This design comes from an exercise in tuning for small area, a short achievable clock period and few clock cycles per item on the open sky130 flow, not from production work. Function was checked by simulation only, so behaviour that the tests miss may differ from the original. Some runs may be left out. An edit can pass the tests and still lose a function that they never use.

==> design/flow/design.v <==
module add(
    input [31:0] A_in,
    input [31:0] B_in,
    input Ctr_in,  
    input en,
    input clk,
    output [31:0] S,
    output Cout,
    output reg done,
    output reg [3:0] flag
);  
    parameter OVERFLOW=3;
    parameter ZERO=2;
    parameter SIGN=1;
    parameter CARRY=0;
    reg [31:0] A;
    reg [31:0] B;
    reg Ctr;
    reg counter;
    always @(posedge clk) begin
        if(en) begin
            if(counter == 0) begin
                A <= A_in;
                Ctr <= Ctr_in;
                if(Ctr_in) begin
                    B <= ~B_in;
                end else begin
                    B <= B_in;
                end
                done <= 0;
                counter <= 1;
            end else begin
                if(Cout) begin
                    flag[CARRY] <= 1;
                    flag[OVERFLOW] <= 1;
                end else begin
                    flag[CARRY] <= 0;
                    flag[OVERFLOW] <= 0;
                end
                if(S[31]) begin
                    flag[SIGN] <= 1;
                end else begin
                    flag[SIGN] <= 0;
                end
                if(S == 0) begin
                    flag[ZERO] <= 1;
                end else begin
                    flag[ZERO] <= 0;
                end
                done <= 1;
                counter <= 0;
            end
        end else begin
            done <= 0;
            counter <= 0;
        end
    end
    genvar i;
    wire [6:0] Cout_temp;
    generate
        for(i = 0; i < 7; i = i + 1) begin : CLA_i_gen
            CLA CLA_i(
                .A(A[4*i+3:4*i]),
                .B(B[4*i+3:4*i]),
                .Cin(i == 0 ? Ctr : Cout_temp[i-1]),
                .S(S[4*i+3:4*i]),
                .Cout(Cout_temp[i])
            );
        end
        CLA CLA_7(
            .A(A[31:28]),
            .B(B[31:28]),
            .Cin(Cout_temp[6]),
            .S(S[31:28])
        );
    endgenerate
    assign Cout = A[31]&B[31]&(~S[31]) | (~A[31])&(~B[31])&S[31];
endmodule
module CLA(
    input [3:0] A,
    input [3:0] B,
    input Cin,
    output [3:0] S,
    output Cout
);  
    wire [3:0] G;
    wire [3:0] P;
    genvar i;
    generate
        for(i = 0; i < 4; i = i + 1) begin : P_G_gen
            assign G[i] = A[i] & B[i];  
            assign P[i] = A[i] | B[i];  
        end
    endgenerate
    wire [3:0] Gi_0;
    wire P3_0 = P[3] & P[2] & P[1] & P[0];
    genvar j;
    generate
        assign Gi_0[0] = G[0];
        for(j = 1; j < 4; j = j + 1) begin : Gi_gen
            assign Gi_0[j] = G[j] | (P[j] & Gi_0[j-1]);
        end
    endgenerate
    assign Cout = Gi_0[3] | (P3_0 & Cin);
    wire [2:0] Cout_temp;
    genvar k;
    generate
        FA Sum_0(
            .A(A[0]),
            .B(B[0]),
            .Cin(Cin),
            .S(S[0]),
            .Cout(Cout_temp[0])
        );
        for(k = 1; k < 3; k = k + 1) begin : Sum_gen
            FA Sum_i(
                .A(A[k]),
                .B(B[k]),
                .Cin(Cout_temp[k-1]),  
                .S(S[k]),
                .Cout(Cout_temp[k])
            );
        end
        FA Sum_3(
            .A(A[3]),
            .B(B[3]),
            .Cin(Cout_temp[2]),
            .S(S[3])
        );
    endgenerate
endmodule  
module FA(
    input A,
    input B,
    input Cin,
    output S,
    output Cout
);
    assign S = A ^ B ^ Cin;
    assign Cout = (A & B) | (A & Cin) | (B & Cin); 
endmodule
module mul(
    input [31:0] M_in,
    input [31:0] Q_in,
    input clk,
    input reset,
    input en,
    output reg done,
    output [63:0] A_out,  
    output reg [3:0] flag  
);
    parameter OVERFLOW=3;
    parameter ZERO=2;
    parameter SIGN=1;
    parameter CARRY=0;
reg [5:0] counter;
reg signed [31:0] M;
reg signed [31:0] Q;
reg signed [66:0] temp;  
wire signed [1:0] temp_s = {temp[66], temp[66]};  
assign A_out = temp[64:1];
wire signed [33:0] b_M;
wire signed [33:0] b_2M;
wire signed [33:0] b_M_in;
wire signed [33:0] b_2M_in;
assign b_2M = -(M<<1);  
assign b_M = - M;  
assign b_2M_in = -(M_in<<1);  
assign b_M_in = - M_in;  
reg signed [33:0] booth_p;  
always @(*) begin  
    if((counter == 0)) begin
        case ({Q_in[1:0],1'b0})  
            3'b000: booth_p <= 0;
            3'b001: booth_p <= {M_in[31], M_in[31], M_in};  
            3'b010: booth_p <= {M_in[31], M_in[31], M_in};
            3'b011: booth_p <= {M_in[31],M_in, 1'b0};  
            3'b100: booth_p <= b_2M_in; 
            3'b101: booth_p <= {b_M_in};  
            3'b110: booth_p <= b_M_in;
            3'b111: booth_p <= 0;
        endcase
    end else begin  
        case (temp[2:0])  
            3'b000: booth_p <= 0;
            3'b001: booth_p <= {M[31], M[31], M};  
            3'b010: booth_p <= {M[31], M[31], M};
            3'b011: booth_p <= {M[31], M, 1'b0};  
            3'b100: booth_p <= b_2M;
            3'b101: booth_p <= b_M;
            3'b110: booth_p <= b_M;
            3'b111: booth_p <= 0;
        endcase
    end
end
parameter MUL_CYCLE = 17;
always @(posedge clk) begin
    if(reset) begin
        M <= 0;
        Q <= 0;
        temp <= 0;
        counter <= 0;
        done <= 0;
    end else begin
        if(en) begin
            if(counter == 0) begin
                M <= M_in;
                Q <= Q_in;
                temp[66:35] <= 0;
                temp[34:0] <= {Q_in[31], Q_in[31],Q_in, 1'b0}; 
                done <= 0;
                counter <= counter + 1;
            end else if(counter == MUL_CYCLE) begin
                temp[66:33] <= {temp_s, temp[66:35]} + booth_p;  
                temp[32:0] <= temp[34:2];
                counter <= 0;
                done <= 1;
            end else begin
                temp[66:33] <= {temp_s, temp[66:35]} + booth_p;
                temp[32:0] <= temp[34:2];
                done <= 0;
                counter <= counter + 1;
            end
        end else begin
            temp <= temp;
            M <= M;
            Q <= Q;
            counter <= 0;
            done <= 0;
        end
    end
end
always @(*) begin
    flag[OVERFLOW] = 0;
    flag[CARRY] = 0;
    if(A_out == 0) begin
        flag[ZERO] = 1;
    end else begin
        flag[ZERO] = 0;
    end
    if(A_out[63]) begin
        flag[SIGN] = 1;
    end else begin
        flag[SIGN] = 0;
    end
end
endmodule
module div #(
        parameter WIDTH = 32
    )(
    input [2*WIDTH-1:0] Z_in,
    input [WIDTH-1:0] D_in,
    input clk,
    input reset,
    input en,
    output reg [WIDTH-1:0] Q,
    output reg [WIDTH-1:0] R,
    output reg done,
    output reg [3:0] flag  
);
    parameter OVERFLOW=3;
    parameter ZERO=2;
    parameter SIGN=1;
    parameter CARRY=0;
    parameter MAX_DIV_CYCLE = WIDTH+1;
    parameter MAX_CORRECT_CYCLE = 2;
    parameter CHECK_OVERFLOW = 2;
    reg [6:0] div_counter;  
    reg [4:0] correct_counter;  
    reg signed [2*WIDTH:0] S;  
    reg signed [WIDTH:0] D;  
    reg signed [WIDTH:0] Q_t;  
    reg signed [WIDTH:0] D_c;  
    reg Z_in_sign;    
    reg overflow;
    wire signed [WIDTH:0] D_abs = (D_in[WIDTH-1] == 1) ? D_c : D;
    wire signed [WIDTH:0] S_abs = (S[2*WIDTH] == 1) ? (~S[2*WIDTH:WIDTH] + 1) : S[2*WIDTH:WIDTH];
    always @(posedge clk) begin
        if(div_counter == 0) begin
            D_c <= ~{D_in[WIDTH-1],D_in}+1;
        end else begin
            D_c <= ~D + 1;
        end
        if(div_counter == 0) begin
            Z_in_sign <= Z_in[2*WIDTH-1];
        end else begin
            Z_in_sign <= Z_in_sign;
        end
    end
    always @(posedge clk) begin
        if(reset) begin
            S <= 0;
            D <= 0;
            Q_t <= 0;
            div_counter <= 0;
            correct_counter <= 0;
            Q <= 0;
            R <= 0;
            done <= 0;
            overflow <= 0;
        end else begin
            if(en) begin
                if(div_counter == 0) begin
                    S <= {Z_in[2*WIDTH-1], Z_in};  
                    D <= {D_in[WIDTH-1], D_in};  
                    Q_t <= 0;
                    div_counter <= div_counter + 1;
                    correct_counter <= 0;
                    Q <= 0;
                    R <= 0;
                    done <= 0;
                    overflow <= 0;
                end else if(correct_counter == MAX_CORRECT_CYCLE) begin  
                    S <= 0;
                    D <= 0;
                    Q_t <= 0;
                    div_counter <= 0;
                    correct_counter <= 0;
                    Q <= Q_t[WIDTH-1:0];
                    R <= S[2*WIDTH-1:WIDTH];
                    done <= 1;
                    overflow <= 0;
                end else if((div_counter == MAX_DIV_CYCLE) && (correct_counter != 0) && (correct_counter != MAX_CORRECT_CYCLE)) begin  
                    if(S[2*WIDTH] ^ D[WIDTH]) begin  
                        Q_t <= Q_t - 1;
                        S[2*WIDTH:WIDTH] <= S[2*WIDTH:WIDTH] + D;
                    end else begin  
                        Q_t <= Q_t + 1;
                        S[2*WIDTH:WIDTH] <= S[2*WIDTH:WIDTH] + D_c;
                    end
                    div_counter <= div_counter;
                    correct_counter <= correct_counter + 1;  
                    Q <= 0;
                    R <= 0;
                    done <= 0;
                    overflow <= 0;
                end else if((div_counter == MAX_DIV_CYCLE) && (correct_counter == 0)) begin  
                    if((S_abs >= D_abs)||(Z_in_sign ^ S[2*WIDTH])) begin  
                        S <= S;
                        D <= D;
                        Q_t[WIDTH] <= ~Q_t[WIDTH-1];  
                        Q_t[WIDTH-1:1] <= Q_t[WIDTH-2:0];  
                        Q_t[0] <= 1;  
                        div_counter <= div_counter;
                        correct_counter <= correct_counter + 1;  
                        Q <= 0;
                        R <= 0;
                        done <= 0;
                        overflow <= 0;  
                    end else begin  
                        S <= S;
                        D <= D;
                        Q_t <= 0;
                        div_counter <= 0;
                        correct_counter <= correct_counter + 1;  
                        Q[WIDTH-1:1] <= Q_t[WIDTH-2:0];  
                        Q[0] <= 1;  
                        R <= S[2*WIDTH-1:WIDTH];
                        done <= 1;
                        overflow <= 0;   
                    end 
                end else if(div_counter == CHECK_OVERFLOW )begin  
                    if(Z_in_sign == S[2*WIDTH]) begin  
                        S <= 0;
                        D <= 0;
                        Q_t <= 0;
                        div_counter <= 0;
                        correct_counter <= 0;
                        Q <= 0;
                        R <= 0;
                        done <= 1;
                        overflow <= 1;
                    end else begin
                        if(S[2*WIDTH] ^ D[WIDTH]) begin  
                            S[2*WIDTH:WIDTH] <= S[2*WIDTH-1:WIDTH-1] + D;  
                            Q_t[0] <= 0; 
                        end else begin
                            S[2*WIDTH:WIDTH] <= S[2*WIDTH-1:WIDTH-1] + D_c;  
                            Q_t[0] <= 1; 
                        end
                        S[WIDTH-1:0] <= {S[WIDTH-2:0],1'b0};  
                        Q_t[WIDTH:1] <= Q_t[WIDTH-1:0];  
                        D <= D; 
                        div_counter <= div_counter + 1;
                        correct_counter <= 0;
                        Q <= 0;
                        R <= 0;
                        done <= 0;
                        overflow <= 0;
                    end
                end else begin  
                    if(S[2*WIDTH] ^ D[WIDTH]) begin  
                        S[2*WIDTH:WIDTH] <= S[2*WIDTH-1:WIDTH-1] + D;  
                        Q_t[0] <= 0; 
                    end else begin
                        S[2*WIDTH:WIDTH] <= S[2*WIDTH-1:WIDTH-1] + D_c;  
                        Q_t[0] <= 1; 
                    end
                    S[WIDTH-1:0] <= {S[WIDTH-2:0],1'b0};  
                    Q_t[WIDTH:1] <= Q_t[WIDTH-1:0];  
                    D <= D; 
                    div_counter <= div_counter + 1;
                    correct_counter <= 0;
                    Q <= 0;
                    R <= 0;
                    done <= 0;
                    overflow <= 0;
                end
            end else begin
                    S <= 0;
                    D <= 0;
                    Q_t <= 0;
                    div_counter <= 0;
                    correct_counter <= 0;
                    Q <= 0;
                    R <= 0;
                    done <= 0;
                    overflow <= 0;
            end
        end
    end
    always @(*) begin
        flag[OVERFLOW] = overflow;
        if(Q[WIDTH-1] == 1) begin
            flag[SIGN] = 1;
        end else begin
            flag[SIGN] = 0;
        end
        if(Q == 0) begin
            flag[ZERO] = 1;
        end else begin
            flag[ZERO] = 0;
        end
        flag[CARRY] = 0;
    end
endmodule
module ALU #(
    parameter WIDTH = 32
)(
    input [WIDTH-1:0] num_1,
    input [WIDTH-1:0] num_2,
    input [WIDTH-1:0] sub_reg_input,
    input [3:0] opcode,  
    input clk,
    output reg [WIDTH-1:0] result,
    output reg [WIDTH-1:0] sub_reg_result,
    output reg done,
    output reg [3:0] flag  
);
    parameter OVERFLOW=3;
    parameter ZERO=2;
    parameter SIGN=1;
    parameter CARRY=0;
    parameter ADD = 4'b0000;
    parameter SUB = 4'b0001;
    parameter MUL = 4'b0010;
    parameter DIV = 4'b0011;  
    parameter NEG = 4'b0100;  
    parameter AND = 4'b0101;
    parameter OR  = 4'b0110;
    parameter XOR = 4'b0111;
    parameter NOT = 4'b1000;  
    parameter ADD_CTR = 1'b0;
    parameter SUB_CTR = 1'b1;
    reg ADD_input_en;
    reg ADD_input_Ctr;
    wire signed [WIDTH-1:0] ADD_output_S;
    wire ADD_output_Cout;
    wire ADD_output_done;
    wire [3:0] ADD_output_flag;
    reg SUB_input_en;
    reg SUB_input_Ctr;
    wire signed [WIDTH-1:0] SUB_output_S;
    wire SUB_output_Cout;
    wire SUB_output_done;
    wire [3:0] SUB_output_flag;
    reg NEG_input_en;
    reg NEG_input_Ctr;
    wire signed [WIDTH-1:0] NEG_output_S;
    wire NEG_output_Cout;
    wire NEG_output_done;
    wire [3:0] NEG_output_flag;
    reg MUL_input_en;
    reg MUL_input_reset;
    wire signed [WIDTH*2-1:0] MUL_output_A;
    wire [3:0] MUL_output_flag;
    wire MUL_done;
    reg DIV_input_en;
    wire signed [WIDTH-1:0] DIV_output_Q;
    wire signed [WIDTH-1:0] DIV_output_R;
    wire DIV_done;
    wire [3:0] DIV_flag;
    reg AND_en;
    reg [WIDTH-1:0] AND_output;
    reg [3:0] AND_flag;
    reg OR_en;
    reg [WIDTH-1:0] OR_output;
    reg [3:0] OR_flag;
    reg XOR_en;
    reg [WIDTH-1:0] XOR_output;
    reg [3:0] XOR_flag;
    reg NOT_en;
    reg [WIDTH-1:0] NOT_output;
    reg [3:0] NOT_flag;
    add ALU_ADD(
        .A_in(num_1),
        .B_in(num_2),
        .Ctr_in(ADD_CTR),
        .en(ADD_input_en),
        .clk(clk),
        .S(ADD_output_S),
        .Cout(ADD_output_Cout),
        .done(ADD_output_done),
        .flag(ADD_output_flag)
    );
    add ALU_SUB(
        .A_in(num_1),
        .B_in(num_2),
        .Ctr_in(SUB_CTR),
        .en(SUB_input_en),
        .clk(clk),
        .S(SUB_output_S),
        .Cout(SUB_output_Cout),
        .done(SUB_output_done),
        .flag(SUB_output_flag)
    );
    add ALU_NEG(
        .A_in(0),
        .B_in(num_1),
        .Ctr_in(SUB_CTR),
        .en(NEG_input_en),
        .clk(clk),
        .S(NEG_output_S),
        .Cout(NEG_output_Cout),
        .done(NEG_output_done),
        .flag(NEG_output_flag)
    );
    mul ALU_MUL(
        .M_in(num_1),
        .Q_in(num_2),
        .clk(clk),
        .reset(0),
        .en(MUL_input_en),
        .done(MUL_done),
        .A_out(MUL_output_A),
        .flag(MUL_output_flag)
    );
    div #(.WIDTH(WIDTH)) ALU_DIV(
        .Z_in({sub_reg_input, num_1}),
        .D_in(num_2),
        .clk(clk),
        .reset(1'b0),
        .en(DIV_input_en),
        .done(DIV_done),
        .Q(DIV_output_Q),
        .R(DIV_output_R),
        .flag(DIV_flag)
    );
    always @(AND_en, num_1, num_2, AND_output) begin : AND_module
        if(AND_en) begin
            AND_output = num_1 & num_2;
            if(AND_output == 0) begin
                AND_flag[ZERO] = 1;  
            end else begin
                AND_flag[ZERO] = 0;
            end
            AND_flag[OVERFLOW] = 0;
            AND_flag[SIGN] = AND_output[WIDTH-1];
            AND_flag[CARRY] = 0;
        end else begin
            AND_flag = 4'b0000;
            AND_output = 0;
        end
    end
    always @(OR_en, num_1, num_2, OR_output) begin : OR_module
        if(OR_en) begin
            OR_output = num_1 | num_2;
            if(OR_output == 0) begin
                OR_flag[ZERO] = 1;  
            end else begin
                OR_flag[ZERO] = 0;
            end
            OR_flag[OVERFLOW] = 0;
            OR_flag[SIGN] = OR_output[WIDTH-1];
            OR_flag[CARRY] = 0;
        end else begin
            OR_flag = 4'b0000;
            OR_output = 0;
        end
    end
    always @(XOR_en, num_1, num_2, XOR_output) begin : XOR_module
        if(XOR_en) begin
            XOR_output = num_1 ^ num_2;
            if(XOR_output == 0) begin
                XOR_flag[ZERO] = 1;  
            end else begin
                XOR_flag[ZERO] = 0;
            end
            XOR_flag[OVERFLOW] = 0;
            XOR_flag[SIGN] = XOR_output[WIDTH-1];
            XOR_flag[CARRY] = 0;
        end else begin
            XOR_flag = 4'b0000;
            XOR_output = 0;
        end
    end
    always @(NOT_en, num_1, NOT_output) begin : NOT_module
        if(NOT_en) begin
            NOT_output = ~num_1;
            if(NOT_output == 0) begin
                NOT_flag[ZERO] = 1;  
            end else begin
                NOT_flag[ZERO] = 0;
            end
            NOT_flag[OVERFLOW] = 0;
            NOT_flag[SIGN] = NOT_output[WIDTH-1];
            NOT_flag[CARRY] = 0;
        end else begin
            NOT_flag = 4'b0000;
            NOT_output = 0;
        end
    end
    always @(*) begin : EN_decode
        ADD_input_en = (opcode == ADD);
        SUB_input_en = (opcode == SUB);
        NEG_input_en = (opcode == NEG);
        MUL_input_en = (opcode == MUL);
        DIV_input_en = (opcode == DIV);
        AND_en = (opcode == AND);
        OR_en  = (opcode == OR);
        XOR_en = (opcode == XOR);
        NOT_en = (opcode == NOT);
    end
    always @(*) begin : OPCODE_drive_output
        sub_reg_result =  0;
        case(opcode)
            ADD: begin
                flag =  ADD_output_flag;
                result =  ADD_output_S;
                done =  ADD_output_done;
            end
            SUB: begin
                flag =  SUB_output_flag;
                result =  SUB_output_S;
                done =  SUB_output_done;
            end
            NEG: begin
                flag =  NEG_output_flag;
                result =  NEG_output_S;
                done =  NEG_output_done;
            end
            MUL: begin
                flag =  MUL_output_flag;
                {sub_reg_result, result} =  MUL_output_A;
                done =  MUL_done;
            end
            DIV: begin
                flag =  DIV_flag;
                result =  DIV_output_Q;
                sub_reg_result =  DIV_output_R;
                done =  DIV_done;
            end
            AND: begin
                flag =  AND_flag;
                result =  AND_output;
                done =  1;
            end
            OR: begin
                flag =  OR_flag;
                result =  OR_output;
                done =  1;
            end
            XOR: begin
                flag =  XOR_flag;
                result =  XOR_output;
                done =  1;
            end
            NOT: begin
                flag =  NOT_flag;
                result =  NOT_output;
                done =  1;
            end 
            default: begin
                result =  0;
                flag =  4'b1111;
                sub_reg_result =  0;
                done =  0;
            end
        endcase
    end
endmodule
==> design/flow/run.sh <==
#!/bin/bash
# synth_recipe.tcl (not shown) runs the flow's synth.tcl, then flattens the netlist and writes it again
# the make line also repeats each setting of config.mk as NAME=value (left out here)
make -C /OpenROAD-flow-scripts/flow DESIGN_CONFIG=/design/flow/config.mk WORK_HOME=/design/flow/orfs CLKGATE_MAP_FILE= SYNTH_SCRIPT=/design/flow/synth_recipe.tcl finish
==> design/flow/config.mk <==
export PLATFORM = sky130hd
export DESIGN_NAME = ALU
export DESIGN_NICKNAME = ALU
export VERILOG_FILES = /design/flow/design.v
export SDC_FILE = /design/flow/constraint.sdc
export NUM_CORES = 4
export LEC_CHECK = 0
export CAP_MARGIN = 20
export CORE_MARGIN = 2
export CORE_UTILIZATION = 40
export PLACE_DENSITY = 0.6
export SLEW_MARGIN = 20
==> design/flow/constraint.sdc <==
create_clock -name core_clock -period 10.0 [get_ports {clk}]
set_input_delay 2.0000 -clock core_clock [delete_from_list [all_inputs] [get_ports {clk}]]
set_output_delay 2.0000 -clock core_clock [all_outputs]
set_load 0.01 [all_outputs]
==> results.tsv, run 1 <==
metric	value	unit
status	timing/DRC/antenna clean	
ys.flop_type	edfxtp_1	
ant_nets	0	
cp_max_fo	4	
syn_area	37500	µm²
max_slew_margin	18.2	%
ctsResizeCount	0	
dp_hpwl	116	mm
use_met1	41.8	%
cp-start-kind	flop	
pre_cts_slack	1910	ps
largest_register_ffs	67	
yosysSeqAreaShare	35.1	%
max_slew.worst_pin.slew	1220	ps
cts_buffer_depth	3	
fmax	0.112	GHz
first_iter_violations	4521	
rsz0062_at_grt	no	
gp_congestion	1.05	
grt_max_degree	101	
track_usage	31.5	%
drc	0	
synth_edf_count	269	
regMostFlops	ALU_MUL.temp	
yosysWarnings	5	
htreeDepth	3	
yosys_register_bits	522	
clkTransAtPathRegs	60	ps
rows	112	
wl_per_cell	27.7	µm
grt_use_met2	48.5	%
maxCapViolCount	0	
grt_pass1_wl	221	mm
grt_overflow	0	
wl	154	mm
ios	170	
postCtsSetupBuffers	0	
num_vias	34400	
finalHoldViolCount	0	
firstDrtPassIters	9	
grt_pass1_vias	32300	
syn_nets	4690	
Testbench counts for the RTL of run 1, summed over its fixed seeds: cycles 32,496, items 4,800.
-- run 1: path summary, 6_finish.rpt --
path | from | endpoint | slack [ps] | cells after the start
min | ALU_NEG.counter | ALU_NEG.counter | 480 | 1
min reg2reg | ALU_NEG.counter | ALU_NEG.counter | 480 | 1
max reg2reg | ALU_DIV.S[34] | ALU_DIV.Q[0] | 4020 | 19
max | ALU_ADD.B[0] | result[31] | 1040 | 18
-- run 1: Yosys cell counts (9+ instances only) --
library cell / instances / share of area, %
nor4_1: 94 / 1.6
a211oi_1: 30 / 0.60
maj3_1: 12 / 0.32
o221ai_1: 28 / 0.65
or3_1: 36 / 0.60
o211ai_1: 17 / 0.34
a22o_1: 97 / 2.3
nand2_1: 370 / 3.7
dfxtp_1: 253 / 14
nor2b_1: 19 / 0.32
xor2_1: 83 / 1.9
a21o_1: 55 / 1.1
mux2i_1: 63 / 1.7
a222oi_1: 36 / 0.96
a21oi_1: 212 / 2.8
inv_1: 263 / 2.6
a221oi_1: 97 / 2.3
edfxtp_1: 269 / 22
or4_1: 20 / 0.40
and2_1: 43 / 0.72
nand2b_1: 26 / 0.43
and3_1: 34 / 0.57
o21a_1: 9 / 0.18
fa_1: 49 / 2.6
nor2_1: 323 / 3.2
a22oi_1: 63 / 1.3
o21ai_1: 10 / 0.13
nand4_1: 78 / 1.3
a31oi_1: 31 / 0.52
o21ai_0: 215 / 2.9
o2111ai_1: 15 / 0.35
buf_1: 31 / 0.31
o21bai_1: 18 / 0.36
nor3b_1: 11 / 0.22
ha_1: 352 / 12
clkbuf_1: 211 / 2.1
o22ai_1: 52 / 0.87
o31ai_1: 23 / 0.46
xnor2_1: 207 / 4.8
nand3_1: 89 / 1.2
o32ai_1: 9 / 0.21
nor3_1: 128 / 1.7
-- run 1: cell families after synthesis --
kind of cell             synth area share [%]
XOR/XNOR                                 6.77
AO/OA/AOI/OAI                            19.9
adder cells (fa/ha/maj)                  14.7
multiplexers                             1.77
flip-flops                               35.1
AND/OR/NAND/NOR                          16.7
buffers and inverters                    5.16
-- run 1: worst max-delay path, cell delays in order, from the launching register on --
cell and delay, ps:
edfxtp_1 330, ha_1 140, inv_1 50, fa_1 470, o21ba_2 250, o211ai_1 180
o211ai_1 170, nor4_1 310, nor4_1 110, nor2_1 180, a21oi_1 180, o41a_1 490
o41a_1 430, fa_1 460, fa_1 460, fa_1 440, xor2_1 250, o311ai_0 740
clkdlybuf4s50_1 680
-- run 1: through the flow --
stage	cell area [µm²]	cells	util (%)	hold slack [ps]
after floorplan	37500	4188	-	417
after detailed placement	40600	5452	43.7	458
after global routing	42800	5571	46.0	509
after CTS	42800	5571	46.0	473
final	42800	5573	46.0	479
after global placement	40600	5452	43.7	461
-- run 1: layout make-up --
type	instances	area, µm²	area share [%]
clock inverter	27	298	0.696
multi-input combinational	3154	22600	52.7
tap	1254	1570	3.67
sequential	522	13100	30.7
timing repair buffer	254	2340	5.48
clock buffer	92	1860	4.36
antenna	2	5.00	0.0117
inverter	268	1010	2.36
-- run 1: metal layers --
layer  vias to the layer above  routed length, µm
met5                         -                  0
met4                         0               8990
met3                       361              15400
met2                      1833              67200
met1                     16600              62700
li1                      15600                  -
run_1/drive_strength.png
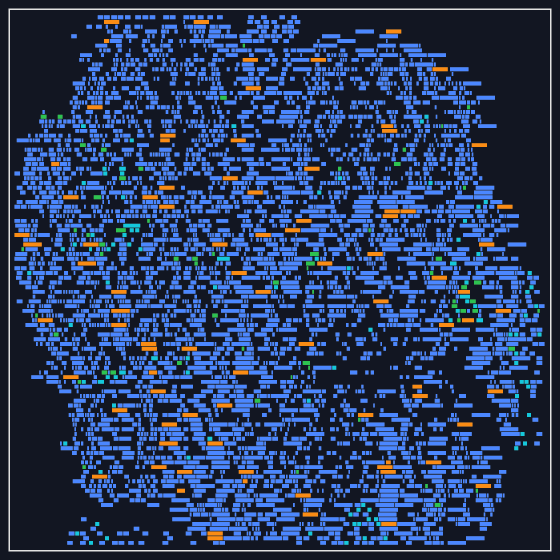
[drive 3 to 4] cyan | cells: 98 | most used: buf_4
[drive 6 and up] orange | cells: 85 | most used: clkbuf_16
[drive 2] green | cells: 62 | most used: nor3_2
[drive 1 or less] blue | cells: 4,072 | most used: nand2_1
Area growth syn-to-layout: 14.1%
worst setup margin: 1040 ps
design area: 42,800 µm²
Plain + repair buffers: 254

run_1/pins.png
Bar = 100 µm. Pins as bars across the die edge, other pins in gray.
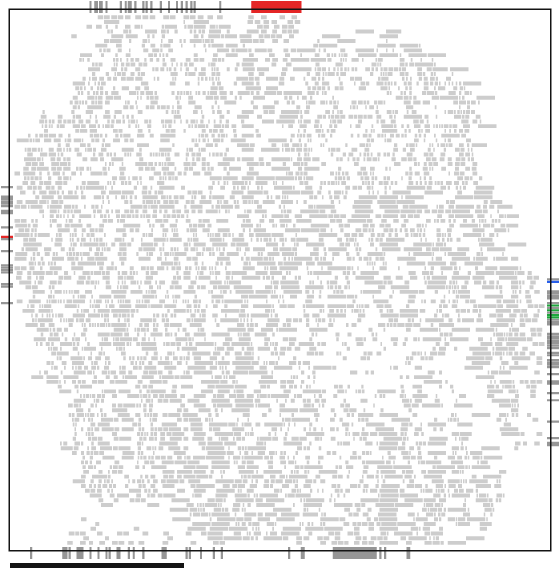
[opcode] green | pins: 4 | direction: input | edge: east
[sub_reg_result] red | pins: 32 | direction: output | edge: 31 north, 1 west
[done] blue | pins: 1 | direction: output | edge: east

run_1/pdn.png
Pins as bars on the die edge.
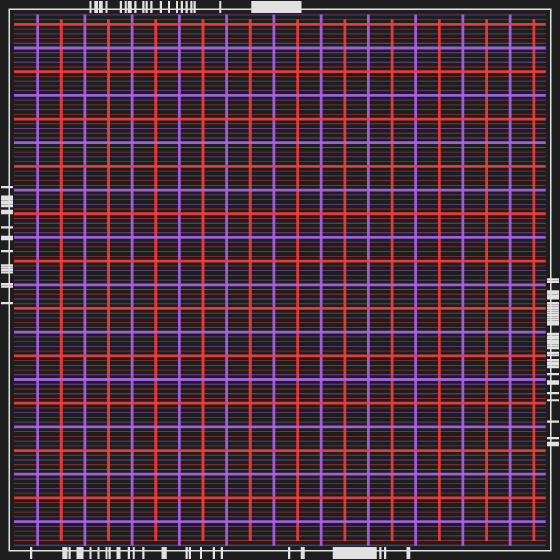
[VSS] purple
[VDD] red
met4 straps: 22
met1 rails: 113
met5 straps: 22
signal pins: 170
core area: 93,000 µm²
die span in x: 310 µm

run_1/cts_layout.png
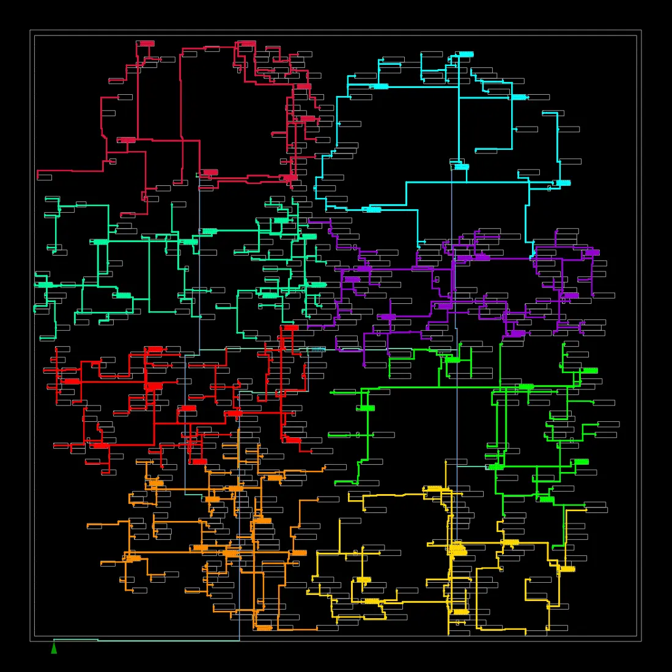
clock tree sinks: 522
CTS Buf Count: 66
root cell of the clock tree: clkbuf_16

run_1/wire_density.png
31 x 31 tiles, from dark purple (low) to yellow (high), scaled to the fullest tile. Values are wire area over tile area, all layers added.
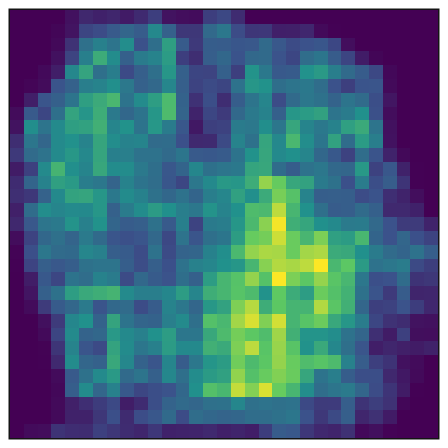

==> run 2: a larger rewrite; changed files in full <==
==> design/flow/design.v <==
module alu_addsub (
    input  [31:0] a,
    input  [31:0] b,       
    input         cin,
    output [31:0] s,
    output [3:0]  flag
);
    assign s = a + b + {31'd0, cin};
    wire ovf = (a[31] == b[31]) & (s[31] != a[31]);
    wire [31:0] cz = {a[30:0] | b[30:0], cin};
    wire zero = ~|((a ^ b) ^ cz);
    assign flag = {ovf, zero, s[31], ovf};
endmodule
module mul_group (
    input  [31:0] m,
    input  [8:0]  q9,      
    input  [31:0] acc,     
    output [39:0] s
);
    wire [39:0] r [0:3];
    wire [3:0] ng;
    genvar t;
    generate
        for (t = 0; t < 4; t = t + 1) begin : row
            wire b0 = q9[2*t], b1 = q9[2*t+1], b2 = q9[2*t+2];
            wire one = b0 ^ b1;
            wire two = (b2 & ~b1 & ~b0) | (~b2 & b1 & b0);
            assign ng[t] = b2 & ~(b1 & b0);
            wire [32:0] mag = one ? {m[31], m} : two ? {m, 1'b0} : 33'd0;
            wire [32:0] x = mag ^ {33{ng[t]}};
            wire [39:0] xe = {{7{x[32]}}, x};
            assign r[t] = xe << (2*t);
        end
    endgenerate
    wire [39:0] nv = {33'd0, ng[3], 1'b0, ng[2], 1'b0, ng[1], 1'b0, ng[0]};
    wire [39:0] av = {{8{acc[31]}}, acc};
    wire [39:0] s1 = r[0] ^ r[1] ^ r[2];
    wire [39:0] c1 = ((r[0] & r[1]) | (r[0] & r[2]) | (r[1] & r[2])) << 1;
    wire [39:0] s2 = r[3] ^ av ^ nv;
    wire [39:0] c2 = ((r[3] & av) | (r[3] & nv) | (av & nv)) << 1;
    wire [39:0] s3 = s1 ^ c1 ^ s2;
    wire [39:0] c3 = ((s1 & c1) | (s1 & s2) | (c1 & s2)) << 1;
    wire [39:0] s4 = s3 ^ c3 ^ c2;
    wire [39:0] c4 = ((s3 & c3) | (s3 & c2) | (c3 & c2)) << 1;
    assign s = s4 + c4;
endmodule
module div_step (
    input  [30:0] r,
    input         b,
    input  [32:0] dx,
    input         c0,
    output [30:0] r_out,
    output        q
);
    wire [31:0] x = {r, b};
    wire [32:0] t = {1'b0, x} + dx + {32'd0, c0};
    assign q = ~t[32];
    assign r_out = q ? t[30:0] : x[30:0];
endmodule
module div_lt (
    input  [30:0] y,
    input  [32:0] dx,
    input         c0,
    output        lt
);
    wire [32:0] t = {2'b0, y} + dx + {32'd0, c0};
    assign lt = t[32];
endmodule
module ALU #(
    parameter WIDTH = 32
)(
    input [WIDTH-1:0] num_1,
    input [WIDTH-1:0] num_2,
    input [WIDTH-1:0] sub_reg_input,
    input [3:0] opcode,
    input clk,
    output reg [WIDTH-1:0] result,
    output reg [WIDTH-1:0] sub_reg_result,
    output reg done,
    output reg [3:0] flag  
);
    wire op_mul = (opcode == 4'd2);
    wire op_div = (opcode == 4'd3);
    wire op_arith = (opcode == 4'd0) | (opcode == 4'd1) | (opcode == 4'd4);
    wire op_logic = (opcode == 4'd5) | (opcode == 4'd6) | (opcode == 4'd7) | (opcode == 4'd8);
    wire is_add = ~opcode[0] & ~opcode[2];
    wire is_neg = opcode[2];
    wire [31:0] aa = is_neg ? 32'd0 : num_1;
    wire [31:0] bb = is_add ? num_2 : ~(is_neg ? num_1 : num_2);
    wire [31:0] ar_s;
    wire [3:0]  ar_f;
    alu_addsub u_add (.a(aa), .b(bb), .cin(~is_add), .s(ar_s), .flag(ar_f));
    reg [31:0] lg;
    always @(*) begin
        case (opcode[1:0])
            2'b01:   lg = num_1 & num_2;
            2'b10:   lg = num_1 | num_2;
            2'b11:   lg = num_1 ^ num_2;
            default: lg = ~num_1;
        endcase
    end
    wire [3:0] lg_f = {1'b0, ~|lg, lg[31], 1'b0};
    reg        act;         
    reg        fin;         
    reg        ovf;         
    reg  [5:0] cnt;         
    reg  [31:0] hi;         
    reg  [31:0] lo;         
    wire [1:0] grp = act ? cnt[1:0] : 2'd0;
    reg  [8:0] q9;
    always @(*) begin
        case (grp)
            2'd0: q9 = {num_2[7:0], 1'b0};
            2'd1: q9 = num_2[15:7];
            2'd2: q9 = num_2[23:15];
            default: q9 = num_2[31:23];
        endcase
    end
    wire [39:0] ms;
    mul_group u_mul (.m(num_1), .q9(q9), .acc(act ? hi : 32'd0), .s(ms));
    wire zs = sub_reg_input[31];
    wire ds = num_2[31];
    wire [32:0] dx = ds ? {num_2[31], num_2} : ~{num_2[31], num_2};    
    wire c0 = ~ds;
    wire [63:0] zm = {sub_reg_input, num_1} ^ {64{zs}};
    wire [30:0] r0 = hi[30:0];
    wire [30:0] r1, r2;
    wire q1, q2;
    div_step u_s1 (.r(r0), .b(lo[31]), .dx(dx), .c0(c0), .r_out(r1), .q(q1));
    div_step u_s2 (.r(r1), .b(lo[30]), .dx(dx), .c0(c0), .r_out(r2), .q(q2));
    wire lt16, lt8;
    div_lt u_l16 (.y({r0[14:0], lo[31:16]}), .dx(dx), .c0(c0), .lt(lt16));
    div_lt u_l8  (.y({r0[22:0], lo[31:24]}), .dx(dx), .c0(c0), .lt(lt8));
    wire sk16 = (cnt >= 6'd16) & ~|r0[30:15] & lt16;
    wire sk8  = (cnt >= 6'd8)  & ~|r0[30:23] & lt8;
    always @(posedge clk) begin
        if (!(op_mul | op_div) | fin) begin
            act <= 1'b0;
            fin <= 1'b0;
        end else if (op_mul) begin
            hi  <= ms[39:8];
            lo  <= {ms[7:0], lo[31:8]};
            cnt <= act ? cnt + 6'd1 : 6'd1;
            act <= 1'b1;
            fin <= act & (cnt[1:0] == 2'd3);
        end else if (!act) begin             
            hi  <= {1'b0, zm[62:32]};
            lo  <= zm[31:0];
            cnt <= 6'd32;
            ovf <= 1'b0;
            act <= 1'b1;
        end else if (sk16) begin
            hi  <= {1'b0, r0[14:0], lo[31:16]};
            lo  <= {lo[15:0], 16'd0};
            cnt <= cnt - 6'd16;
            fin <= (cnt == 6'd16);
        end else if (sk8) begin
            hi  <= {1'b0, r0[22:0], lo[31:24]};
            lo  <= {lo[23:0], 8'd0};
            cnt <= cnt - 6'd8;
            fin <= (cnt == 6'd8);
        end else begin
            hi  <= {1'b0, r2};
            lo  <= {lo[29:0], q1, q2};
            cnt <= cnt - 6'd2;
            ovf <= cnt[5] & q1;
            fin <= (cnt == 6'd2) | (cnt[5] & q1);
        end
    end
    wire [31:0] rp = {1'b0, hi[30:0]};
    wire [31:0] qp = lo;
    wire [31:0] ea = ds ? rp : ~rp;
    wire [31:0] ecz = {ea[30:0] | num_2[30:0], ds};
    wire ex = ~|((ea ^ num_2) ^ ecz);
    wire sadj = zs & ex & qp[0];
    wire dneg = zs ^ ds;
    wire [31:0] dq = (qp ^ {32{dneg}}) + {31'd0, dneg ^ sadj};
    wire [31:0] dr = zs ? (sadj ? 32'd0 : ~rp) : rp;
    always @(*) begin
        result = lg;
        sub_reg_result = 32'd0;
        flag = lg_f;
        done = 1'b0;
        if (op_arith) begin
            result = ar_s;
            flag = ar_f;
            done = 1'b1;
        end else if (op_logic) begin
            done = 1'b1;
        end else if (op_mul) begin
            result = lo;
            sub_reg_result = hi;
            flag = {1'b0, ~|{hi, lo}, hi[31], 1'b0};
            done = fin;
        end else if (op_div) begin
            result = ovf ? 32'd0 : dq;
            sub_reg_result = ovf ? 32'd0 : dr;
            flag = ovf ? 4'b1100 : {1'b0, ~|dq, dq[31], 1'b0};
            done = fin;
        end
    end
endmodule
run_2/wire_density.png
27 x 27 tiles, from dark purple (low) to yellow (high), scaled to the fullest tile. Values are wire area over tile area, all layers added.
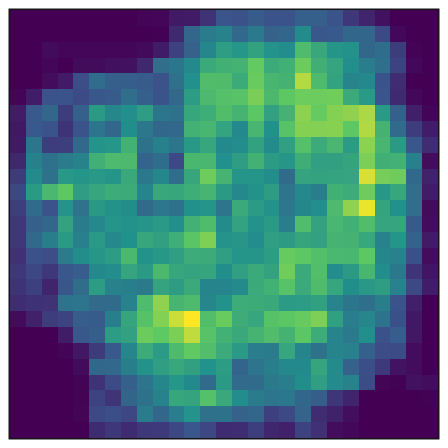
emptiest ninth of the die: north-west
mean over tiles: 0.33
fullest tile: 0.86
Detailed Route WL: 140 mm
DR WL/cell: 28.1 µm
via count: 30,900
gr usage total: 36.5%

run_2/cts_layout.png
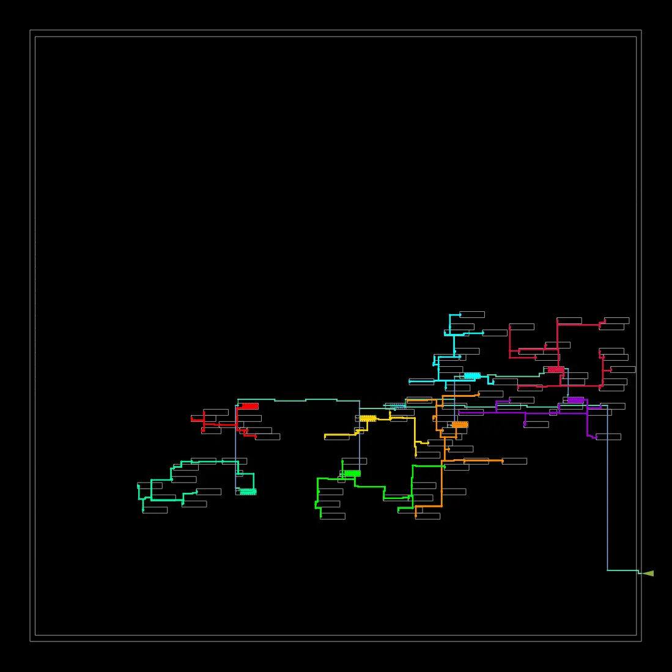
CTS Buf Count: 9
seq_cells: 73

==> run 2 against run 1 <==
  * Utilization fell by 0.31 points
  * Flip-flop and latch count is 449 lower
  * Still clean
  * Clock skew fell by 4.2 ps
  * Final cell count is 11% lower
  * Register-to-register slack got worse by 2300 ps
  * Critical path type is now input pin to output port
  * First-iteration DRC count decreased by 16%
==> results.tsv, run 2 <==
metric	value	unit	change
grt_max_degree	95		-5.9%
yosysWarnings	2		-3
core_area	71400	µm²	-23%
whs	802	ps	+324 ps
ios	170		unchanged
yosysTopAreaCellShare	16.0	%	-5.5 points
grt_overflow	0		unchanged
yosysTopAreaCell	ha_1		
ctsResizeCount	0		unchanged
maxCapViolCount	0		unchanged
status	timing/DRC/antenna clean		
synth_common_cells	inv_1, nand2_1, ha_1, xnor2_1, a21oi_1		
cp-start-kind	input pin		
first_iter_violations	3788		-16%
use_met1	47.5	%	+5.6 points
chipWidth	272	µm	-12%
drc	0		unchanged
r2r_setup_slack	1740	ps	-2280 ps
ys.flop_type	edfxtp_1		
regArea	2180	µm²	-83%
syn_area	28800	µm²	-23%
clkTransAtPathRegs	60	ps	about the same
final_core_util	45.7	%	-0.31 points
fin_cells	4972		-11%
finalHoldViolCount	0		unchanged
Testbench counts for the RTL of run 2, summed over its fixed seeds: cycles 9,448, items 4,800.
run_2/pdn.png
Pins as bars on the die edge.
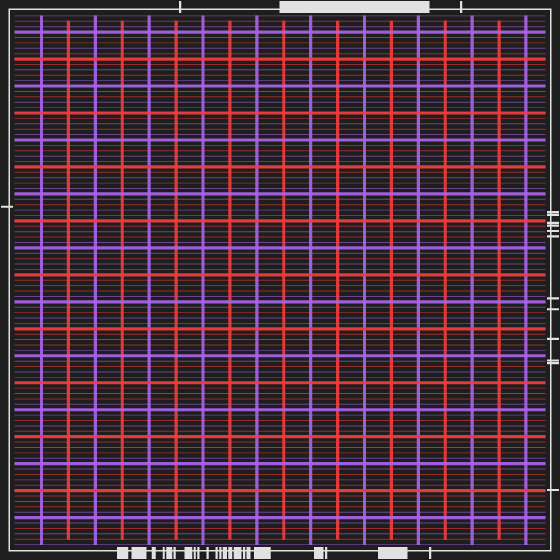
[VSS] purple
[VDD] red
signal pins: 170
rows: 98
met5 straps: 19
met4 straps: 19
met1 rails: 99

==> run 2: cell types whose count changed in the layout (fill, tap and decap cells not counted), sizes merged, moves of 72 or more <==
cell / before / now
a221oi: 97 / 15
a22o: 97 / 6
buf: 87 / 205
clkbuf: 92 / 9
dfxtp: 253 / 2
edfxtp: 269 / 71
inv: 272 / 426
nor2: 323 / 250
nor3: 130 / 58
o221ai: 28 / 110
xnor2: 207 / 288
xor2: 83 / 199
==> run 2: metrics by stage <==
stage | worst slack, ps | instance area (µm²)
floorplan | 812 | 28800
global placement | 321 | 32300
detailed placement | 320 | 32300
CTS | 312 | 32500
global route | 17.4 | 32600
finish | 288 | 32600
==> run 2: worst max-delay path, stage by stage <==
cell             delay, ps
clkdlybuf4s50_1        530
inv_1                  160
ha_1                   330
xor2_1                 280
nand3_1                160
nor4b_1                370
and4_1                 340
and3_1                 190
or2_1                  130
ha_1                   170
inv_1                   90
a211oi_4               250
and2_1                 260
nand2b_4                90
o21a_1                 200
a21oi_4                170
xnor2_1                 90
nor4_1                 330
o2111ai_1              160
or4_1                  530
o31ai_2                270
clkdlybuf4s50_1        590
==> run 2: cell type report <==
cell class | count | area share, %
Antenna cell | 3 | 0.0230
Clock buffer | 9 | 0.691
Clock inverter | 7 | 0.188
Inverter | 425 | 4.89
Multi-Input combinational cell | 3136 | 73.9
Sequential cell | 73 | 6.68
Tap cell | 950 | 3.65
Timing Repair Buffer | 369 | 9.96
==> run 2: cell families after synthesis <==
logic type / after synthesis / share of synthesized area (%)
xor+xnor: 487 / 14.8
compound gates: 1013 / 23.1
buf+inv: 711 / 9.31
fa+ha+maj: 477 / 23.6
mux: 99 / 4.56
flops: 73 / 7.55
simple gates: 1060 / 17.1
==> run 2: worst paths after layout <==
check | start | endpoint | cells past startpoint
max | num_2[7] | flag[2] | 22
min | cnt[4] | cnt[4] | 2
max reg2reg | cnt[1] | hi[24] | 27
min reg2reg | cnt[4] | cnt[4] | 2
==> run 2: metal layers <==
| layer | up-vias | part of all wire, % |
|---|---|---|
| met5 | - | 0.059 |
| met4 | 14 | 8.3 |
| met3 | 475 | 9.9 |
| met2 | 1871 | 42 |
| met1 | 14600 | 39 |
| li1 | 13900 | - |
run_2/drive_strength.png
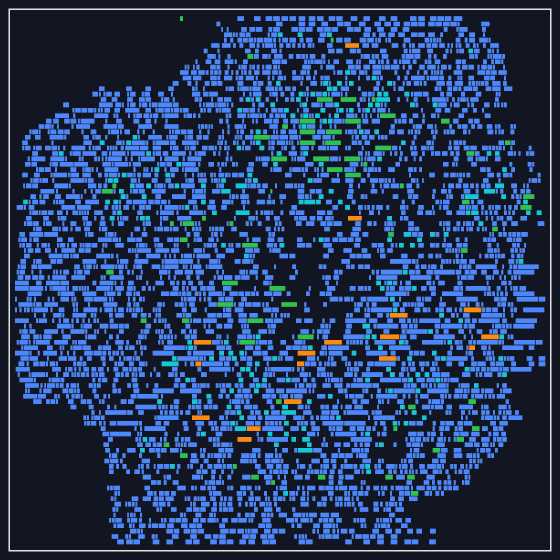

==> run 2 -> run 3 <==
--- a/design/flow/config.mk
+++ b/design/flow/config.mk
@@ -7,2 +7,3 @@
 export LEC_CHECK = 0
+export ABC_CLOCK_PERIOD_IN_PS = 6000
 export CAP_MARGIN = 20
@@ -11,2 +12,3 @@
 export PLACE_DENSITY = 0.6
+export SETUP_SLACK_MARGIN = 3
 export SLEW_MARGIN = 20
run_3/drive_strength.png
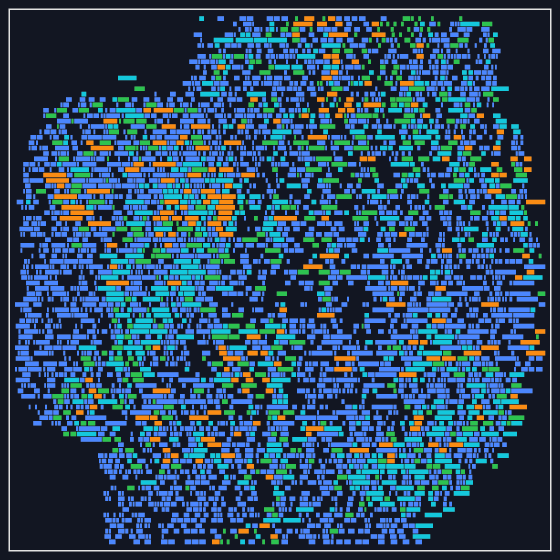
[drive 6 and up] orange | cells: 199 | most used: buf_6
[drive 2] green | cells: 401 | most used: a21oi_2
[drive 1 or less] blue | cells: 3,145 | most used: nand2_1
[drive 3 to 4] cyan | cells: 570 | most used: buf_4
Plain + repair buffers: 664
design area: 40,000 µm²
worst setup margin: 1450 ps
Area growth syn-to-layout: 39.1%

run_3/pdn.png
Pins as bars on the die edge.
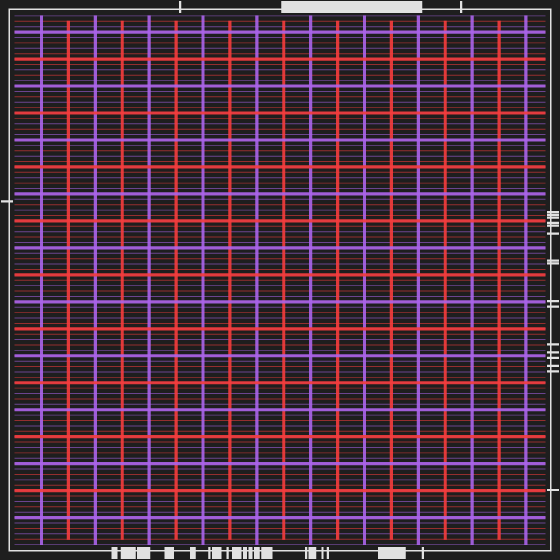
[VSS] purple
[VDD] red
met5 straps: 19
signal pins: 170
rows: 98
met1 rails: 99

==> run 3 against run 2 <==
  * Routed wire length is 10% higher
  * Still clean on timing, DRC and antenna
  * Worst hold slack worse by 18 ps
  * Final cell count is 6.0% higher
  * Synthesized area stayed put
  * Flip-flop and latch count stayed put
  * Register-to-register slack better by 990 ps
==> results.tsv, run 3 <==
metric	value	unit	change
finalHoldViolCount	0		unchanged
layout_common_cells	nand2_1, inv_1, buf_4		
yosys.area_share.simple	17.1	%	unchanged
finalCriticalPeriod	8550	ps	
ys.flop_type	edfxtp_1		
wl_per_cell	29.2	µm	+3.8%
maxCapViolCount	0		unchanged
cts_sinks	73		
grt_overflow	0		unchanged
setup_viol	0		
synth_common_cells	inv_1, nand2_1, ha_1, xnor2_1, a21oi_1		
whs	784	ps	-18.5 ps
num_vias	33300		+7.9%
required	8000	ps	
yosysWarnings	2		unchanged
final_nets	4888		
core_area	71400	µm²	unchanged
placedCellCount	4933		
hp-class	flop to flop		
cts_inserted_buffers	9		unchanged
fin_cells	5269		+6.0%
syn_area	28800	µm²	unchanged
drc	0		unchanged
clkTransAtPathRegs	60	ps	about the same
ys_async_sr_fraction	0	%	
r2r_setup_slack	2730	ps	+990 ps
track_usage	39.8	%	+3.2 points
firstDrtPassIters	8		
gp_congestion	1.05		
ios	170		unchanged
end_kind	output port		
use_met1	50.4	%	+3.0 points
synth_xor_xnor_area_share	14.8	%	unchanged
synth_compound_area_share	23.1	%	unchanged
yosysTopAreaCellShare	16.0	%	unchanged
yosysTopAreaCell	ha_1		
grt_max_degree	77		-19%
wl	154	mm	+10%
first_iter_violations	4227		+12%
synth_top_family_by_area	adder cells		
start_util	40.3	%	
synth_fa_ha_area_share	23.6	%	unchanged
grt_busiest_layer	met2		
muxShareOfSynthArea	4.56	%	unchanged
cp-start-kind	input pin		
status	timing/DRC/antenna clean		
run_3/pins.png
Bar = 100 µm. Pins as bars across the die edge, other pins in gray.
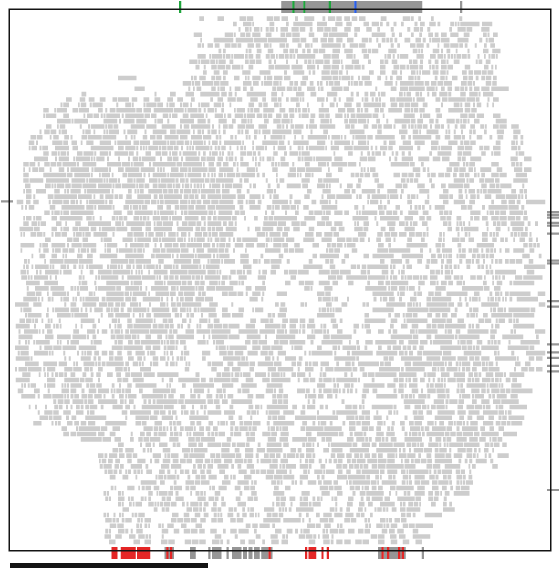
[opcode] green | pins: 4 | direction: input | edge: north
[sub_reg_result] red | pins: 32 | direction: output | edge: south
[done] blue | pins: 1 | direction: output | edge: north
all pins by edge: 79 north, 74 south, 16 east, 1 west
Port Buffers: 169
Die Y: 272 µm
die span in x: 272 µm

[run 3: cell types whose count changed in the layout (fill, tap and decap cells not counted), sizes merged]
cell,change
clkbuf,+6
clkdlybuf4s50,-81
buf,+333
inv,-1
clkinvlp,-1
bufbuf,+12
bufinv,+1
clkdlybuf4s15,+9
nor2,+1
diode,+1
dlygate4sd2,+17
[run 3: kinds of logic (layout without fill, tap and decap cells)]
| logic type | count (synthesis) | in the layout |
|---|---|---|
| and+or+nand+nor | 1060 | 1061 |
| AOI/OAI and AO/OA | 1013 | 1013 |
| buffers and inverters | 711 | 1105 |
| xor gates and xnor gates | 487 | 487 |
| adders and majority gates | 477 | 477 |
| muxes | 99 | 99 |
| DFF | 73 | 73 |
| other | 0 | 4 |
[run 3: routing by layer]
layer | share of wire, % | vias up
met5 | 0 | -
met4 | 8.7 | 0
met3 | 11 | 652
met2 | 42 | 2222
met1 | 38 | 16000
li1 | - | 14500
[run 3: worst max-delay path, cell delays in order]
cell and delay, ps:
clkdlybuf4s50_1 590, inv_1 250, ha_1 360, mux4_2 620, nor4b_1 350, nand4_1 140, or3_1 370, o21ai_0 500
nand4_1 190, nor4_2 180, o2111ai_1 160, or4_4 450, o31ai_4 210, buf_2 170
[run 3: path summary, 6_finish.rpt]
kind | from | endpoint | cells past startpoint
setup / recovery | num_1[27] | flag[2] | 14
hold / removal | cnt[4] | cnt[4] | 2
setup reg to reg | act | hi[30] | 29
hold reg to reg | cnt[4] | cnt[4] | 2
[run 3: what timing repair did]
item	in CTS	in global routing
setup endpoints to repair	119	114
cloned	21	4
buffers inserted	239	52
resized for setup	958	212
pin swaps	234	150
[run 3: final cells by class]
type / instances / area (µm²)
Clock buffer: 10 / 229
Tap cell: 950 / 1190
Antenna cell: 4 / 10.0
Clock inverter: 6 / 65.1
Sequential cell: 73 / 2180
Multi-Input combinational cell: 3137 / 28000
Timing Repair Buffer: 664 / 6740
Fill cell: 6545 / 31300
Inverter: 425 / 1610
[run 3: through the flow]
step	worst slack, ps	utilization, %	area (µm²)
after floorplan	1620	-	29300
after global placement	440	45.4	32400
after detailed placement	429	45.4	32400
after CTS	1510	54.0	38500
after global routing	1350	56.1	40000
final	1450	56.1	40000
run_3/cts_layout.png
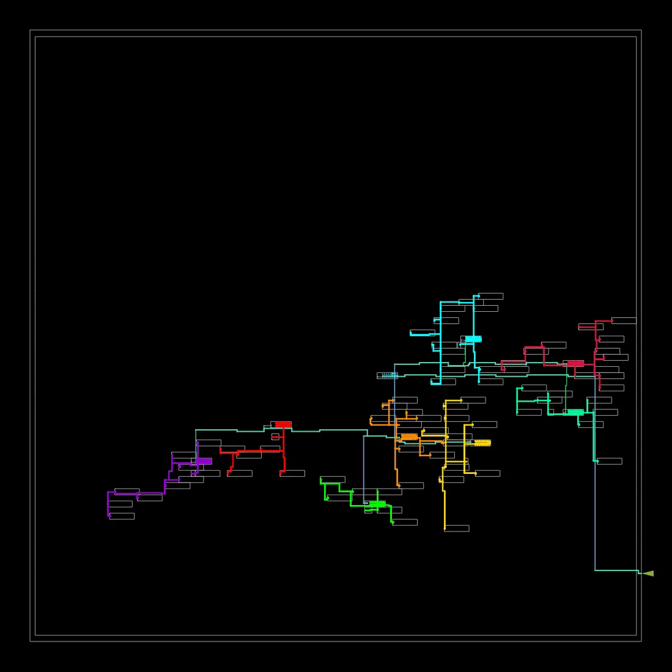

==> run 4: a larger rewrite; changed files in full <==
==> design/flow/design.v <==
module bk_add #(parameter N = 32) (
    input  [N-1:0] a,
    input  [N-1:0] b,
    input          cin,
    output [N-1:0] s,
    output         co
);
    localparam TOP = (N > 64) ? 64 : (N > 32) ? 32 : (N > 16) ? 16 : (N > 8) ? 8 : (N > 4) ? 4 : (N > 2) ? 2 : 1;
    wire [N-1:0] p0 = a ^ b;
    wire [N-1:0] g0 = a & b;
    reg  [N-1:0] G, P;
    integer i, d;
    always @(*) begin
        G = g0;
        P = p0;
        G[0] = g0[0] | (p0[0] & cin);
        for (d = 1; d < N; d = d * 2)
            for (i = 2 * d - 1; i < N; i = i + 2 * d) begin
                G[i] = G[i] | (P[i] & G[i - d]);
                P[i] = P[i] & P[i - d];
            end
        for (d = TOP; d >= 1; d = d / 2)
            for (i = 3 * d - 1; i < N; i = i + 2 * d) begin
                G[i] = G[i] | (P[i] & G[i - d]);
                P[i] = P[i] & P[i - d];
            end
    end
    assign s = p0 ^ {G[N-2:0], cin};
    assign co = G[N-1];
endmodule
module alu_addsub (
    input  [31:0] a,
    input  [31:0] b,       
    input         cin,
    output [31:0] s,
    output [3:0]  flag
);
    wire co;
    bk_add #(32) u_add (.a(a), .b(b), .cin(cin), .s(s), .co(co));
    wire ovf = (a[31] == b[31]) & (s[31] != a[31]);
    wire [31:0] cz = {a[30:0] | b[30:0], cin};
    wire zero = ~|((a ^ b) ^ cz);
    assign flag = {ovf, zero, s[31], ovf};
endmodule
module mul_group (
    input  [31:0] m,
    input  [8:0]  q9,      
    input  [31:0] s_in,    
    input  [31:0] c_in,
    input         cl_in,   
    output [31:0] s_out,
    output [31:0] c_out,
    output        cl_out,
    output [7:0]  p        
);
    wire [39:0] r [0:3];
    wire [3:0] ng;
    genvar t;
    generate
        for (t = 0; t < 4; t = t + 1) begin : row
            wire b0 = q9[2*t], b1 = q9[2*t+1], b2 = q9[2*t+2];
            wire one = b0 ^ b1;
            wire two = (b2 & ~b1 & ~b0) | (~b2 & b1 & b0);
            assign ng[t] = b2 & ~(b1 & b0);
            wire [32:0] mag = one ? {m[31], m} : two ? {m, 1'b0} : 33'd0;
            wire [32:0] x = mag ^ {33{ng[t]}};
            wire [39:0] u = {7'd0, ~x[32], x[31:0]};
            assign r[t] = u << (2*t);
        end
    endgenerate
    wire [39:0] nv = {32'd0, 1'b1, ng[3], 1'b1, ng[2], 1'b1, ng[1], 1'b1, ng[0]} ;
    wire [39:0] av = {8'd0, s_in};
    wire [39:0] bv = {8'd0, c_in[31:1], c_in[0] | 1'b0};
    wire [39:0] s1 = r[0] ^ r[1] ^ r[2];
    wire [39:0] c1 = ((r[0] & r[1]) | (r[0] & r[2]) | (r[1] & r[2])) << 1;
    wire [39:0] s2 = r[3] ^ av ^ bv;
    wire [39:0] c2 = ((r[3] & av) | (r[3] & bv) | (av & bv)) << 1;
    wire [39:0] s3 = s1 ^ c1 ^ s2;
    wire [39:0] c3 = ((s1 & c1) | (s1 & s2) | (c1 & s2)) << 1;
    wire [39:0] c2n = c2 | {39'd0, cl_in};           
    wire [39:0] s4 = s3 ^ c2n ^ nv;
    wire [39:0] c4 = ((s3 & c2n) | (s3 & nv) | (c2n & nv)) << 1;
    wire [39:0] s5 = s4 ^ c4 ^ c3;
    wire [39:0] c5 = ((s4 & c4) | (s4 & c3) | (c4 & c3)) << 1;
    wire [8:0] lo = {1'b0, s5[7:0]} + {1'b0, c5[7:0]};
    assign p = lo[7:0];
    assign cl_out = lo[8];
    assign s_out = s5[39:8];
    assign c_out = c5[39:8];
endmodule
module mul_hi (
    input  [31:0] s,
    input  [31:0] c,
    input         cl,
    output [31:0] h
);
    localparam [31:0] K = 32'haaaaaaaa;
    wire [31:0] x = s ^ c ^ K;
    wire [31:0] y = (s & c) | (s & K) | (c & K);
    wire co;
    bk_add #(32) u_cpa (.a(x), .b({y[30:0], cl}), .cin(1'b0), .s(h), .co(co));
endmodule
module div_step (
    input  [30:0] r,
    input         b,
    input  [32:0] dx,
    input         c0,
    output [30:0] r_out,
    output        q
);
    wire [31:0] x = {r, b};
    wire [32:0] t;
    wire co;
    bk_add #(33) u_sub (.a({1'b0, x}), .b(dx), .cin(c0), .s(t), .co(co));
    assign q = ~t[32];
    assign r_out = q ? t[30:0] : x[30:0];
endmodule
module div_lt (
    input  [30:0] y,
    input  [32:0] dx,
    input         c0,
    output        lt
);
    wire [32:0] t;
    wire co;
    bk_add #(33) u_cmp (.a({2'b0, y}), .b(dx), .cin(c0), .s(t), .co(co));
    assign lt = t[32];
endmodule
module ALU #(
    parameter WIDTH = 32
)(
    input [WIDTH-1:0] num_1,
    input [WIDTH-1:0] num_2,
    input [WIDTH-1:0] sub_reg_input,
    input [3:0] opcode,
    input clk,
    output reg [WIDTH-1:0] result,
    output reg [WIDTH-1:0] sub_reg_result,
    output reg done,
    output reg [3:0] flag  
);
    wire op_mul = (opcode == 4'd2);
    wire op_div = (opcode == 4'd3);
    wire op_arith = (opcode == 4'd0) | (opcode == 4'd1) | (opcode == 4'd4);
    wire op_logic = (opcode == 4'd5) | (opcode == 4'd6) | (opcode == 4'd7) | (opcode == 4'd8);
    wire is_add = ~opcode[0] & ~opcode[2];
    wire is_neg = opcode[2];
    wire [31:0] aa = is_neg ? 32'd0 : num_1;
    wire [31:0] bb = is_add ? num_2 : ~(is_neg ? num_1 : num_2);
    wire [31:0] ar_s;
    wire [3:0]  ar_f;
    alu_addsub u_add (.a(aa), .b(bb), .cin(~is_add), .s(ar_s), .flag(ar_f));
    reg [31:0] lg;
    always @(*) begin
        case (opcode[1:0])
            2'b01:   lg = num_1 & num_2;
            2'b10:   lg = num_1 | num_2;
            2'b11:   lg = num_1 ^ num_2;
            default: lg = ~num_1;
        endcase
    end
    wire [3:0] lg_f = {1'b0, ~|lg, lg[31], 1'b0};
    reg        act;         
    reg        fin;         
    reg        ovf;         
    reg  [5:0] cnt;         
    reg  [31:0] hs;         
    reg  [31:0] hc;         
    reg         mcl;        
    reg  [31:0] lo;         
    reg  [32:0] dxr;        
    reg         c0r;
    wire [1:0] grp = act ? cnt[1:0] : 2'd0;
    reg  [8:0] q9;
    always @(*) begin
        case (grp)
            2'd0: q9 = {num_2[7:0], 1'b0};
            2'd1: q9 = num_2[15:7];
            2'd2: q9 = num_2[23:15];
            default: q9 = num_2[31:23];
        endcase
    end
    wire [31:0] ms_s, ms_c;
    wire ms_cl;
    wire [7:0] ms_p;
    mul_group u_mul (.m(num_1), .q9(q9), .s_in(act ? hs : 32'h55555556), .c_in(act ? hc : 32'd0),
                     .cl_in(act & mcl), .s_out(ms_s), .c_out(ms_c), .cl_out(ms_cl), .p(ms_p));
    wire [31:0] mh;
    mul_hi u_mh (.s(hs), .c(hc), .cl(mcl), .h(mh));
    wire zs = sub_reg_input[31];
    wire ds = num_2[31];
    wire [32:0] dx = ds ? {num_2[31], num_2} : ~{num_2[31], num_2};    
    wire c0 = ~ds;
    wire [63:0] zm = {sub_reg_input, num_1} ^ {64{zs}};
    wire [30:0] r0 = act ? hs[30:0] : zm[62:32];    
    wire [31:0] l0 = act ? lo : zm[31:0];
    wire [5:0]  cn = act ? cnt : 6'd32;
    wire [30:0] r1, r2;
    wire q1, q2;
    div_step u_s1 (.r(hs[30:0]), .b(lo[31]), .dx(dxr), .c0(c0r), .r_out(r1), .q(q1));
    div_step u_s2 (.r(r1), .b(lo[30]), .dx(dxr), .c0(c0r), .r_out(r2), .q(q2));
    wire lt16, lt8;
    div_lt u_l16 (.y({r0[14:0], l0[31:16]}), .dx(dx), .c0(c0), .lt(lt16));
    div_lt u_l8  (.y({r0[22:0], l0[31:24]}), .dx(dx), .c0(c0), .lt(lt8));
    wire sk16 = cn[5] | cn[4];
    wire sk8  = cn[5] | cn[4] | cn[3];
    wire do16 = sk16 & ~|r0[30:15] & lt16;
    wire do8  = sk8 & ~|r0[30:23] & lt8;
    always @(posedge clk) begin
        dxr <= dx;
        c0r <= c0;
        hc  <= ms_c;
        mcl <= ms_cl;
        if (!opcode[0]) begin                
            hs  <= ms_s;
            lo  <= {ms_p, lo[31:8]};
        end else if (do16) begin
            hs  <= {1'b0, r0[14:0], l0[31:16]};
            lo  <= {l0[15:0], 16'd0};
        end else if (do8) begin
            hs  <= {1'b0, r0[22:0], l0[31:24]};
            lo  <= {l0[23:0], 8'd0};
        end else if (!act) begin
            hs  <= {1'b0, r0};
            lo  <= l0;
        end else begin
            hs  <= {1'b0, r2};
            lo  <= {lo[29:0], q1, q2};
        end
        if (!(op_mul | op_div) | fin) begin
            act <= 1'b0;
            fin <= 1'b0;
        end else if (op_mul) begin
            cnt <= act ? cnt + 6'd1 : 6'd1;
            act <= 1'b1;
            fin <= act & (cnt[1:0] == 2'd3);
        end else begin
            act <= 1'b1;
            if (!act) ovf <= 1'b0;
            if (do16) begin
                cnt <= cn - 6'd16;
                fin <= (cn == 6'd16);
            end else if (do8) begin
                cnt <= cn - 6'd8;
                fin <= (cn == 6'd8);
            end else if (!act) begin
                cnt <= 6'd32;
            end else begin
                cnt <= cnt - 6'd2;
                ovf <= cnt[5] & q1;
                fin <= (cnt == 6'd2) | (cnt[5] & q1);
            end
        end
    end
    wire [31:0] rp = {1'b0, hs[30:0]};
    wire [31:0] qp = lo;
    wire [31:0] ea = ds ? rp : ~rp;
    wire [31:0] ecz = {ea[30:0] | num_2[30:0], ds};
    wire ex = ~|((ea ^ num_2) ^ ecz);
    wire sadj = zs & ex & qp[0];
    wire dneg = zs ^ ds;
    wire dcin = dneg ^ sadj;
    wire [31:0] dx_q = qp ^ {32{dneg}};
    reg  [31:0] dpre;                     
    integer k;
    always @(*) begin
        dpre[0] = 1'b1;
        for (k = 1; k < 32; k = k + 1) dpre[k] = dpre[k-1] & dx_q[k-1];
    end
    wire [31:0] dq = dx_q ^ (dpre & {32{dcin}});
    wire [31:0] dr = zs ? (sadj ? 32'd0 : ~rp) : rp;
    wire qz = ~|qp;
    wire dzero = qz;
    wire dsign = dneg ? ~qz : (&qp[30:0] & sadj);
    always @(*) begin
        result = lg;
        sub_reg_result = 32'd0;
        flag = lg_f;
        done = 1'b0;
        if (op_arith) begin
            result = ar_s;
            flag = ar_f;
            done = 1'b1;
        end else if (op_logic) begin
            done = 1'b1;
        end else if (op_mul) begin
            result = lo;
            sub_reg_result = mh;
            flag = {1'b0, ~|{mh, lo}, mh[31], 1'b0};
            done = fin;
        end else if (op_div) begin
            result = ovf ? 32'd0 : dq;
            sub_reg_result = ovf ? 32'd0 : dr;
            flag = ovf ? 4'b1100 : {1'b0, dzero, dsign, 1'b0};
            done = fin;
        end
    end
endmodule
==> design/flow/config.mk <==
export PLATFORM = sky130hd
export DESIGN_NAME = ALU
export DESIGN_NICKNAME = ALU
export VERILOG_FILES = /design/flow/design.v
export SDC_FILE = /design/flow/constraint.sdc
export NUM_CORES = 4
export LEC_CHECK = 0
export ABC_AREA = 1
export CAP_MARGIN = 20
export CORE_MARGIN = 2
export CORE_UTILIZATION = 40
export PLACE_DENSITY = 0.6
export SLEW_MARGIN = 20
run_4/cts_layout.png
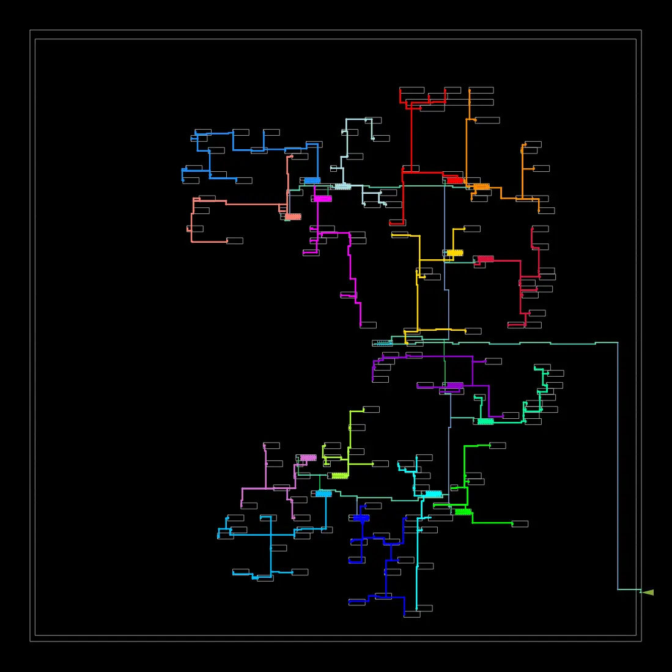
clock tree sinks: 136
CTS Buf Count: 17
H-tree lvl count: 4

run_4/pins.png
Bar = 100 µm. Pins as bars across the die edge, other pins in gray.
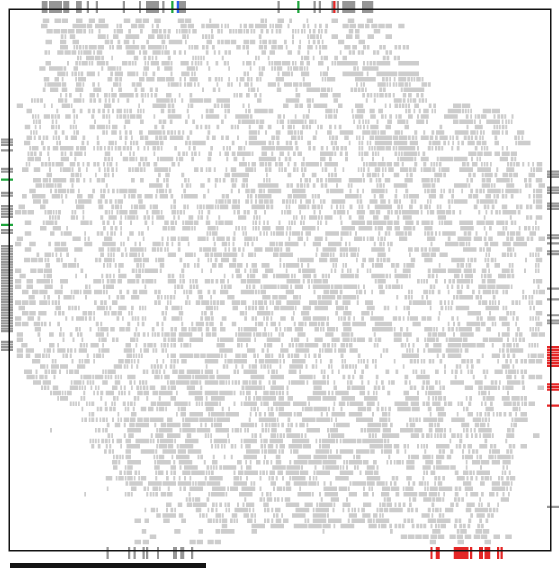
[sub_reg_result] red | pins: 32 | direction: output | edge: 19 south, 12 east, 1 north
[opcode] green | pins: 4 | direction: input | edge: 2 north, 2 west
[done] blue | pins: 1 | direction: output | edge: north
all pins by edge: 54 north, 54 west, 32 east, 30 south
Die Y: 276 µm
die span in x: 276 µm

run_4/drive_strength.png
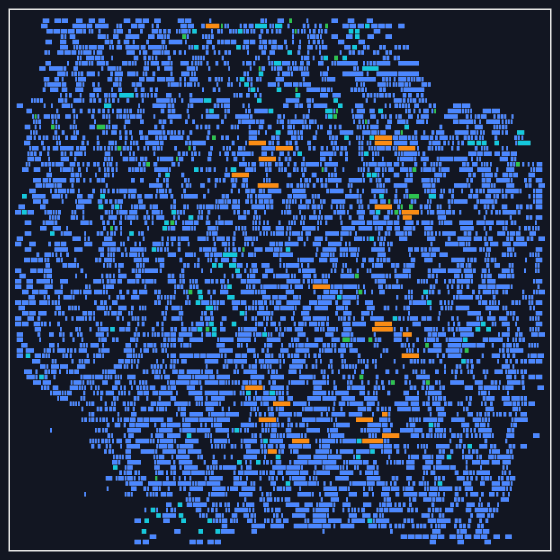
[drive 1 or less] blue | cells: 4,356 | most used: nand2_1
[drive 3 to 4] cyan | cells: 125 | most used: buf_4
[drive 6 and up] orange | cells: 26 | most used: clkbuf_16
[drive 2] green | cells: 44 | most used: inv_2
design area: 33,000 µm²
worst setup margin: 547 ps
Plain + repair buffers: 272
Area growth syn-to-layout: 11.5%

==> run 4 against run 3 <==
  * Fmax shrank 9.5%
  * Synthesized area grew 2.9%
  * Non-clock buffer count shrank 392
  * Synthesized cell count grew 14%
  * Critical endpoint is now result[30]
==> results.tsv, run 4 <==
metric	value	unit	change
cp-start-kind	input pin		
hold-path-cell-count	1		-1
hp-class	flop to flop		
ys_async_sr_fraction	0	%	unchanged
whs	607	ps	-177 ps
required	8000	ps	about the same
clkTransAtPathRegs	70	ps	about the same
setup_viol	0		unchanged
status	timing/DRC/antenna clean		
track_usage	37.3	%	-2.5 points
wl_met3	15.4	mm	-10%
maxCapViolCount	0		unchanged
r2r_setup_slack	2390	ps	-340 ps
wl_met1	58.4	mm	+0.51%
min_to	ovf		
rr_startpoint	cnt[0]		
wl	145	mm	-5.5%
grt_overflow	0		unchanged
final_core_util	45.2	%	-11 points
layout_common_cells	nand2_1, inv_1, o21ai_0		
grt_max_degree	76		-1.3%
crit_start	num_2[0]		
reg2reg_to	lo[31]		
fin_cells	5516		+4.7%
wl_met2	60.8	mm	-6.6%
finalHoldViolCount	0		unchanged
synth_common_cells	nand2_1, inv_1, o21ai_0, ha_1, nor2_1		
reg2regPathDepth	26		-10%
wl_per_cell	26.4	µm	-9.7%
syn_area	29600	µm²	+2.9%
Testbench counts for the RTL of run 4, summed over its fixed seeds: cycles 9,075, items 4,800.
run 4: cell types whose count changed in the layout (fill, tap and decap cells not counted), moves of 65 or more:
cell             previous run  this run
inv_1                     383       630
xnor2_1                   239        66
ha_1                      307       398
dfxtp_1                     1       128
nand3_1                    48       143
buf_4                     327       104
xor2_1                    170       237
nand2_1                   391      1035
fa_1                       97       189
o21ai_0                   146       443
o221ai_1                   65         0
clkdlybuf4s50_1            82       165
buf_6                     102         0
run 4: layout make-up:
class / instances / area (µm²)
Tap cell: 959 / 1200
Sequential cell: 136 / 2800
Multi-Input combinational cell: 3460 / 23500
Clock buffer: 22 / 495
Timing Repair Buffer: 272 / 2450
Fill cell: 7719 / 40100
Antenna cell: 6 / 15.0
Inverter: 652 / 2450
Clock inverter: 9 / 139
run 4: how the worst max path moves through the flow:
| stage | end | slack (ps) |
|---|---|---|
| after floorplan | flag[3] | 1750 |
| after global placement | result[30] | 550 |
| after detailed placement | result[30] | 460 |
| after CTS | result[30] | 430 |
| after global routing | result[30] | 40 |
| final | result[30] | 550 |
run 4: per-layer routing:
layer | vias to the layer above | global-route usage, %
met1 | 14700 | 48.5
met5 | - | 0
met3 | 425 | 8.15
li1 | 14600 | -
met2 | 1837 | 56.3
met4 | 8 | 22.9
run 4: worst max-delay path: stages:
cell             delay, ps
clkdlybuf4s50_1        610
inv_1                  180
o21ai_0                180
nand2_1                 60
o21ai_0                120
inv_1                  100
fa_1                   430
inv_1                   90
fa_1                   230
inv_1                   60
a31oi_1                310
inv_1                  110
a221o_1                350
a21oi_1                260
o21a_1                 210
o21ai_0                200
nand3_1                120
nand2_1                 90
inv_1                  110
o21bai_1                90
a21boi_1               220
fa_1                   420
or2_2                  290
nand2_1                 80
clkdlybuf4s50_1        530
run 4: kinds of logic after synthesis:
kind of cell / share of synthesized area (%)
AOI/OAI and AO/OA: 18.4
xor gates and xnor gates: 8.96
adders and majority gates: 29.6
buffers and inverters: 11.5
DFF: 9.43
and+or+nand+nor: 22.1
run 4: what timing repair did:
item,4_1_cts,5_1_grt
setup buffers,0,0
gates resized for setup,0,1
endpoints found under the hold margin,0,0
endpoints found under the setup margin,0,1
run_4/wire_density.png
28 x 28 tiles, from dark purple (low) to yellow (high), scaled to the fullest tile. Values are wire area over tile area, all layers added.
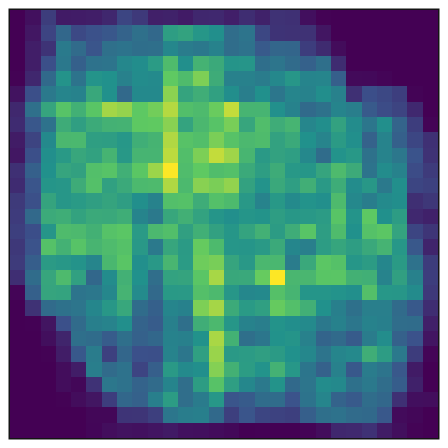

==> run 4 -> run 5 <==
==> design/flow/flow/run.sh (new file) <==
#!/bin/bash
set -euo pipefail
export BUFFER_PORTS_ARGS="-buffer_cell sky130_fd_sc_hd__buf_2"
bash standard.sh > flow.log 2>&1
==> design/flow/standard.sh (new file) <==
#!/bin/bash
# synth_recipe.tcl (not shown) runs the flow's synth.tcl, then flattens the netlist and writes it again
# the make line also repeats each setting of config.mk as NAME=value (left out here)
make -C /OpenROAD-flow-scripts/flow DESIGN_CONFIG=/design/flow/config.mk WORK_HOME=/design/flow/orfs CLKGATE_MAP_FILE= SYNTH_SCRIPT=/design/flow/synth_recipe.tcl "${@:-finish}"
removed: design/flow/run.sh
run_5/wire_density.png
28 x 28 tiles, from dark purple (low) to yellow (high), scaled to the fullest tile. Values are wire area over tile area, all layers added.
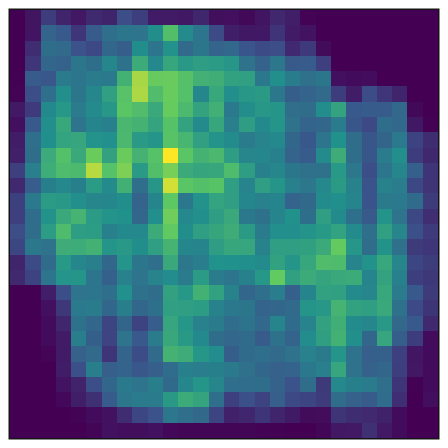
densest ninth of the die: center
mean over tiles: 0.33
tiles over half the peak: 26%
nearly empty tiles: 12%
fullest tile: 0.95

run_5/cts_layout.png
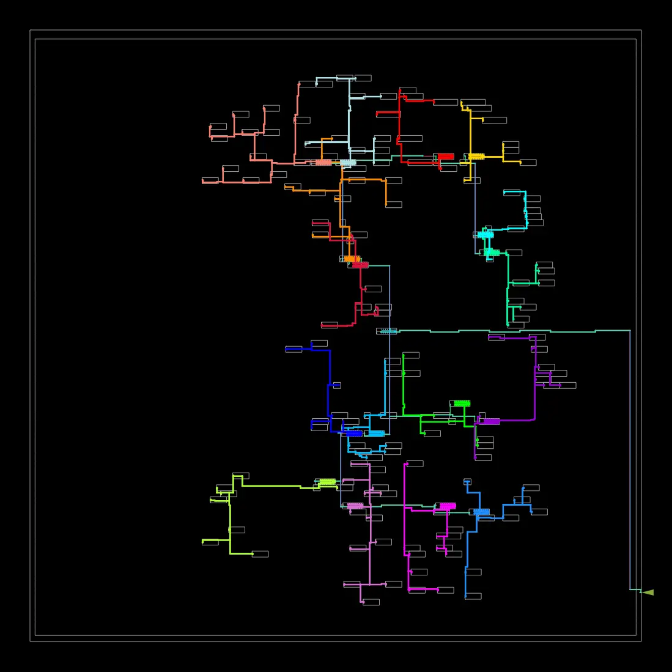
seq_cells: 136

==> run 5 against run 4 <==
  * Global-route usage shrank 0.69 points
  * Non-clock buffer count shrank 33
  * Critical path depth grew 3
  * Utilization shrank 1.5 points
  * Largest cell class unchanged
  * Fmax grew 4.1%
  * Synthesized cell count is the same
  * Highest routed layer unchanged
  * Still clean
  * Worst setup slack gained 380 ps
  * Via count is essentially flat
==> results.tsv, run 5 <==
metric	value	unit	change
cpMostUsedCell	nand2_1		
setup_viol	0		unchanged
place.port_buffers	169		
wl_per_cell	26.2	µm	-0.63%
slowest_stage	xor2_1		
clkTransAtPathRegs	80	ps	about the same
synth.area.top_cells	ha_1, nand2_1, fa_1, dfxtp_1, inv_1		
wl	144	mm	-1.2%
fin_skew	19.4	ps	
mostFrequentLayoutCell	nand2_1		
synthCells	4483		
drive_gt1_share	7.28	%	
rr_startpoint	cnt[0]		
synth_most_common_cell	nand2_1		
first_iter_violations	4009		
grt_overflow	0		unchanged
crit_start	hs[3]		
cts_inserted_buffers	17		unchanged
syn_area	29600	µm²	unchanged
arrival	7080	ps	
regMostFlops	lo		
end_kind	output port		
hp-class	flop to flop		
hp-start	lo[28]		
cp-start-kind	flop		
fill_cells	7837		+1.5%
yosysSeqAreaShare	9.43	%	
required	8000	ps	about the same
track_usage	36.6	%	-0.69 points
synth_common_cells	nand2_1, inv_1, o21ai_0, ha_1, nor2_1		
drv_slew	0		
chipWidth	276	µm	unchanged
cpPeakStageDelay	770	ps	+160 ps
whs	626	ps	+19.0 ps
postCtsHoldBufs	0		
rows	99		
finalHoldViolCount	0		unchanged
max_slew.worst_pin.slew	1220	ps	
ios	170		
critPathKind	flop to output port		
cts_sinks	136		unchanged
max_slew_margin	18.9	%	
ctsResizeCount	0		unchanged
ys_async_sr_fraction	0	%	unchanged
finalCriticalPeriod	9080	ps	
status	timing/DRC/antenna clean		
htreeDepth	4		unchanged
maxCapViolCount	0		unchanged
grt_max_degree	77		+1.3%
die_h	276	µm	unchanged
postCtsSetupBuffers	0		unchanged
layout_common_cells	nand2_1, inv_1, o21ai_0		
fin_setup_tns	0	ps	
run_5/drive_strength.png
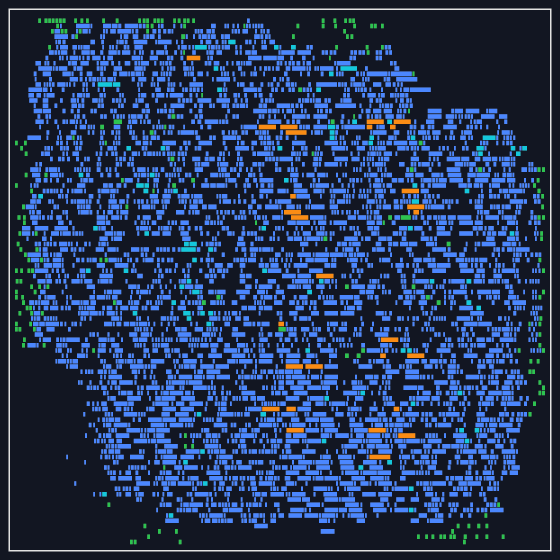
[drive 2] green | cells: 211 | most used: buf_2
[drive 6 and up] orange | cells: 28 | most used: clkbuf_16
[drive 1 or less] blue | cells: 4,190 | most used: nand2_1
[drive 3 to 4] cyan | cells: 90 | most used: buf_4
design area: 31,900 µm²
worst setup margin: 923 ps
Area growth syn-to-layout: 7.74%
Plain + repair buffers: 239

==> run 5: critical path: cells and delay by family, from the launching register on <==
family	cells	cell delay (ps)
DFF	1	570
and+or+nand+nor	8	720
xor gates and xnor gates	1	770
adders and majority gates	3	1030
buffers and inverters	6	830
AOI/OAI and AO/OA	10	2700
==> run 5: layer usage <==
metal	global-route usage (%)	part of all wire, %	up-vias
li1	-	-	14600
met1	48.4	41	14700
met2	54.3	41	1876
met3	7.44	11	412
met4	23.3	7.9	8
met5	0	0.040	-
==> run 5: per-stage QoR <==
stage / cell area (µm²) / util (%) / cells
global placement: 31300 / 42.8 / 5446
CTS: 31900 / 43.6 / 5478
floorplan: 29600 / - / 4483
finish: 31900 / 43.7 / 5485
global route: 31900 / 43.6 / 5478
detailed placement: 31300 / 42.8 / 5446
==> run 5: final timing paths <==
kind / depth (start not counted) / slack [ps] / endpoint
max reg2reg: 31 / 2410 / lo[31]
min reg2reg: 2 / 630 / lo[20]
max: 28 / 920 / flag[2]
min: 2 / 630 / lo[20]
==> run 5: logic make-up (layout without fill, tap and decap cells) <==
group / after synthesis / after routing / share of synthesized area (%)
AO/OA/AOI/OAI: 977 / 977 / 18.4
XOR/XNOR: 303 / 303 / 8.96
adder cells (fa/ha/maj): 587 / 587 / 29.6
buffers and inverters: 887 / 923 / 11.5
flip-flops: 136 / 136 / 9.43
other: 0 / 7 / 0
AND/OR/NAND/NOR: 1593 / 1593 / 22.1
==> run 5: area by class of cell <==
| cell class | count | area, µm² | share of cell area [%] |
|---|---|---|---|
| Multi-Input combinational cell | 3460 | 23500 | 73.6 |
| Sequential cell | 136 | 2800 | 8.76 |
| Inverter | 652 | 2450 | 7.67 |
| Timing Repair Buffer | 239 | 1370 | 4.31 |
| Tap cell | 959 | 1200 | 3.76 |
| Clock buffer | 18 | 439 | 1.38 |
| Clock inverter | 14 | 160 | 0.502 |
| Antenna cell | 7 | 17.5 | 0.0549 |
run_5/pdn.png
Pins as bars on the die edge.
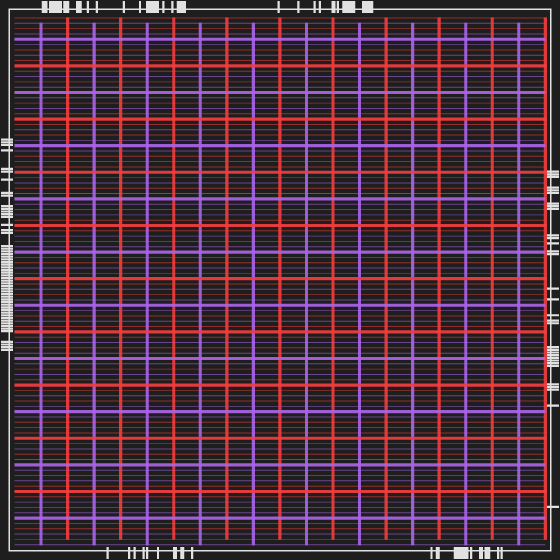

==> run 5 -> run 6 <==
--- a/design/flow/design.v
+++ b/design/flow/design.v
@@ -37,4 +37,3 @@
 );
-    wire co;
-    bk_add #(32) u_add (.a(a), .b(b), .cin(cin), .s(s), .co(co));
+    assign s = a + b + {31'd0, cin};      
     wire ovf = (a[31] == b[31]) & (s[31] != a[31]);
@@ -105,4 +104,5 @@
     input         b,
-    input  [32:0] dx,
-    input         c0,
+    input         zs,
+    input  [32:0] y,
+    input         cin,
     output [30:0] r_out,
@@ -110,13 +110,13 @@
 );
-    wire [31:0] x = {r, b};
     wire [32:0] t;
     wire co;
-    bk_add #(33) u_sub (.a({1'b0, x}), .b(dx), .cin(c0), .s(t), .co(co));
-    assign q = ~t[32];
-    assign r_out = q ? t[30:0] : x[30:0];
+    bk_add #(33) u_sub (.a({zs, r, b}), .b(y), .cin(cin), .s(t), .co(co));
+    assign q = t[32] ^ ~zs;
+    assign r_out = q ? t[30:0] : {r[29:0], b};
 endmodule
 module div_lt (
-    input  [30:0] y,
-    input  [32:0] dx,
-    input         c0,
+    input  [30:0] v,
+    input         zs,
+    input  [32:0] y,
+    input         cin,
     output        lt
@@ -125,4 +125,4 @@
     wire co;
-    bk_add #(33) u_cmp (.a({2'b0, y}), .b(dx), .cin(c0), .s(t), .co(co));
-    assign lt = t[32];
+    bk_add #(33) u_cmp (.a({zs, zs, v}), .b(y), .cin(cin), .s(t), .co(co));
+    assign lt = t[32] ^ zs;
 endmodule
@@ -170,4 +170,4 @@
     reg  [31:0] lo;         
-    reg  [32:0] dxr;        
-    reg         c0r;
+    reg  [32:0] yr;         
+    reg         cr;
     wire [1:0] grp = act ? cnt[1:0] : 2'd0;
@@ -191,7 +191,7 @@
     wire ds = num_2[31];
-    wire [32:0] dx = ds ? {num_2[31], num_2} : ~{num_2[31], num_2};    
-    wire c0 = ~ds;
-    wire [63:0] zm = {sub_reg_input, num_1} ^ {64{zs}};
-    wire [30:0] r0 = act ? hs[30:0] : zm[62:32];    
-    wire [31:0] l0 = act ? lo : zm[31:0];
+    wire dneg = zs ^ ds;
+    wire [32:0] y = {num_2[31], num_2} ^ {33{~dneg}};    
+    wire cin = ~dneg;
+    wire [30:0] r0 = act ? hs[30:0] : sub_reg_input[30:0];    
+    wire [31:0] l0 = act ? lo : num_1;
     wire [5:0]  cn = act ? cnt : 6'd32;
@@ -199,14 +199,12 @@
     wire q1, q2;
-    div_step u_s1 (.r(hs[30:0]), .b(lo[31]), .dx(dxr), .c0(c0r), .r_out(r1), .q(q1));
-    div_step u_s2 (.r(r1), .b(lo[30]), .dx(dxr), .c0(c0r), .r_out(r2), .q(q2));
+    div_step u_s1 (.r(hs[30:0]), .b(lo[31]), .zs(zs), .y(yr), .cin(cr), .r_out(r1), .q(q1));
+    div_step u_s2 (.r(r1), .b(lo[30]), .zs(zs), .y(yr), .cin(cr), .r_out(r2), .q(q2));
     wire lt16, lt8;
-    div_lt u_l16 (.y({r0[14:0], l0[31:16]}), .dx(dx), .c0(c0), .lt(lt16));
-    div_lt u_l8  (.y({r0[22:0], l0[31:24]}), .dx(dx), .c0(c0), .lt(lt8));
-    wire sk16 = cn[5] | cn[4];
-    wire sk8  = cn[5] | cn[4] | cn[3];
-    wire do16 = sk16 & ~|r0[30:15] & lt16;
-    wire do8  = sk8 & ~|r0[30:23] & lt8;
+    div_lt u_l16 (.v({r0[14:0], l0[31:16]}), .zs(zs), .y(y), .cin(cin), .lt(lt16));
+    div_lt u_l8  (.v({r0[22:0], l0[31:24]}), .zs(zs), .y(y), .cin(cin), .lt(lt8));
+    wire do16 = (cn[5] | cn[4]) & (r0[30:15] == {16{zs}}) & lt16;
+    wire do8  = (cn[5] | cn[4] | cn[3]) & (r0[30:23] == {8{zs}}) & lt8;
     always @(posedge clk) begin
-        dxr <= dx;
-        c0r <= c0;
+        yr <= y;
+        cr <= cin;
         hc  <= ms_c;
@@ -218,6 +216,6 @@
             hs  <= {1'b0, r0[14:0], l0[31:16]};
-            lo  <= {l0[15:0], 16'd0};
+            lo  <= {l0[15:0], {16{dneg}}};
         end else if (do8) begin
             hs  <= {1'b0, r0[22:0], l0[31:24]};
-            lo  <= {l0[23:0], 8'd0};
+            lo  <= {l0[23:0], {8{dneg}}};
         end else if (!act) begin
@@ -227,3 +225,3 @@
             hs  <= {1'b0, r2};
-            lo  <= {lo[29:0], q1, q2};
+            lo  <= {lo[29:0], q1 ^ dneg, q2 ^ dneg};
         end
@@ -254,12 +252,9 @@
     end
-    wire [31:0] rp = {1'b0, hs[30:0]};
-    wire [31:0] qp = lo;
-    wire [31:0] ea = ds ? rp : ~rp;
-    wire [31:0] ecz = {ea[30:0] | num_2[30:0], ds};
-    wire ex = ~|((ea ^ num_2) ^ ecz);
-    wire sadj = zs & ex & qp[0];
-    wire dneg = zs ^ ds;
+    wire [31:0] ea = {~ds, hs[30:0] ^ {31{~dneg}}};
+    wire [31:0] eb = num_2;
+    wire [31:0] ecz = {ea[30:0] | eb[30:0], ds};
+    wire ex = ~|((ea ^ eb) ^ ecz);
+    wire sadj = zs & ex & (lo[0] ^ dneg);         
     wire dcin = dneg ^ sadj;
-    wire [31:0] dx_q = qp ^ {32{dneg}};
-    reg  [31:0] dpre;                     
+    reg  [31:0] dpre;                             
     integer k;
@@ -267,9 +262,8 @@
         dpre[0] = 1'b1;
-        for (k = 1; k < 32; k = k + 1) dpre[k] = dpre[k-1] & dx_q[k-1];
-    end
-    wire [31:0] dq = dx_q ^ (dpre & {32{dcin}});
-    wire [31:0] dr = zs ? (sadj ? 32'd0 : ~rp) : rp;
-    wire qz = ~|qp;
-    wire dzero = qz;
-    wire dsign = dneg ? ~qz : (&qp[30:0] & sadj);
+        for (k = 1; k < 32; k = k + 1) dpre[k] = dpre[k-1] & lo[k-1];
+    end
+    wire [31:0] dq = lo ^ (dpre & {32{dcin}});
+    wire [31:0] dr = sadj ? 32'd0 : {zs, hs[30:0]};
+    wire qz = (lo == {32{dneg}});
+    wire dsign = dneg ? ~qz : (&lo[30:0] & sadj);
     always @(*) begin
@@ -293,3 +287,3 @@
             sub_reg_result = ovf ? 32'd0 : dr;
-            flag = ovf ? 4'b1100 : {1'b0, dzero, dsign, 1'b0};
+            flag = ovf ? 4'b1100 : {1'b0, qz, dsign, 1'b0};
             done = fin;
==> design/flow/run.sh (new file) <==
#!/bin/bash
# synth_recipe.tcl (not shown) runs the flow's synth.tcl, then flattens the netlist and writes it again
# the make line also repeats each setting of config.mk as NAME=value (left out here)
make -C /OpenROAD-flow-scripts/flow DESIGN_CONFIG=/design/flow/config.mk WORK_HOME=/design/flow/orfs CLKGATE_MAP_FILE= SYNTH_SCRIPT=/design/flow/synth_recipe.tcl finish
removed: design/flow/flow/run.sh
removed: design/flow/standard.sh
run_6/pdn.png
Pins as bars on the die edge.
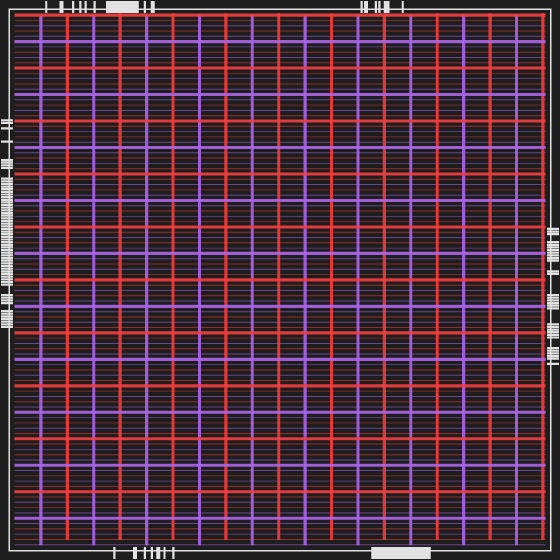
[VSS] purple
[VDD] red
rows: 100
signal pins: 170
met5 straps: 20
met4 straps: 20
core area: 74,200 µm²
Die Y: 277 µm

run_6/pins.png
Bar = 100 µm. Pins as bars across the die edge, other pins in gray.
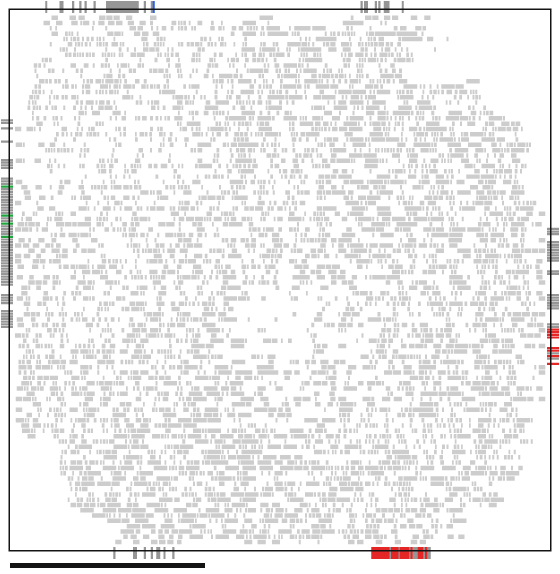
[sub_reg_result] red | pins: 32 | direction: output | edge: 24 south, 8 east
[done] blue | pins: 1 | direction: output | edge: north
[opcode] green | pins: 4 | direction: input | edge: west
all pins by edge: 60 west, 42 south, 37 north, 31 east

==> run 6 against run 5 <==
  * Critical endpoint unchanged
  * Worst hold slack worse by 45 ps
  * Design area is 4.9% higher
  * Via count is 3.9% higher
==> results.tsv, run 6 <==
metric	value	unit	change
status	timing/DRC/antenna clean		
drive_gt1_share	4.47	%	-2.8 points
ctsResizeCount	0		unchanged
setup_viol	0		unchanged
cts_inserted_buffers	17		unchanged
place.port_buffers	169		unchanged
max_slew_margin	20.0	%	+1.1 points
rows	100		+1.0%
syn_area	29900	µm²	+0.91%
area_growth	12.0	%	
htreeDepth	4		unchanged
wl	151	mm	+5.2%
finalCriticalPeriod	9630	ps	+556 ps
ios	170		unchanged
chipWidth	277	µm	+0.45%
grt_max_degree	98		+27%
cp-endpoint	flag[2]		
yosysSeqAreaShare	9.41	%	-0.018 points
mostFrequentLayoutCell	nand2_1		
postCtsHoldBufs	0		unchanged
ys_async_sr_fraction	0	%	unchanged
finalHoldViolCount	0		unchanged
crit_start	hs[3]		
Testbench counts for the RTL of run 6, summed over its fixed seeds: cycles 9,075, items 4,800.
run_6/wire_density.png
28 x 28 tiles, from dark purple (low) to yellow (high), scaled to the fullest tile. Values are wire area over tile area, all layers added.
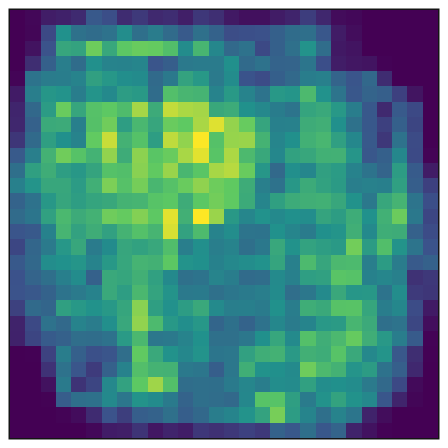
emptiest ninth of the die: north-east
tiles over half the peak: 40%
nearly empty tiles: 8.3%
mean over tiles: 0.34
fullest tile: 0.80

[run 6: cell count changes in the layout (fill, tap and decap cells not counted), sizes merged, moves of 15 or more]
cell and change:
a31oi -21, buf -121, clkdlybuf4s50 +167, fa -15
inv +46, nand2 +169, nand3 +100, nor2 -49
o21ai -117, xor2 -15
[run 6: worst min path at each step]
stage	slack [ps]	to	depth (start not counted)	from
5_1_grt	590	lo[3]	2	lo[11]
3_5_place_dp	550	lo[3]	2	lo[11]
6_report	580	lo[3]	2	lo[11]
3_3_place_gp	540	lo[3]	2	lo[11]
2_1_floorplan	490	lo[22]	2	lo[30]
4_1_cts	580	lo[3]	2	lo[11]
[run 6: per-stage QoR]
stage	hold slack [ps]	area, µm²	cells
2_1_floorplan	486	29900	4626
3_3_place_gp	542	32800	5662
3_5_place_dp	554	32800	5663
4_1_cts	576	33500	5694
5_1_grt	589	33500	5694
6_report	581	33500	5695
[run 6: kinds of logic (layout without fill, tap and decap cells)]
group           Yosys count  count (layout)  synth area share [%]
other cells               0               1                     0
flops                   137             137                  9.41
xor+xnor                279             279                  8.18
buf+inv                 925            1024                  12.1
fa+ha+maj               576             576                  28.5
mux                       1               1                0.0335
simple gates           1853            1853                  25.7
compound gates          855             855                  16.1
[run 6: area by class of cell]
| class | instances | area (µm²) |
|---|---|---|
| fill | 8007 | 40700 |
| inverter | 708 | 2660 |
| timing repair buffer | 285 | 2570 |
| clock buffer | 20 | 447 |
| multi-input combinational | 3564 | 23500 |
| antenna | 1 | 2.50 |
| clock inverter | 11 | 221 |
| tap | 969 | 1210 |
| sequential | 137 | 2820 |
[run 6: metal layers]
metal / GRT usage [%] / vias up / share of wire (%)
met5: 0 / - / 0.026
met4: 20.4 / 6 / 6.1
met3: 8.72 / 387 / 11
met2: 57.8 / 1915 / 42
met1: 51.6 / 15400 / 41
li1: - / 15100 / -
[run 6: critical path, cell delays in order (launching register included)]
cell and delay [ps]:
dfxtp_1 540, inv_1 230, ha_1 330, inv_1 40
ha_1 310, nand2_1 80, nand2_1 40, a31oi_1 250
inv_1 110, a221o_1 420, nand3_1 100, nand4_1 400
nand3_1 200, nand2_1 110, nand2_1 80, nand2_1 70
nand3_1 80, nand2_1 80, fa_1 470, xnor2_2 270
buf_6 210, nor4_1 650, nand3_1 180, buf_4 210
o41ai_1 230, o21ai_0 290, o21ai_0 500, clkdlybuf4s50_1 650
run_6/drive_strength.png
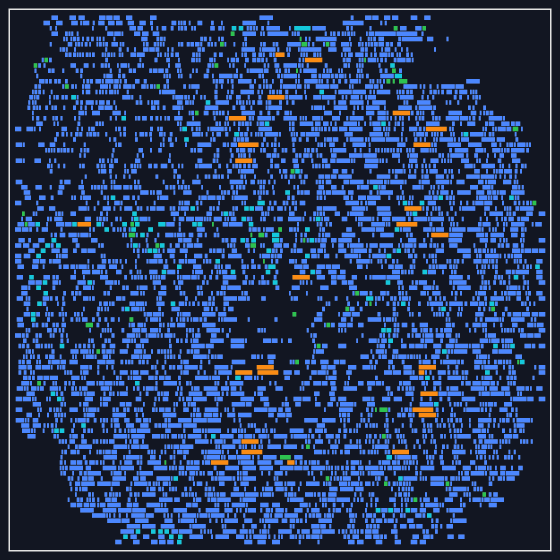

==> run 6 -> run 7 <==
--- a/design/flow/design.v
+++ b/design/flow/design.v
@@ -63,4 +63,4 @@
             assign ng[t] = b2 & ~(b1 & b0);
-            wire [32:0] mag = one ? {m[31], m} : two ? {m, 1'b0} : 33'd0;
-            wire [32:0] x = mag ^ {33{ng[t]}};
+            wire [32:0] mn = {m[31], m} ^ {33{ng[t]}};      
+            wire [32:0] x = ({33{one}} & mn) | ({33{two}} & {mn[31:0], ng[t]});
             wire [39:0] u = {7'd0, ~x[32], x[31:0]};
@@ -201,7 +201,7 @@
     div_step u_s2 (.r(r1), .b(lo[30]), .zs(zs), .y(yr), .cin(cr), .r_out(r2), .q(q2));
-    wire lt16, lt8;
-    div_lt u_l16 (.v({r0[14:0], l0[31:16]}), .zs(zs), .y(y), .cin(cin), .lt(lt16));
-    div_lt u_l8  (.v({r0[22:0], l0[31:24]}), .zs(zs), .y(y), .cin(cin), .lt(lt8));
-    wire do16 = (cn[5] | cn[4]) & (r0[30:15] == {16{zs}}) & lt16;
-    wire do8  = (cn[5] | cn[4] | cn[3]) & (r0[30:23] == {8{zs}}) & lt8;
+    wire ltA, ltB;
+    div_lt u_la (.v({r0[0], l0[31:2]}), .zs(zs), .y(y), .cin(cin), .lt(ltA));
+    div_lt u_lb (.v({r0[18:0], l0[31:20]}), .zs(zs), .y(y), .cin(cin), .lt(ltB));
+    wire doA = (cn >= 6'd30) & (r0[30:1] == {30{zs}}) & ltA;
+    wire doB = (cn >= 6'd12) & (r0[30:19] == {12{zs}}) & ltB;
     always @(posedge clk) begin
@@ -214,8 +214,8 @@
             lo  <= {ms_p, lo[31:8]};
-        end else if (do16) begin
-            hs  <= {1'b0, r0[14:0], l0[31:16]};
-            lo  <= {l0[15:0], {16{dneg}}};
-        end else if (do8) begin
-            hs  <= {1'b0, r0[22:0], l0[31:24]};
-            lo  <= {l0[23:0], {8{dneg}}};
+        end else if (doA) begin
+            hs  <= {1'b0, r0[0], l0[31:2]};
+            lo  <= {l0[1:0], {30{dneg}}};
+        end else if (doB) begin
+            hs  <= {1'b0, r0[18:0], l0[31:20]};
+            lo  <= {l0[19:0], {12{dneg}}};
         end else if (!act) begin
@@ -237,8 +237,8 @@
             if (!act) ovf <= 1'b0;
-            if (do16) begin
-                cnt <= cn - 6'd16;
-                fin <= (cn == 6'd16);
-            end else if (do8) begin
-                cnt <= cn - 6'd8;
-                fin <= (cn == 6'd8);
+            if (doA) begin
+                cnt <= cn - 6'd30;
+                fin <= (cn == 6'd30);
+            end else if (doB) begin
+                cnt <= cn - 6'd12;
+                fin <= (cn == 6'd12);
             end else if (!act) begin
==> design/flow/flow/run.sh (new file) <==
#!/bin/bash
set -euo pipefail
export BUFFER_PORTS_ARGS="-buffer_cell sky130_fd_sc_hd__buf_2"
bash standard.sh > flow.log 2>&1
==> design/flow/standard.sh (new file) <==
#!/bin/bash
# synth_recipe.tcl (not shown) runs the flow's synth.tcl, then flattens the netlist and writes it again
# the make line also repeats each setting of config.mk as NAME=value (left out here)
make -C /OpenROAD-flow-scripts/flow DESIGN_CONFIG=/design/flow/config.mk WORK_HOME=/design/flow/orfs CLKGATE_MAP_FILE= SYNTH_SCRIPT=/design/flow/synth_recipe.tcl "${@:-finish}"
removed: design/flow/run.sh
run_7/drive_strength.png
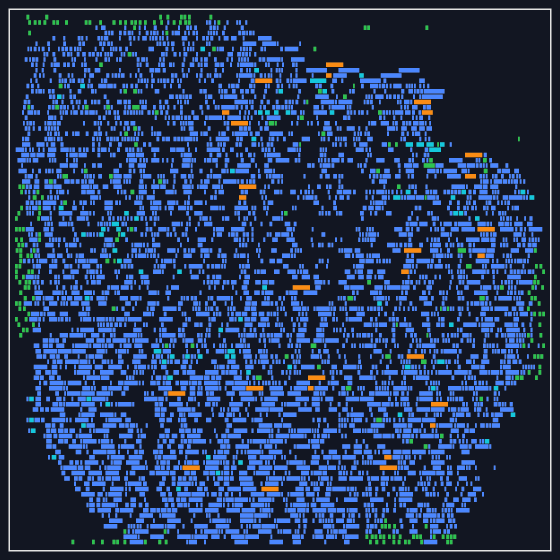
[drive 6 and up] orange | cells: 27 | most used: clkbuf_16
[drive 3 to 4] cyan | cells: 77 | most used: buf_4
[drive 1 or less] blue | cells: 4,259 | most used: nand2_1
[drive 2] green | cells: 243 | most used: buf_2

run_7/wire_density.png
28 x 28 tiles, from dark purple (low) to yellow (high), scaled to the fullest tile. Values are wire area over tile area, all layers added.
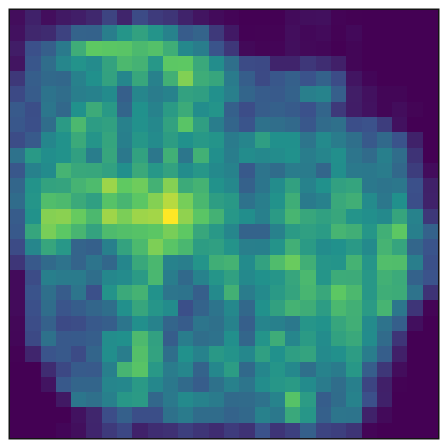
emptiest ninth of the die: north-east
tiles over half the peak: 32%
nearly empty tiles: 12%
fullest tile: 0.93
mean over tiles: 0.35
Detailed Route WL: 150 mm
DR WL/cell: 26.9 µm
via count: 32,600
gr usage total: 38.4%

run_7/pins.png
Bar = 100 µm. Pins as bars across the die edge, other pins in gray.
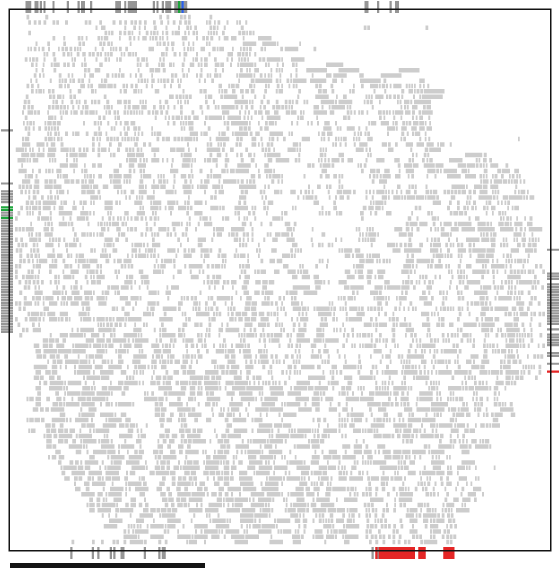
[sub_reg_result] red | pins: 32 | direction: output | edge: 31 south, 1 east
[opcode] green | pins: 4 | direction: input | edge: 3 west, 1 north
[done] blue | pins: 1 | direction: output | edge: north
all pins by edge: 55 west, 44 south, 41 north, 30 east
Die Y: 277 µm
die span in x: 277 µm

==> run 7 against run 6 <==
  * Final cell count is 2.1% lower
  * Register-to-register slack worse by 70 ps
  * Critical path depth shrank 3
  * Clock-buffer cell count decreased by 3
==> results.tsv, run 7 <==
metric	value	unit	change
status	timing/DRC/antenna clean		
drc	0		
critPathBufInv	5		-1
place.port_buffers	169		unchanged
gp_congestion	1.09		
core_area	74100	µm²	-0.17%
area_growth	7.42	%	
grt_max_degree	74		-24%
syn_area	29800	µm²	-0.23%
ctsResizeCount	0		unchanged
fin_cells	5577		-2.1%
rows	100		unchanged
htreeDepth	4		unchanged
setup_viol	0		unchanged
ios	170		unchanged
hp-start	fin		
placedCellCount	5543		-2.1%
whs	640	ps	+59.1 ps
mostFrequentLayoutCell	nand2_1		
max_slew_margin	29.0	%	+8.9 points
finalCriticalPeriod	8790	ps	-847 ps
dieArea	76700	µm²	
yosysSeqAreaShare	9.43	%	+0.022 points
postCtsHoldBufs	0		unchanged
crit_path_cell_trace	inv_1, ha_1, inv_1, fa_1, a31oi_1, inv_1, a221o_1, nand3_1, nand4_1, nand3_1, nand2_1, nand3_1, nand2_1, nand2_1, nand2_1, fa_1, xor2_1, inv_1, nor4_1, nand3_1, o41ai_1, o21ai_0, o22ai_1, buf_2		
ys_async_sr_fraction	0	%	unchanged
cpPeakStageDelay	810	ps	+160 ps
finalHoldViolCount	0		unchanged
fill_cells	8088		+1.0%
cts_inserted_buffers	17		unchanged
slowest_stage	xor2_1		
cp_top_family	compound AO/OA/AOI/OAI gates		
Testbench counts for the RTL of run 7, summed over its fixed seeds: cycles 8,810, items 4,800.
[run 7: changes by cell type after synthesis, moves of 11 or more]
cell | previous run | this run
nand3_1 | 244 | 233
inv_1 | 685 | 744
nand2_1 | 1207 | 1056
clkbuf_1 | 152 | 113
o22a_1 | 0 | 15
buf_4 | 3 | 21
nor2_1 | 231 | 243
o21ai_0 | 386 | 258
o22ai_1 | 10 | 111
clkinv_1 | 12 | 27
o21ai_1 | 27 | 46
[run 7: worst register-to-register path, stage by stage (launching register included)]
cell and delay, ps:
dfxtp_4 800, nand2_1 360, nor2_1 600, inv_1 190, o21ai_0 500, inv_1 130
ha_1 350, inv_1 780, o22ai_1 240, fa_1 500, fa_1 490, inv_1 50
fa_1 470, fa_1 490, inv_1 40, ha_1 350, nand2_1 70, o21ai_0 270
xor2_1 570, a22oi_1 180
[run 7: logic make-up (layout without fill, tap and decap cells)]
| logic type | Yosys count | after routing | synth area share, % |
|---|---|---|---|
| and+or+nand+nor | 1721 | 1721 | 24.4 |
| muxes | 2 | 2 | 0.0671 |
| adders and majority gates | 575 | 575 | 28.5 |
| xor gates and xnor gates | 269 | 269 | 7.93 |
| other | 0 | 2 | 0 |
| buffers and inverters | 973 | 1047 | 13.0 |
| AOI/OAI and AO/OA | 855 | 855 | 16.7 |
| DFF | 137 | 137 | 9.43 |
[run 7: metal layers]
metal / routed length (µm) / vias up / part of all wire (%) / GRT usage (%)
li1: - / 14800 / - / -
met1: 59600 / 15200 / 40 / 49.6
met2: 62000 / 2043 / 41 / 56.9
met3: 17400 / 448 / 12 / 9.84
met4: 11200 / 12 / 7.4 / 24.4
met5: 88 / - / 0.059 / 0
[run 7: final cells by class]
class                      count  area, µm²  share of cell area [%]
antenna                        2       5.00                  0.0156
clock buffer                  17        425                    1.33
clock inverter                15        155                   0.484
inverter                     784       2940                    9.19
multi-input combinational   3422      23200                    72.3
sequential                   137       2820                    8.79
tap                          969       1210                    3.79
timing repair buffer         231       1310                    4.09
[run 7: stage by stage]
stage          instance area, µm²  setup WS, ps
2_1_floorplan               29800          2800
3_3_place_gp                31400          1700
3_5_place_dp                31400          1700
4_1_cts                     32000          1360
5_1_grt                     32000          1190
6_report                    32000          1210
[run 7: final timing paths]
check                 end  cells past startpoint
setup / recovery  flag[2]                     24
hold / removal        ovf                      1
setup reg to reg   lo[30]                     19
hold reg to reg       ovf                      1
run_7/pdn.png
Pins as bars on the die edge.
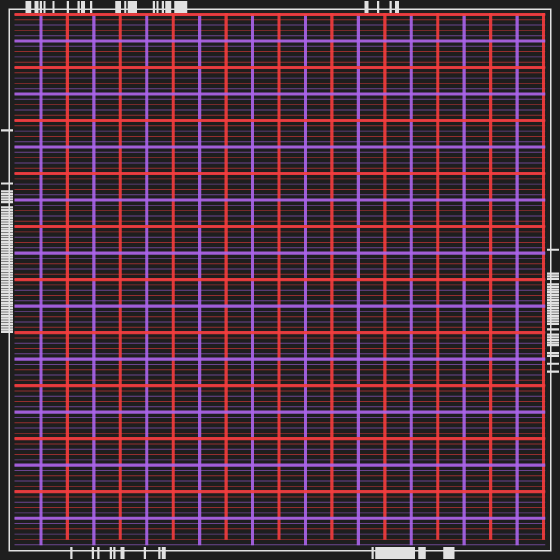

==> run 7 -> run 8 <==
--- a/design/flow/design.v
+++ b/design/flow/design.v
@@ -93,3 +93,4 @@
     input         cl,
-    output [31:0] h
+    output [31:0] h,
+    output        hz
 );
@@ -97,5 +98,6 @@
     wire [31:0] x = s ^ c ^ K;
-    wire [31:0] y = (s & c) | (s & K) | (c & K);
+    wire [31:0] y = {((s[30:0] & c[30:0]) | (s[30:0] & K[30:0]) | (c[30:0] & K[30:0])), cl};
     wire co;
-    bk_add #(32) u_cpa (.a(x), .b({y[30:0], cl}), .cin(1'b0), .s(h), .co(co));
+    bk_add #(32) u_cpa (.a(x), .b(y), .cin(1'b0), .s(h), .co(co));
+    assign hz = ~|((x ^ y) ^ {x[30:0] | y[30:0], 1'b0});
 endmodule
@@ -171,3 +173,4 @@
     reg  [32:0] yr;         
-    reg         cr;
+    reg         cr;         
+    reg         zr;         
     wire [1:0] grp = act ? cnt[1:0] : 2'd0;
@@ -188,3 +191,4 @@
     wire [31:0] mh;
-    mul_hi u_mh (.s(hs), .c(hc), .cl(mcl), .h(mh));
+    wire mhz;
+    mul_hi u_mh (.s(hs), .c(hc), .cl(mcl), .h(mh), .hz(mhz));
     wire zs = sub_reg_input[31];
@@ -209,2 +213,3 @@
         cr <= cin;
+        zr <= zs;
         hc  <= ms_c;
@@ -252,8 +257,9 @@
     end
-    wire [31:0] ea = {~ds, hs[30:0] ^ {31{~dneg}}};
-    wire [31:0] eb = num_2;
-    wire [31:0] ecz = {ea[30:0] | eb[30:0], ds};
+    wire rneg = ~cr;
+    wire [31:0] ea = {1'b1, hs[30:0]};
+    wire [31:0] eb = yr[31:0];
+    wire [31:0] ecz = {ea[30:0] | eb[30:0], cr};
     wire ex = ~|((ea ^ eb) ^ ecz);
-    wire sadj = zs & ex & (lo[0] ^ dneg);         
-    wire dcin = dneg ^ sadj;
+    wire sadj = zr & ex & (lo[0] ^ rneg);         
+    wire dcin = rneg ^ sadj;
     reg  [31:0] dpre;                             
@@ -265,5 +271,5 @@
     wire [31:0] dq = lo ^ (dpre & {32{dcin}});
-    wire [31:0] dr = sadj ? 32'd0 : {zs, hs[30:0]};
-    wire qz = (lo == {32{dneg}});
-    wire dsign = dneg ? ~qz : (&lo[30:0] & sadj);
+    wire [31:0] dr = sadj ? 32'd0 : {zr, hs[30:0]};
+    wire qz = (lo == {32{rneg}});
+    wire dsign = rneg ? ~qz : (&lo[30:0] & sadj);
     always @(*) begin
@@ -282,3 +288,3 @@
             sub_reg_result = mh;
-            flag = {1'b0, ~|{mh, lo}, mh[31], 1'b0};
+            flag = {1'b0, mhz & ~|lo, mh[31], 1'b0};
             done = fin;
run_8/pdn.png
Pins as bars on the die edge.
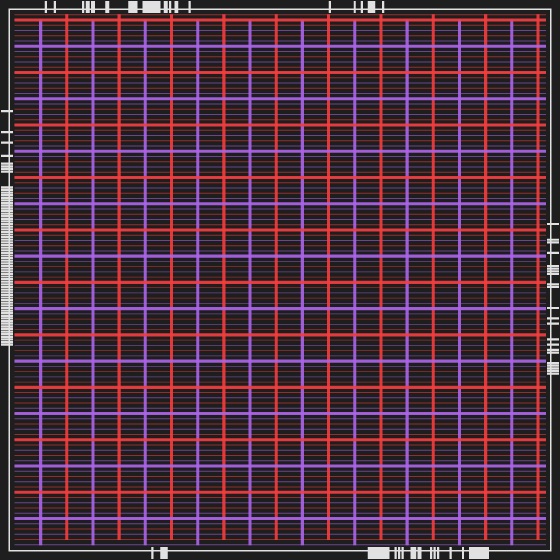
[VDD] red
[VSS] purple
rows: 101
met4 straps: 20

run_8/drive_strength.png
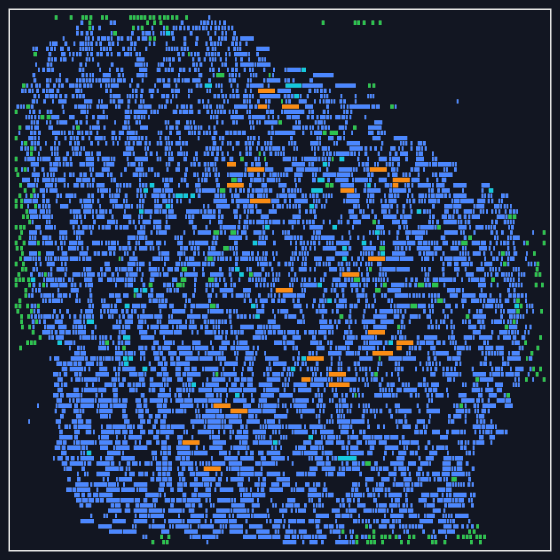
[drive 2] green | cells: 245 | most used: buf_2
[drive 6 and up] orange | cells: 26 | most used: clkbuf_16
[drive 3 to 4] cyan | cells: 55 | most used: buf_4
[drive 1 or less] blue | cells: 4,364 | most used: nand2_1
Area growth syn-to-layout: 6.99%
design area: 32,600 µm²
Plain + repair buffers: 214
worst setup margin: 1630 ps

run_8/wire_density.png
28 x 28 tiles, from dark purple (low) to yellow (high), scaled to the fullest tile. Values are wire area over tile area, all layers added.
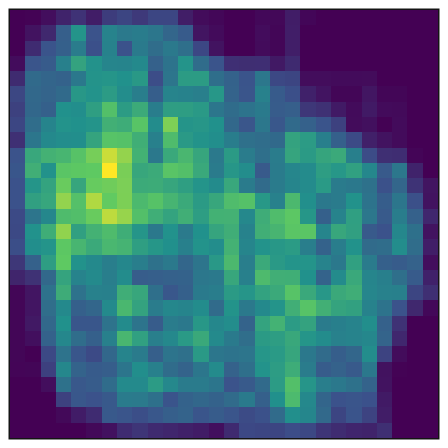
fullest tile: 0.94
emptiest ninth of the die: north-east
tiles over half the peak: 27%
nearly empty tiles: 14%
mean over tiles: 0.33

==> run 8 against run 7 <==
  * First-iteration DRC count is 2.2% higher
  * Still clean on timing, DRC and antenna
  * Sequential share of layout area shrank 0.088 points
  * Largest cell class unchanged
  * Routed wire length fell by 3.9%
  * Design area increased by 1.7%
  * Highest routed layer unchanged
  * Final cell count up 1.6%
==> results.tsv, run 8 <==
metric	value	unit	change
yosysSeqAreaShare	9.30	%	-0.13 points
track_usage	36.1	%	-2.3 points
ctsResizeCount	0		unchanged
regArea	2840	µm²	+0.71%
rows	101		+1.0%
finalCriticalPeriod	8370	ps	-417 ps
wl_per_cell	25.5	µm	-5.4%
placedCellCount	5635		+1.7%
fin_cells	5668		+1.6%
cpPeakStageDelay	530	ps	-280 ps
multi_input_area	23700	µm²	+2.3%
drc	0		unchanged
syn_area	30500	µm²	+2.1%
slowest_stage	inv_2		
hp-start	lo[25]		
antenna_cells	0		-2
min_to	lo[17]		
core_area	75700	µm²	+2.2%
setup_viol	0		unchanged
fill_cells	8178		+1.1%
max_slew_margin	17.2	%	-12 points
grt_max_degree	97		+31%
reg2reg_to	hs[6]		
ys_async_sr_fraction	0	%	unchanged
pre_cts_slack	1790	ps	+84.4 ps
status	timing/DRC/antenna clean		
wl	144	mm	-3.9%
reg2regPathDepth	39		+20
cts_inserted_buffers	17		unchanged
hold-path-cell-count	2		+1
Testbench counts for the RTL of run 8, summed over its fixed seeds: cycles 8,810, items 4,800.
==> run 8: cell count changes in the layout (fill, tap and decap cells not counted), sizes merged, moves of 6 or more <==
cell	before	now
clkbuf	17	23
nand3	234	255
o211ai	42	34
buf	231	213
ha	401	433
nand2	1070	1105
inv	765	779
a21oi	249	224
nor3	30	46
xor2	222	200
nor2	249	272
==> run 8: area by class of cell <==
class                      count  share of cell area, %
clock buffer                  22                   1.46
sequential                   138                   8.71
clock inverter                10                  0.426
multi-input combinational   3503                   72.7
tap                          978                   3.76
inverter                     803                   9.25
timing repair buffer         214                   3.67
==> run 8: critical path, delay by kind of cell <==
family,cells,cell delay (ps)
AO/OA/AOI/OAI,7,1320
adder cells (fa/ha/maj),2,660
buffers and inverters,6,1330
AND/OR/NAND/NOR,8,1010
==> run 8: stage by stage <==
stage	area [µm²]	hold WS [ps]
floorplan	30500	480
global placement	32000	558
detailed placement	32000	565
CTS	32600	579
global route	32600	621
finish	32600	580
==> run 8: worst max path at each step <==
stage	end	cells after the start	slack, ps
floorplan	result[18]	21	2970
global placement	result[16]	23	1770
detailed placement	result[16]	23	1790
CTS	result[16]	23	1780
global route	result[16]	23	1320
finish	result[16]	23	1630
==> run 8: cells by family (layout without fill, tap and decap cells) <==
kind of cell	Yosys count	count (layout)	synth area share (%)
simple gates	1811	1811	25.1
buf+inv	1001	1049	13.0
compound gates	833	833	16.1
fa+ha+maj	607	607	29.2
xor+xnor	251	251	7.22
flops	138	138	9.30
mux	1	1	0.0329
==> run 8: routing by layer <==
| layer | vias to the layer above | part of all wire, % | track usage (%) |
|---|---|---|---|
| met4 | 4 | 7.6 | 22.6 |
| met1 | 15300 | 40 | 48.1 |
| li1 | 15100 | - | - |
| met5 | - | 0.019 | 0 |
| met3 | 430 | 12 | 7.31 |
| met2 | 2053 | 41 | 53.4 |
run_8/pins.png
Bar = 100 µm. Pins as bars across the die edge, other pins in gray.
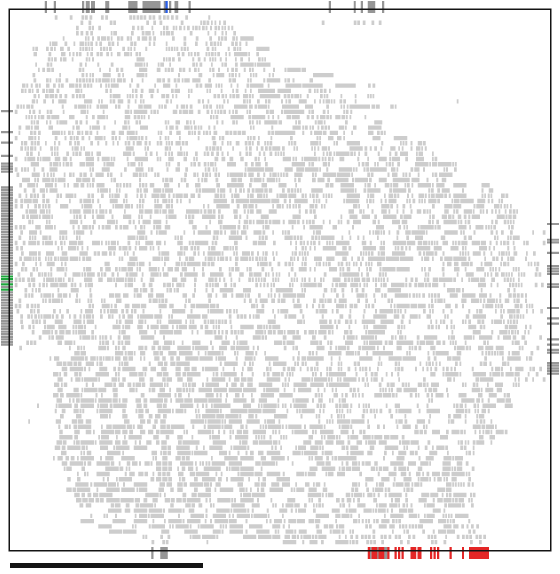

==> run 8 -> run 9 <==
--- a/design/flow/design.v
+++ b/design/flow/design.v
@@ -172,3 +172,2 @@
     reg  [31:0] lo;         
-    reg  [32:0] yr;         
     reg         cr;         
@@ -203,2 +202,3 @@
     wire q1, q2;
+    wire [32:0] yr = {hc[31], hc};       
     div_step u_s1 (.r(hs[30:0]), .b(lo[31]), .zs(zs), .y(yr), .cin(cr), .r_out(r1), .q(q1));
@@ -211,6 +211,5 @@
     always @(posedge clk) begin
-        yr <= y;
         cr <= cin;
         zr <= zs;
-        hc  <= ms_c;
+        hc  <= opcode[0] ? y[31:0] : ms_c;
         mcl <= ms_cl;
--- a/design/flow/config.mk
+++ b/design/flow/config.mk
@@ -12,2 +12,3 @@
 export PLACE_DENSITY = 0.6
+export SETUP_SLACK_MARGIN = 3.0
 export SLEW_MARGIN = 20
run_9/pins.png
Bar = 100 µm. Pins as bars across the die edge, other pins in gray.
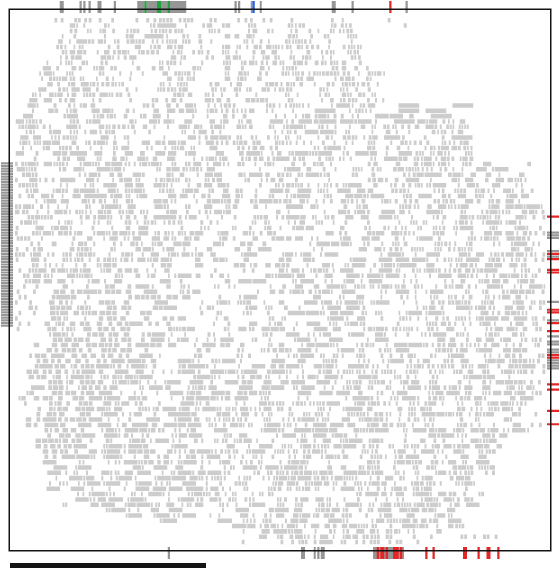
[done] blue | pins: 1 | direction: output | edge: north
[sub_reg_result] red | pins: 32 | direction: output | edge: 16 south, 15 east, 1 north
[opcode] green | pins: 4 | direction: input | edge: north
all pins by edge: 62 west, 45 north, 32 south, 31 east
die span in x: 276 µm
Die Y: 276 µm

run_9/cts_layout.png
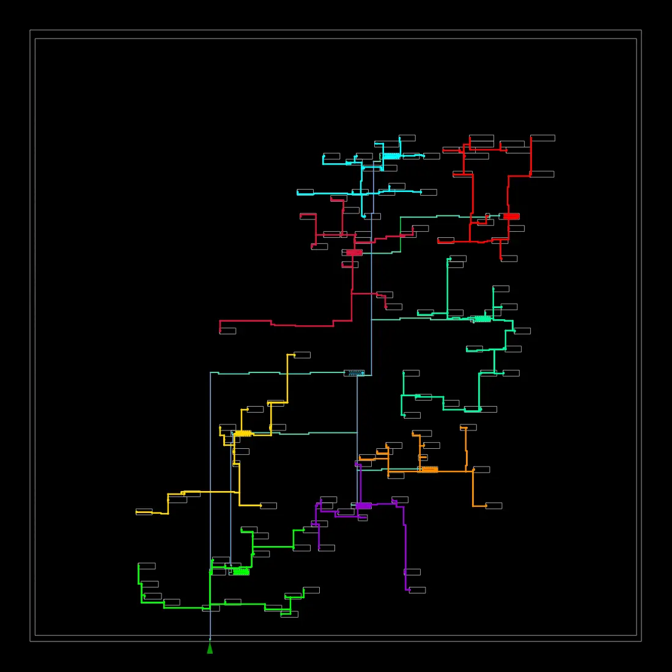
CTS Buf Count: 9
H-tree lvl count: 3
clock tree sinks: 107
seq_cells: 107

==> run 9 against run 8 <==
  * First-iteration DRC count fell by 2.0%
  * Routed wire length rose by 1.3%
  * Worst hold slack improved by 27 ps
  * Flip-flop and latch count shrank 31
  * Non-clock buffer count rose by 78
  * Synthesized area shrank 2.9%
  * Clock-buffer cell count is 13 lower
  * Register-to-register slack improved by 950 ps
  * Via count about the same
  * Sequential share of layout area fell by 1.8 points
  * Critical endpoint is now result[3]
  * Highest routed layer unchanged
==> results.tsv, run 9 <==
metric	value	unit	change
cp-start-kind	input pin		
synthCells	4589		
reg2reg_to	lo[30]		
finalCriticalPeriod	7040	ps	-1330 ps
track_usage	37.7	%	+1.6 points
syn_area	29600	µm²	-2.9%
rr_startpoint	cnt[1]		
slowest_stage	inv_1		
avgSynthCellArea	6.44	µm²	
crit_path_cell_trace	buf_2, inv_1, ha_1, nand2_1, o21ai_0, a21oi_1, o21ai_1, nand2_1, a21oi_1, a21oi_1, o21ai_0, buf_2		
maxCapViolCount	0		
final_nets	5388		
min_to	lo[11]		
ant_nets	0		
gp_congestion	1.06		
cts_buffer_depth	2		
clock_latency	410	ps	
yosysTopAreaCellShare	17.7	%	
core_area	73100	µm²	-3.5%
cpMostUsedCell	a21oi_1		
mostFrequentLayoutCell	nand2_1		
yosysSeqAreaShare	7.48	%	-1.8 points
hp-start	lo[19]		
dieArea	76100	µm²	
area_growth	9.79	%	
status	timing/DRC/antenna clean		
drc	0		unchanged
fin_ws	2960	ps	+1330 ps
grt_pass1_wl	208	mm	
cpPeakStageDelay	550	ps	+20 ps
cts_root_buf	clkbuf_16		
pre_cts_slack	2040	ps	+253 ps
rsz0062_at_grt	yes		
ys_async_sr_fraction	0	%	unchanged
grt_max_degree	75		-23%
ios	170		
rows	99		-2.0%
reg2regPathDepth	24		-38%
synth.area.top_cells	ha_1, nand2_1, fa_1, inv_1, dfxtp_1		
hold-path-cell-count	2		unchanged
fin_setup_tns	0	ps	
max_slew_margin	18.4	%	+1.2 points
setup_viol	0		unchanged
fin_skew	14.0	ps	
wl_per_cell	25.9	µm	+1.5%
Testbench counts for the RTL of run 9, summed over its fixed seeds: cycles 8,810, items 4,800.
run_9/wire_density.png
28 x 28 tiles, from dark purple (low) to yellow (high), scaled to the fullest tile. Values are wire area over tile area, all layers added.
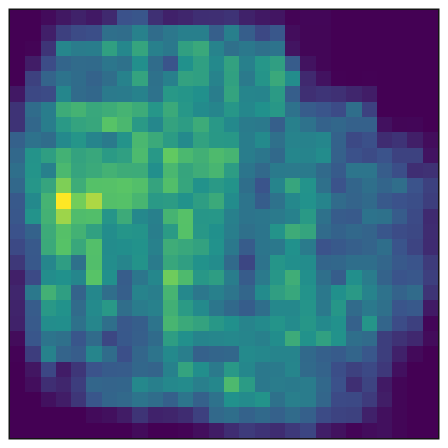
fullest tile: 0.98
tiles over half the peak: 23%
nearly empty tiles: 13%
mean over tiles: 0.33
emptiest ninth of the die: north-east
Detailed Route WL: 146 mm
via count: 32,800

==> run 9: area by class of cell <==
type                    count  area (µm²)
diodes                      4        10.0
clock buffers               9         225
clock inverters             6        73.8
fillers                  7942       40600
inverters                 808        3120
multi-input cells        3473       23600
flip-flops and latches    107        2230
well taps                 959        1200
repair buffers            292        1980
repair inverters            2        10.0
==> run 9: how the worst max path moves through the flow <==
stage / slack (ps) / cells past startpoint / start / endpoint
after floorplan: 3040 / 20 / opcode[2] / result[22]
after global placement: 2110 / 23 / opcode[2] / result[14]
after detailed placement: 2040 / 23 / opcode[2] / result[14]
after CTS: 2930 / 20 / num_1[0] / result[14]
after global routing: 2830 / 18 / opcode[2] / flag[3]
final: 2960 / 12 / num_1[3] / result[3]
==> run 9: per-layer routing <==
layer	wire, µm	track usage (%)
met1	61600	52.8
met2	59500	54.8
met3	16500	7.35
met4	8800	19.0
met5	42	0
==> run 9: critical path, delay by kind of cell <==
kind	cells	cell delay [ps]
compound gates	6	1490
fa+ha+maj	1	350
buf+inv	3	900
simple gates	2	280
==> run 9: kinds of logic (layout without fill, tap and decap cells) <==
group                      after synthesis  count (layout)  share of synthesized area (%)
AOI/OAI and AO/OA                      820             820                           16.2
other                                    0               4                              0
xor gates and xnor gates               265             265                           7.85
and+or+nand+nor                       1792            1793                           25.3
DFF                                    107             107                           7.48
buffers and inverters                 1010            1117                           13.5
adders and majority gates              594             594                           29.6
muxes                                    1               1                         0.0339
==> run 9: metrics by stage <==
step / cells / hold WS, ps / cell area (µm²)
final: 5660 / 607 / 32500
after global routing: 5656 / 606 / 32500
after CTS: 5601 / 602 / 31800
after detailed placement: 5578 / 587 / 31200
after global placement: 5578 / 578 / 31200
after floorplan: 4589 / 475 / 29600
==> run 9: repair_timing <==
action / CTS / global route
setup endpoints to repair: 65 / 84
pin swaps: 4 / 11
buffers inserted: 4 / 52
resized for setup: 61 / 76
cloned: 4 / 3

[afterwards: timing with drivers on the ports]
How much do the figures lean on ideal ports? The routed layouts below were timed once more, with nothing changed but the port constraints.
Step 1 sets driving cells, clkbuf_16 on the clock port and buf_2 on the other inputs (assumed; they add their load-dependent delay and slew).
Step 2, shift: input delay + t, output delay - t, t = (earliest + latest rising clock arrival at the registers) / 2. This alone moves slack from input paths to output paths.
Slacks: ideal / step 1 / step 2; pairs: ideal / step 1.
| run | t (ns) | slack for setup (ns) | worst data-port slew with drivers (ns) |
|---|---|---|---|
| run 1 | 0.687 | 1.035 / 0.971 / 1.658 | 0.05 |
| run 2 | 0.416 | 0.288 / 0.246 / 0.117 | 0.10 |
| run 3 | 0.428 | 1.449 / 1.163 / 1.163 | 0.46 |
| run 4 | 0.517 | 0.547 / 0.462 / 0.462 | 0.09 |
| run 5 | 0.518 | 0.923 / 0.860 / 1.029 | 0.08 |
| run 6 | 0.537 | 0.367 / 0.307 / 0.633 | 0.11 |
| run 7 | 0.555 | 1.214 / 1.164 / 1.522 | 0.06 |
| run 8 | 0.528 | 1.630 / 1.612 / 1.609 | 0.05 |
| run 9 | 0.464 | 2.959 / 2.820 / 2.790 | 0.26 |
After both steps every run listed still meets setup and hold. For run 3, which loses most, drivers alone change the setup slack by -0.286 ns; drivers and shift together by -0.286 ns.
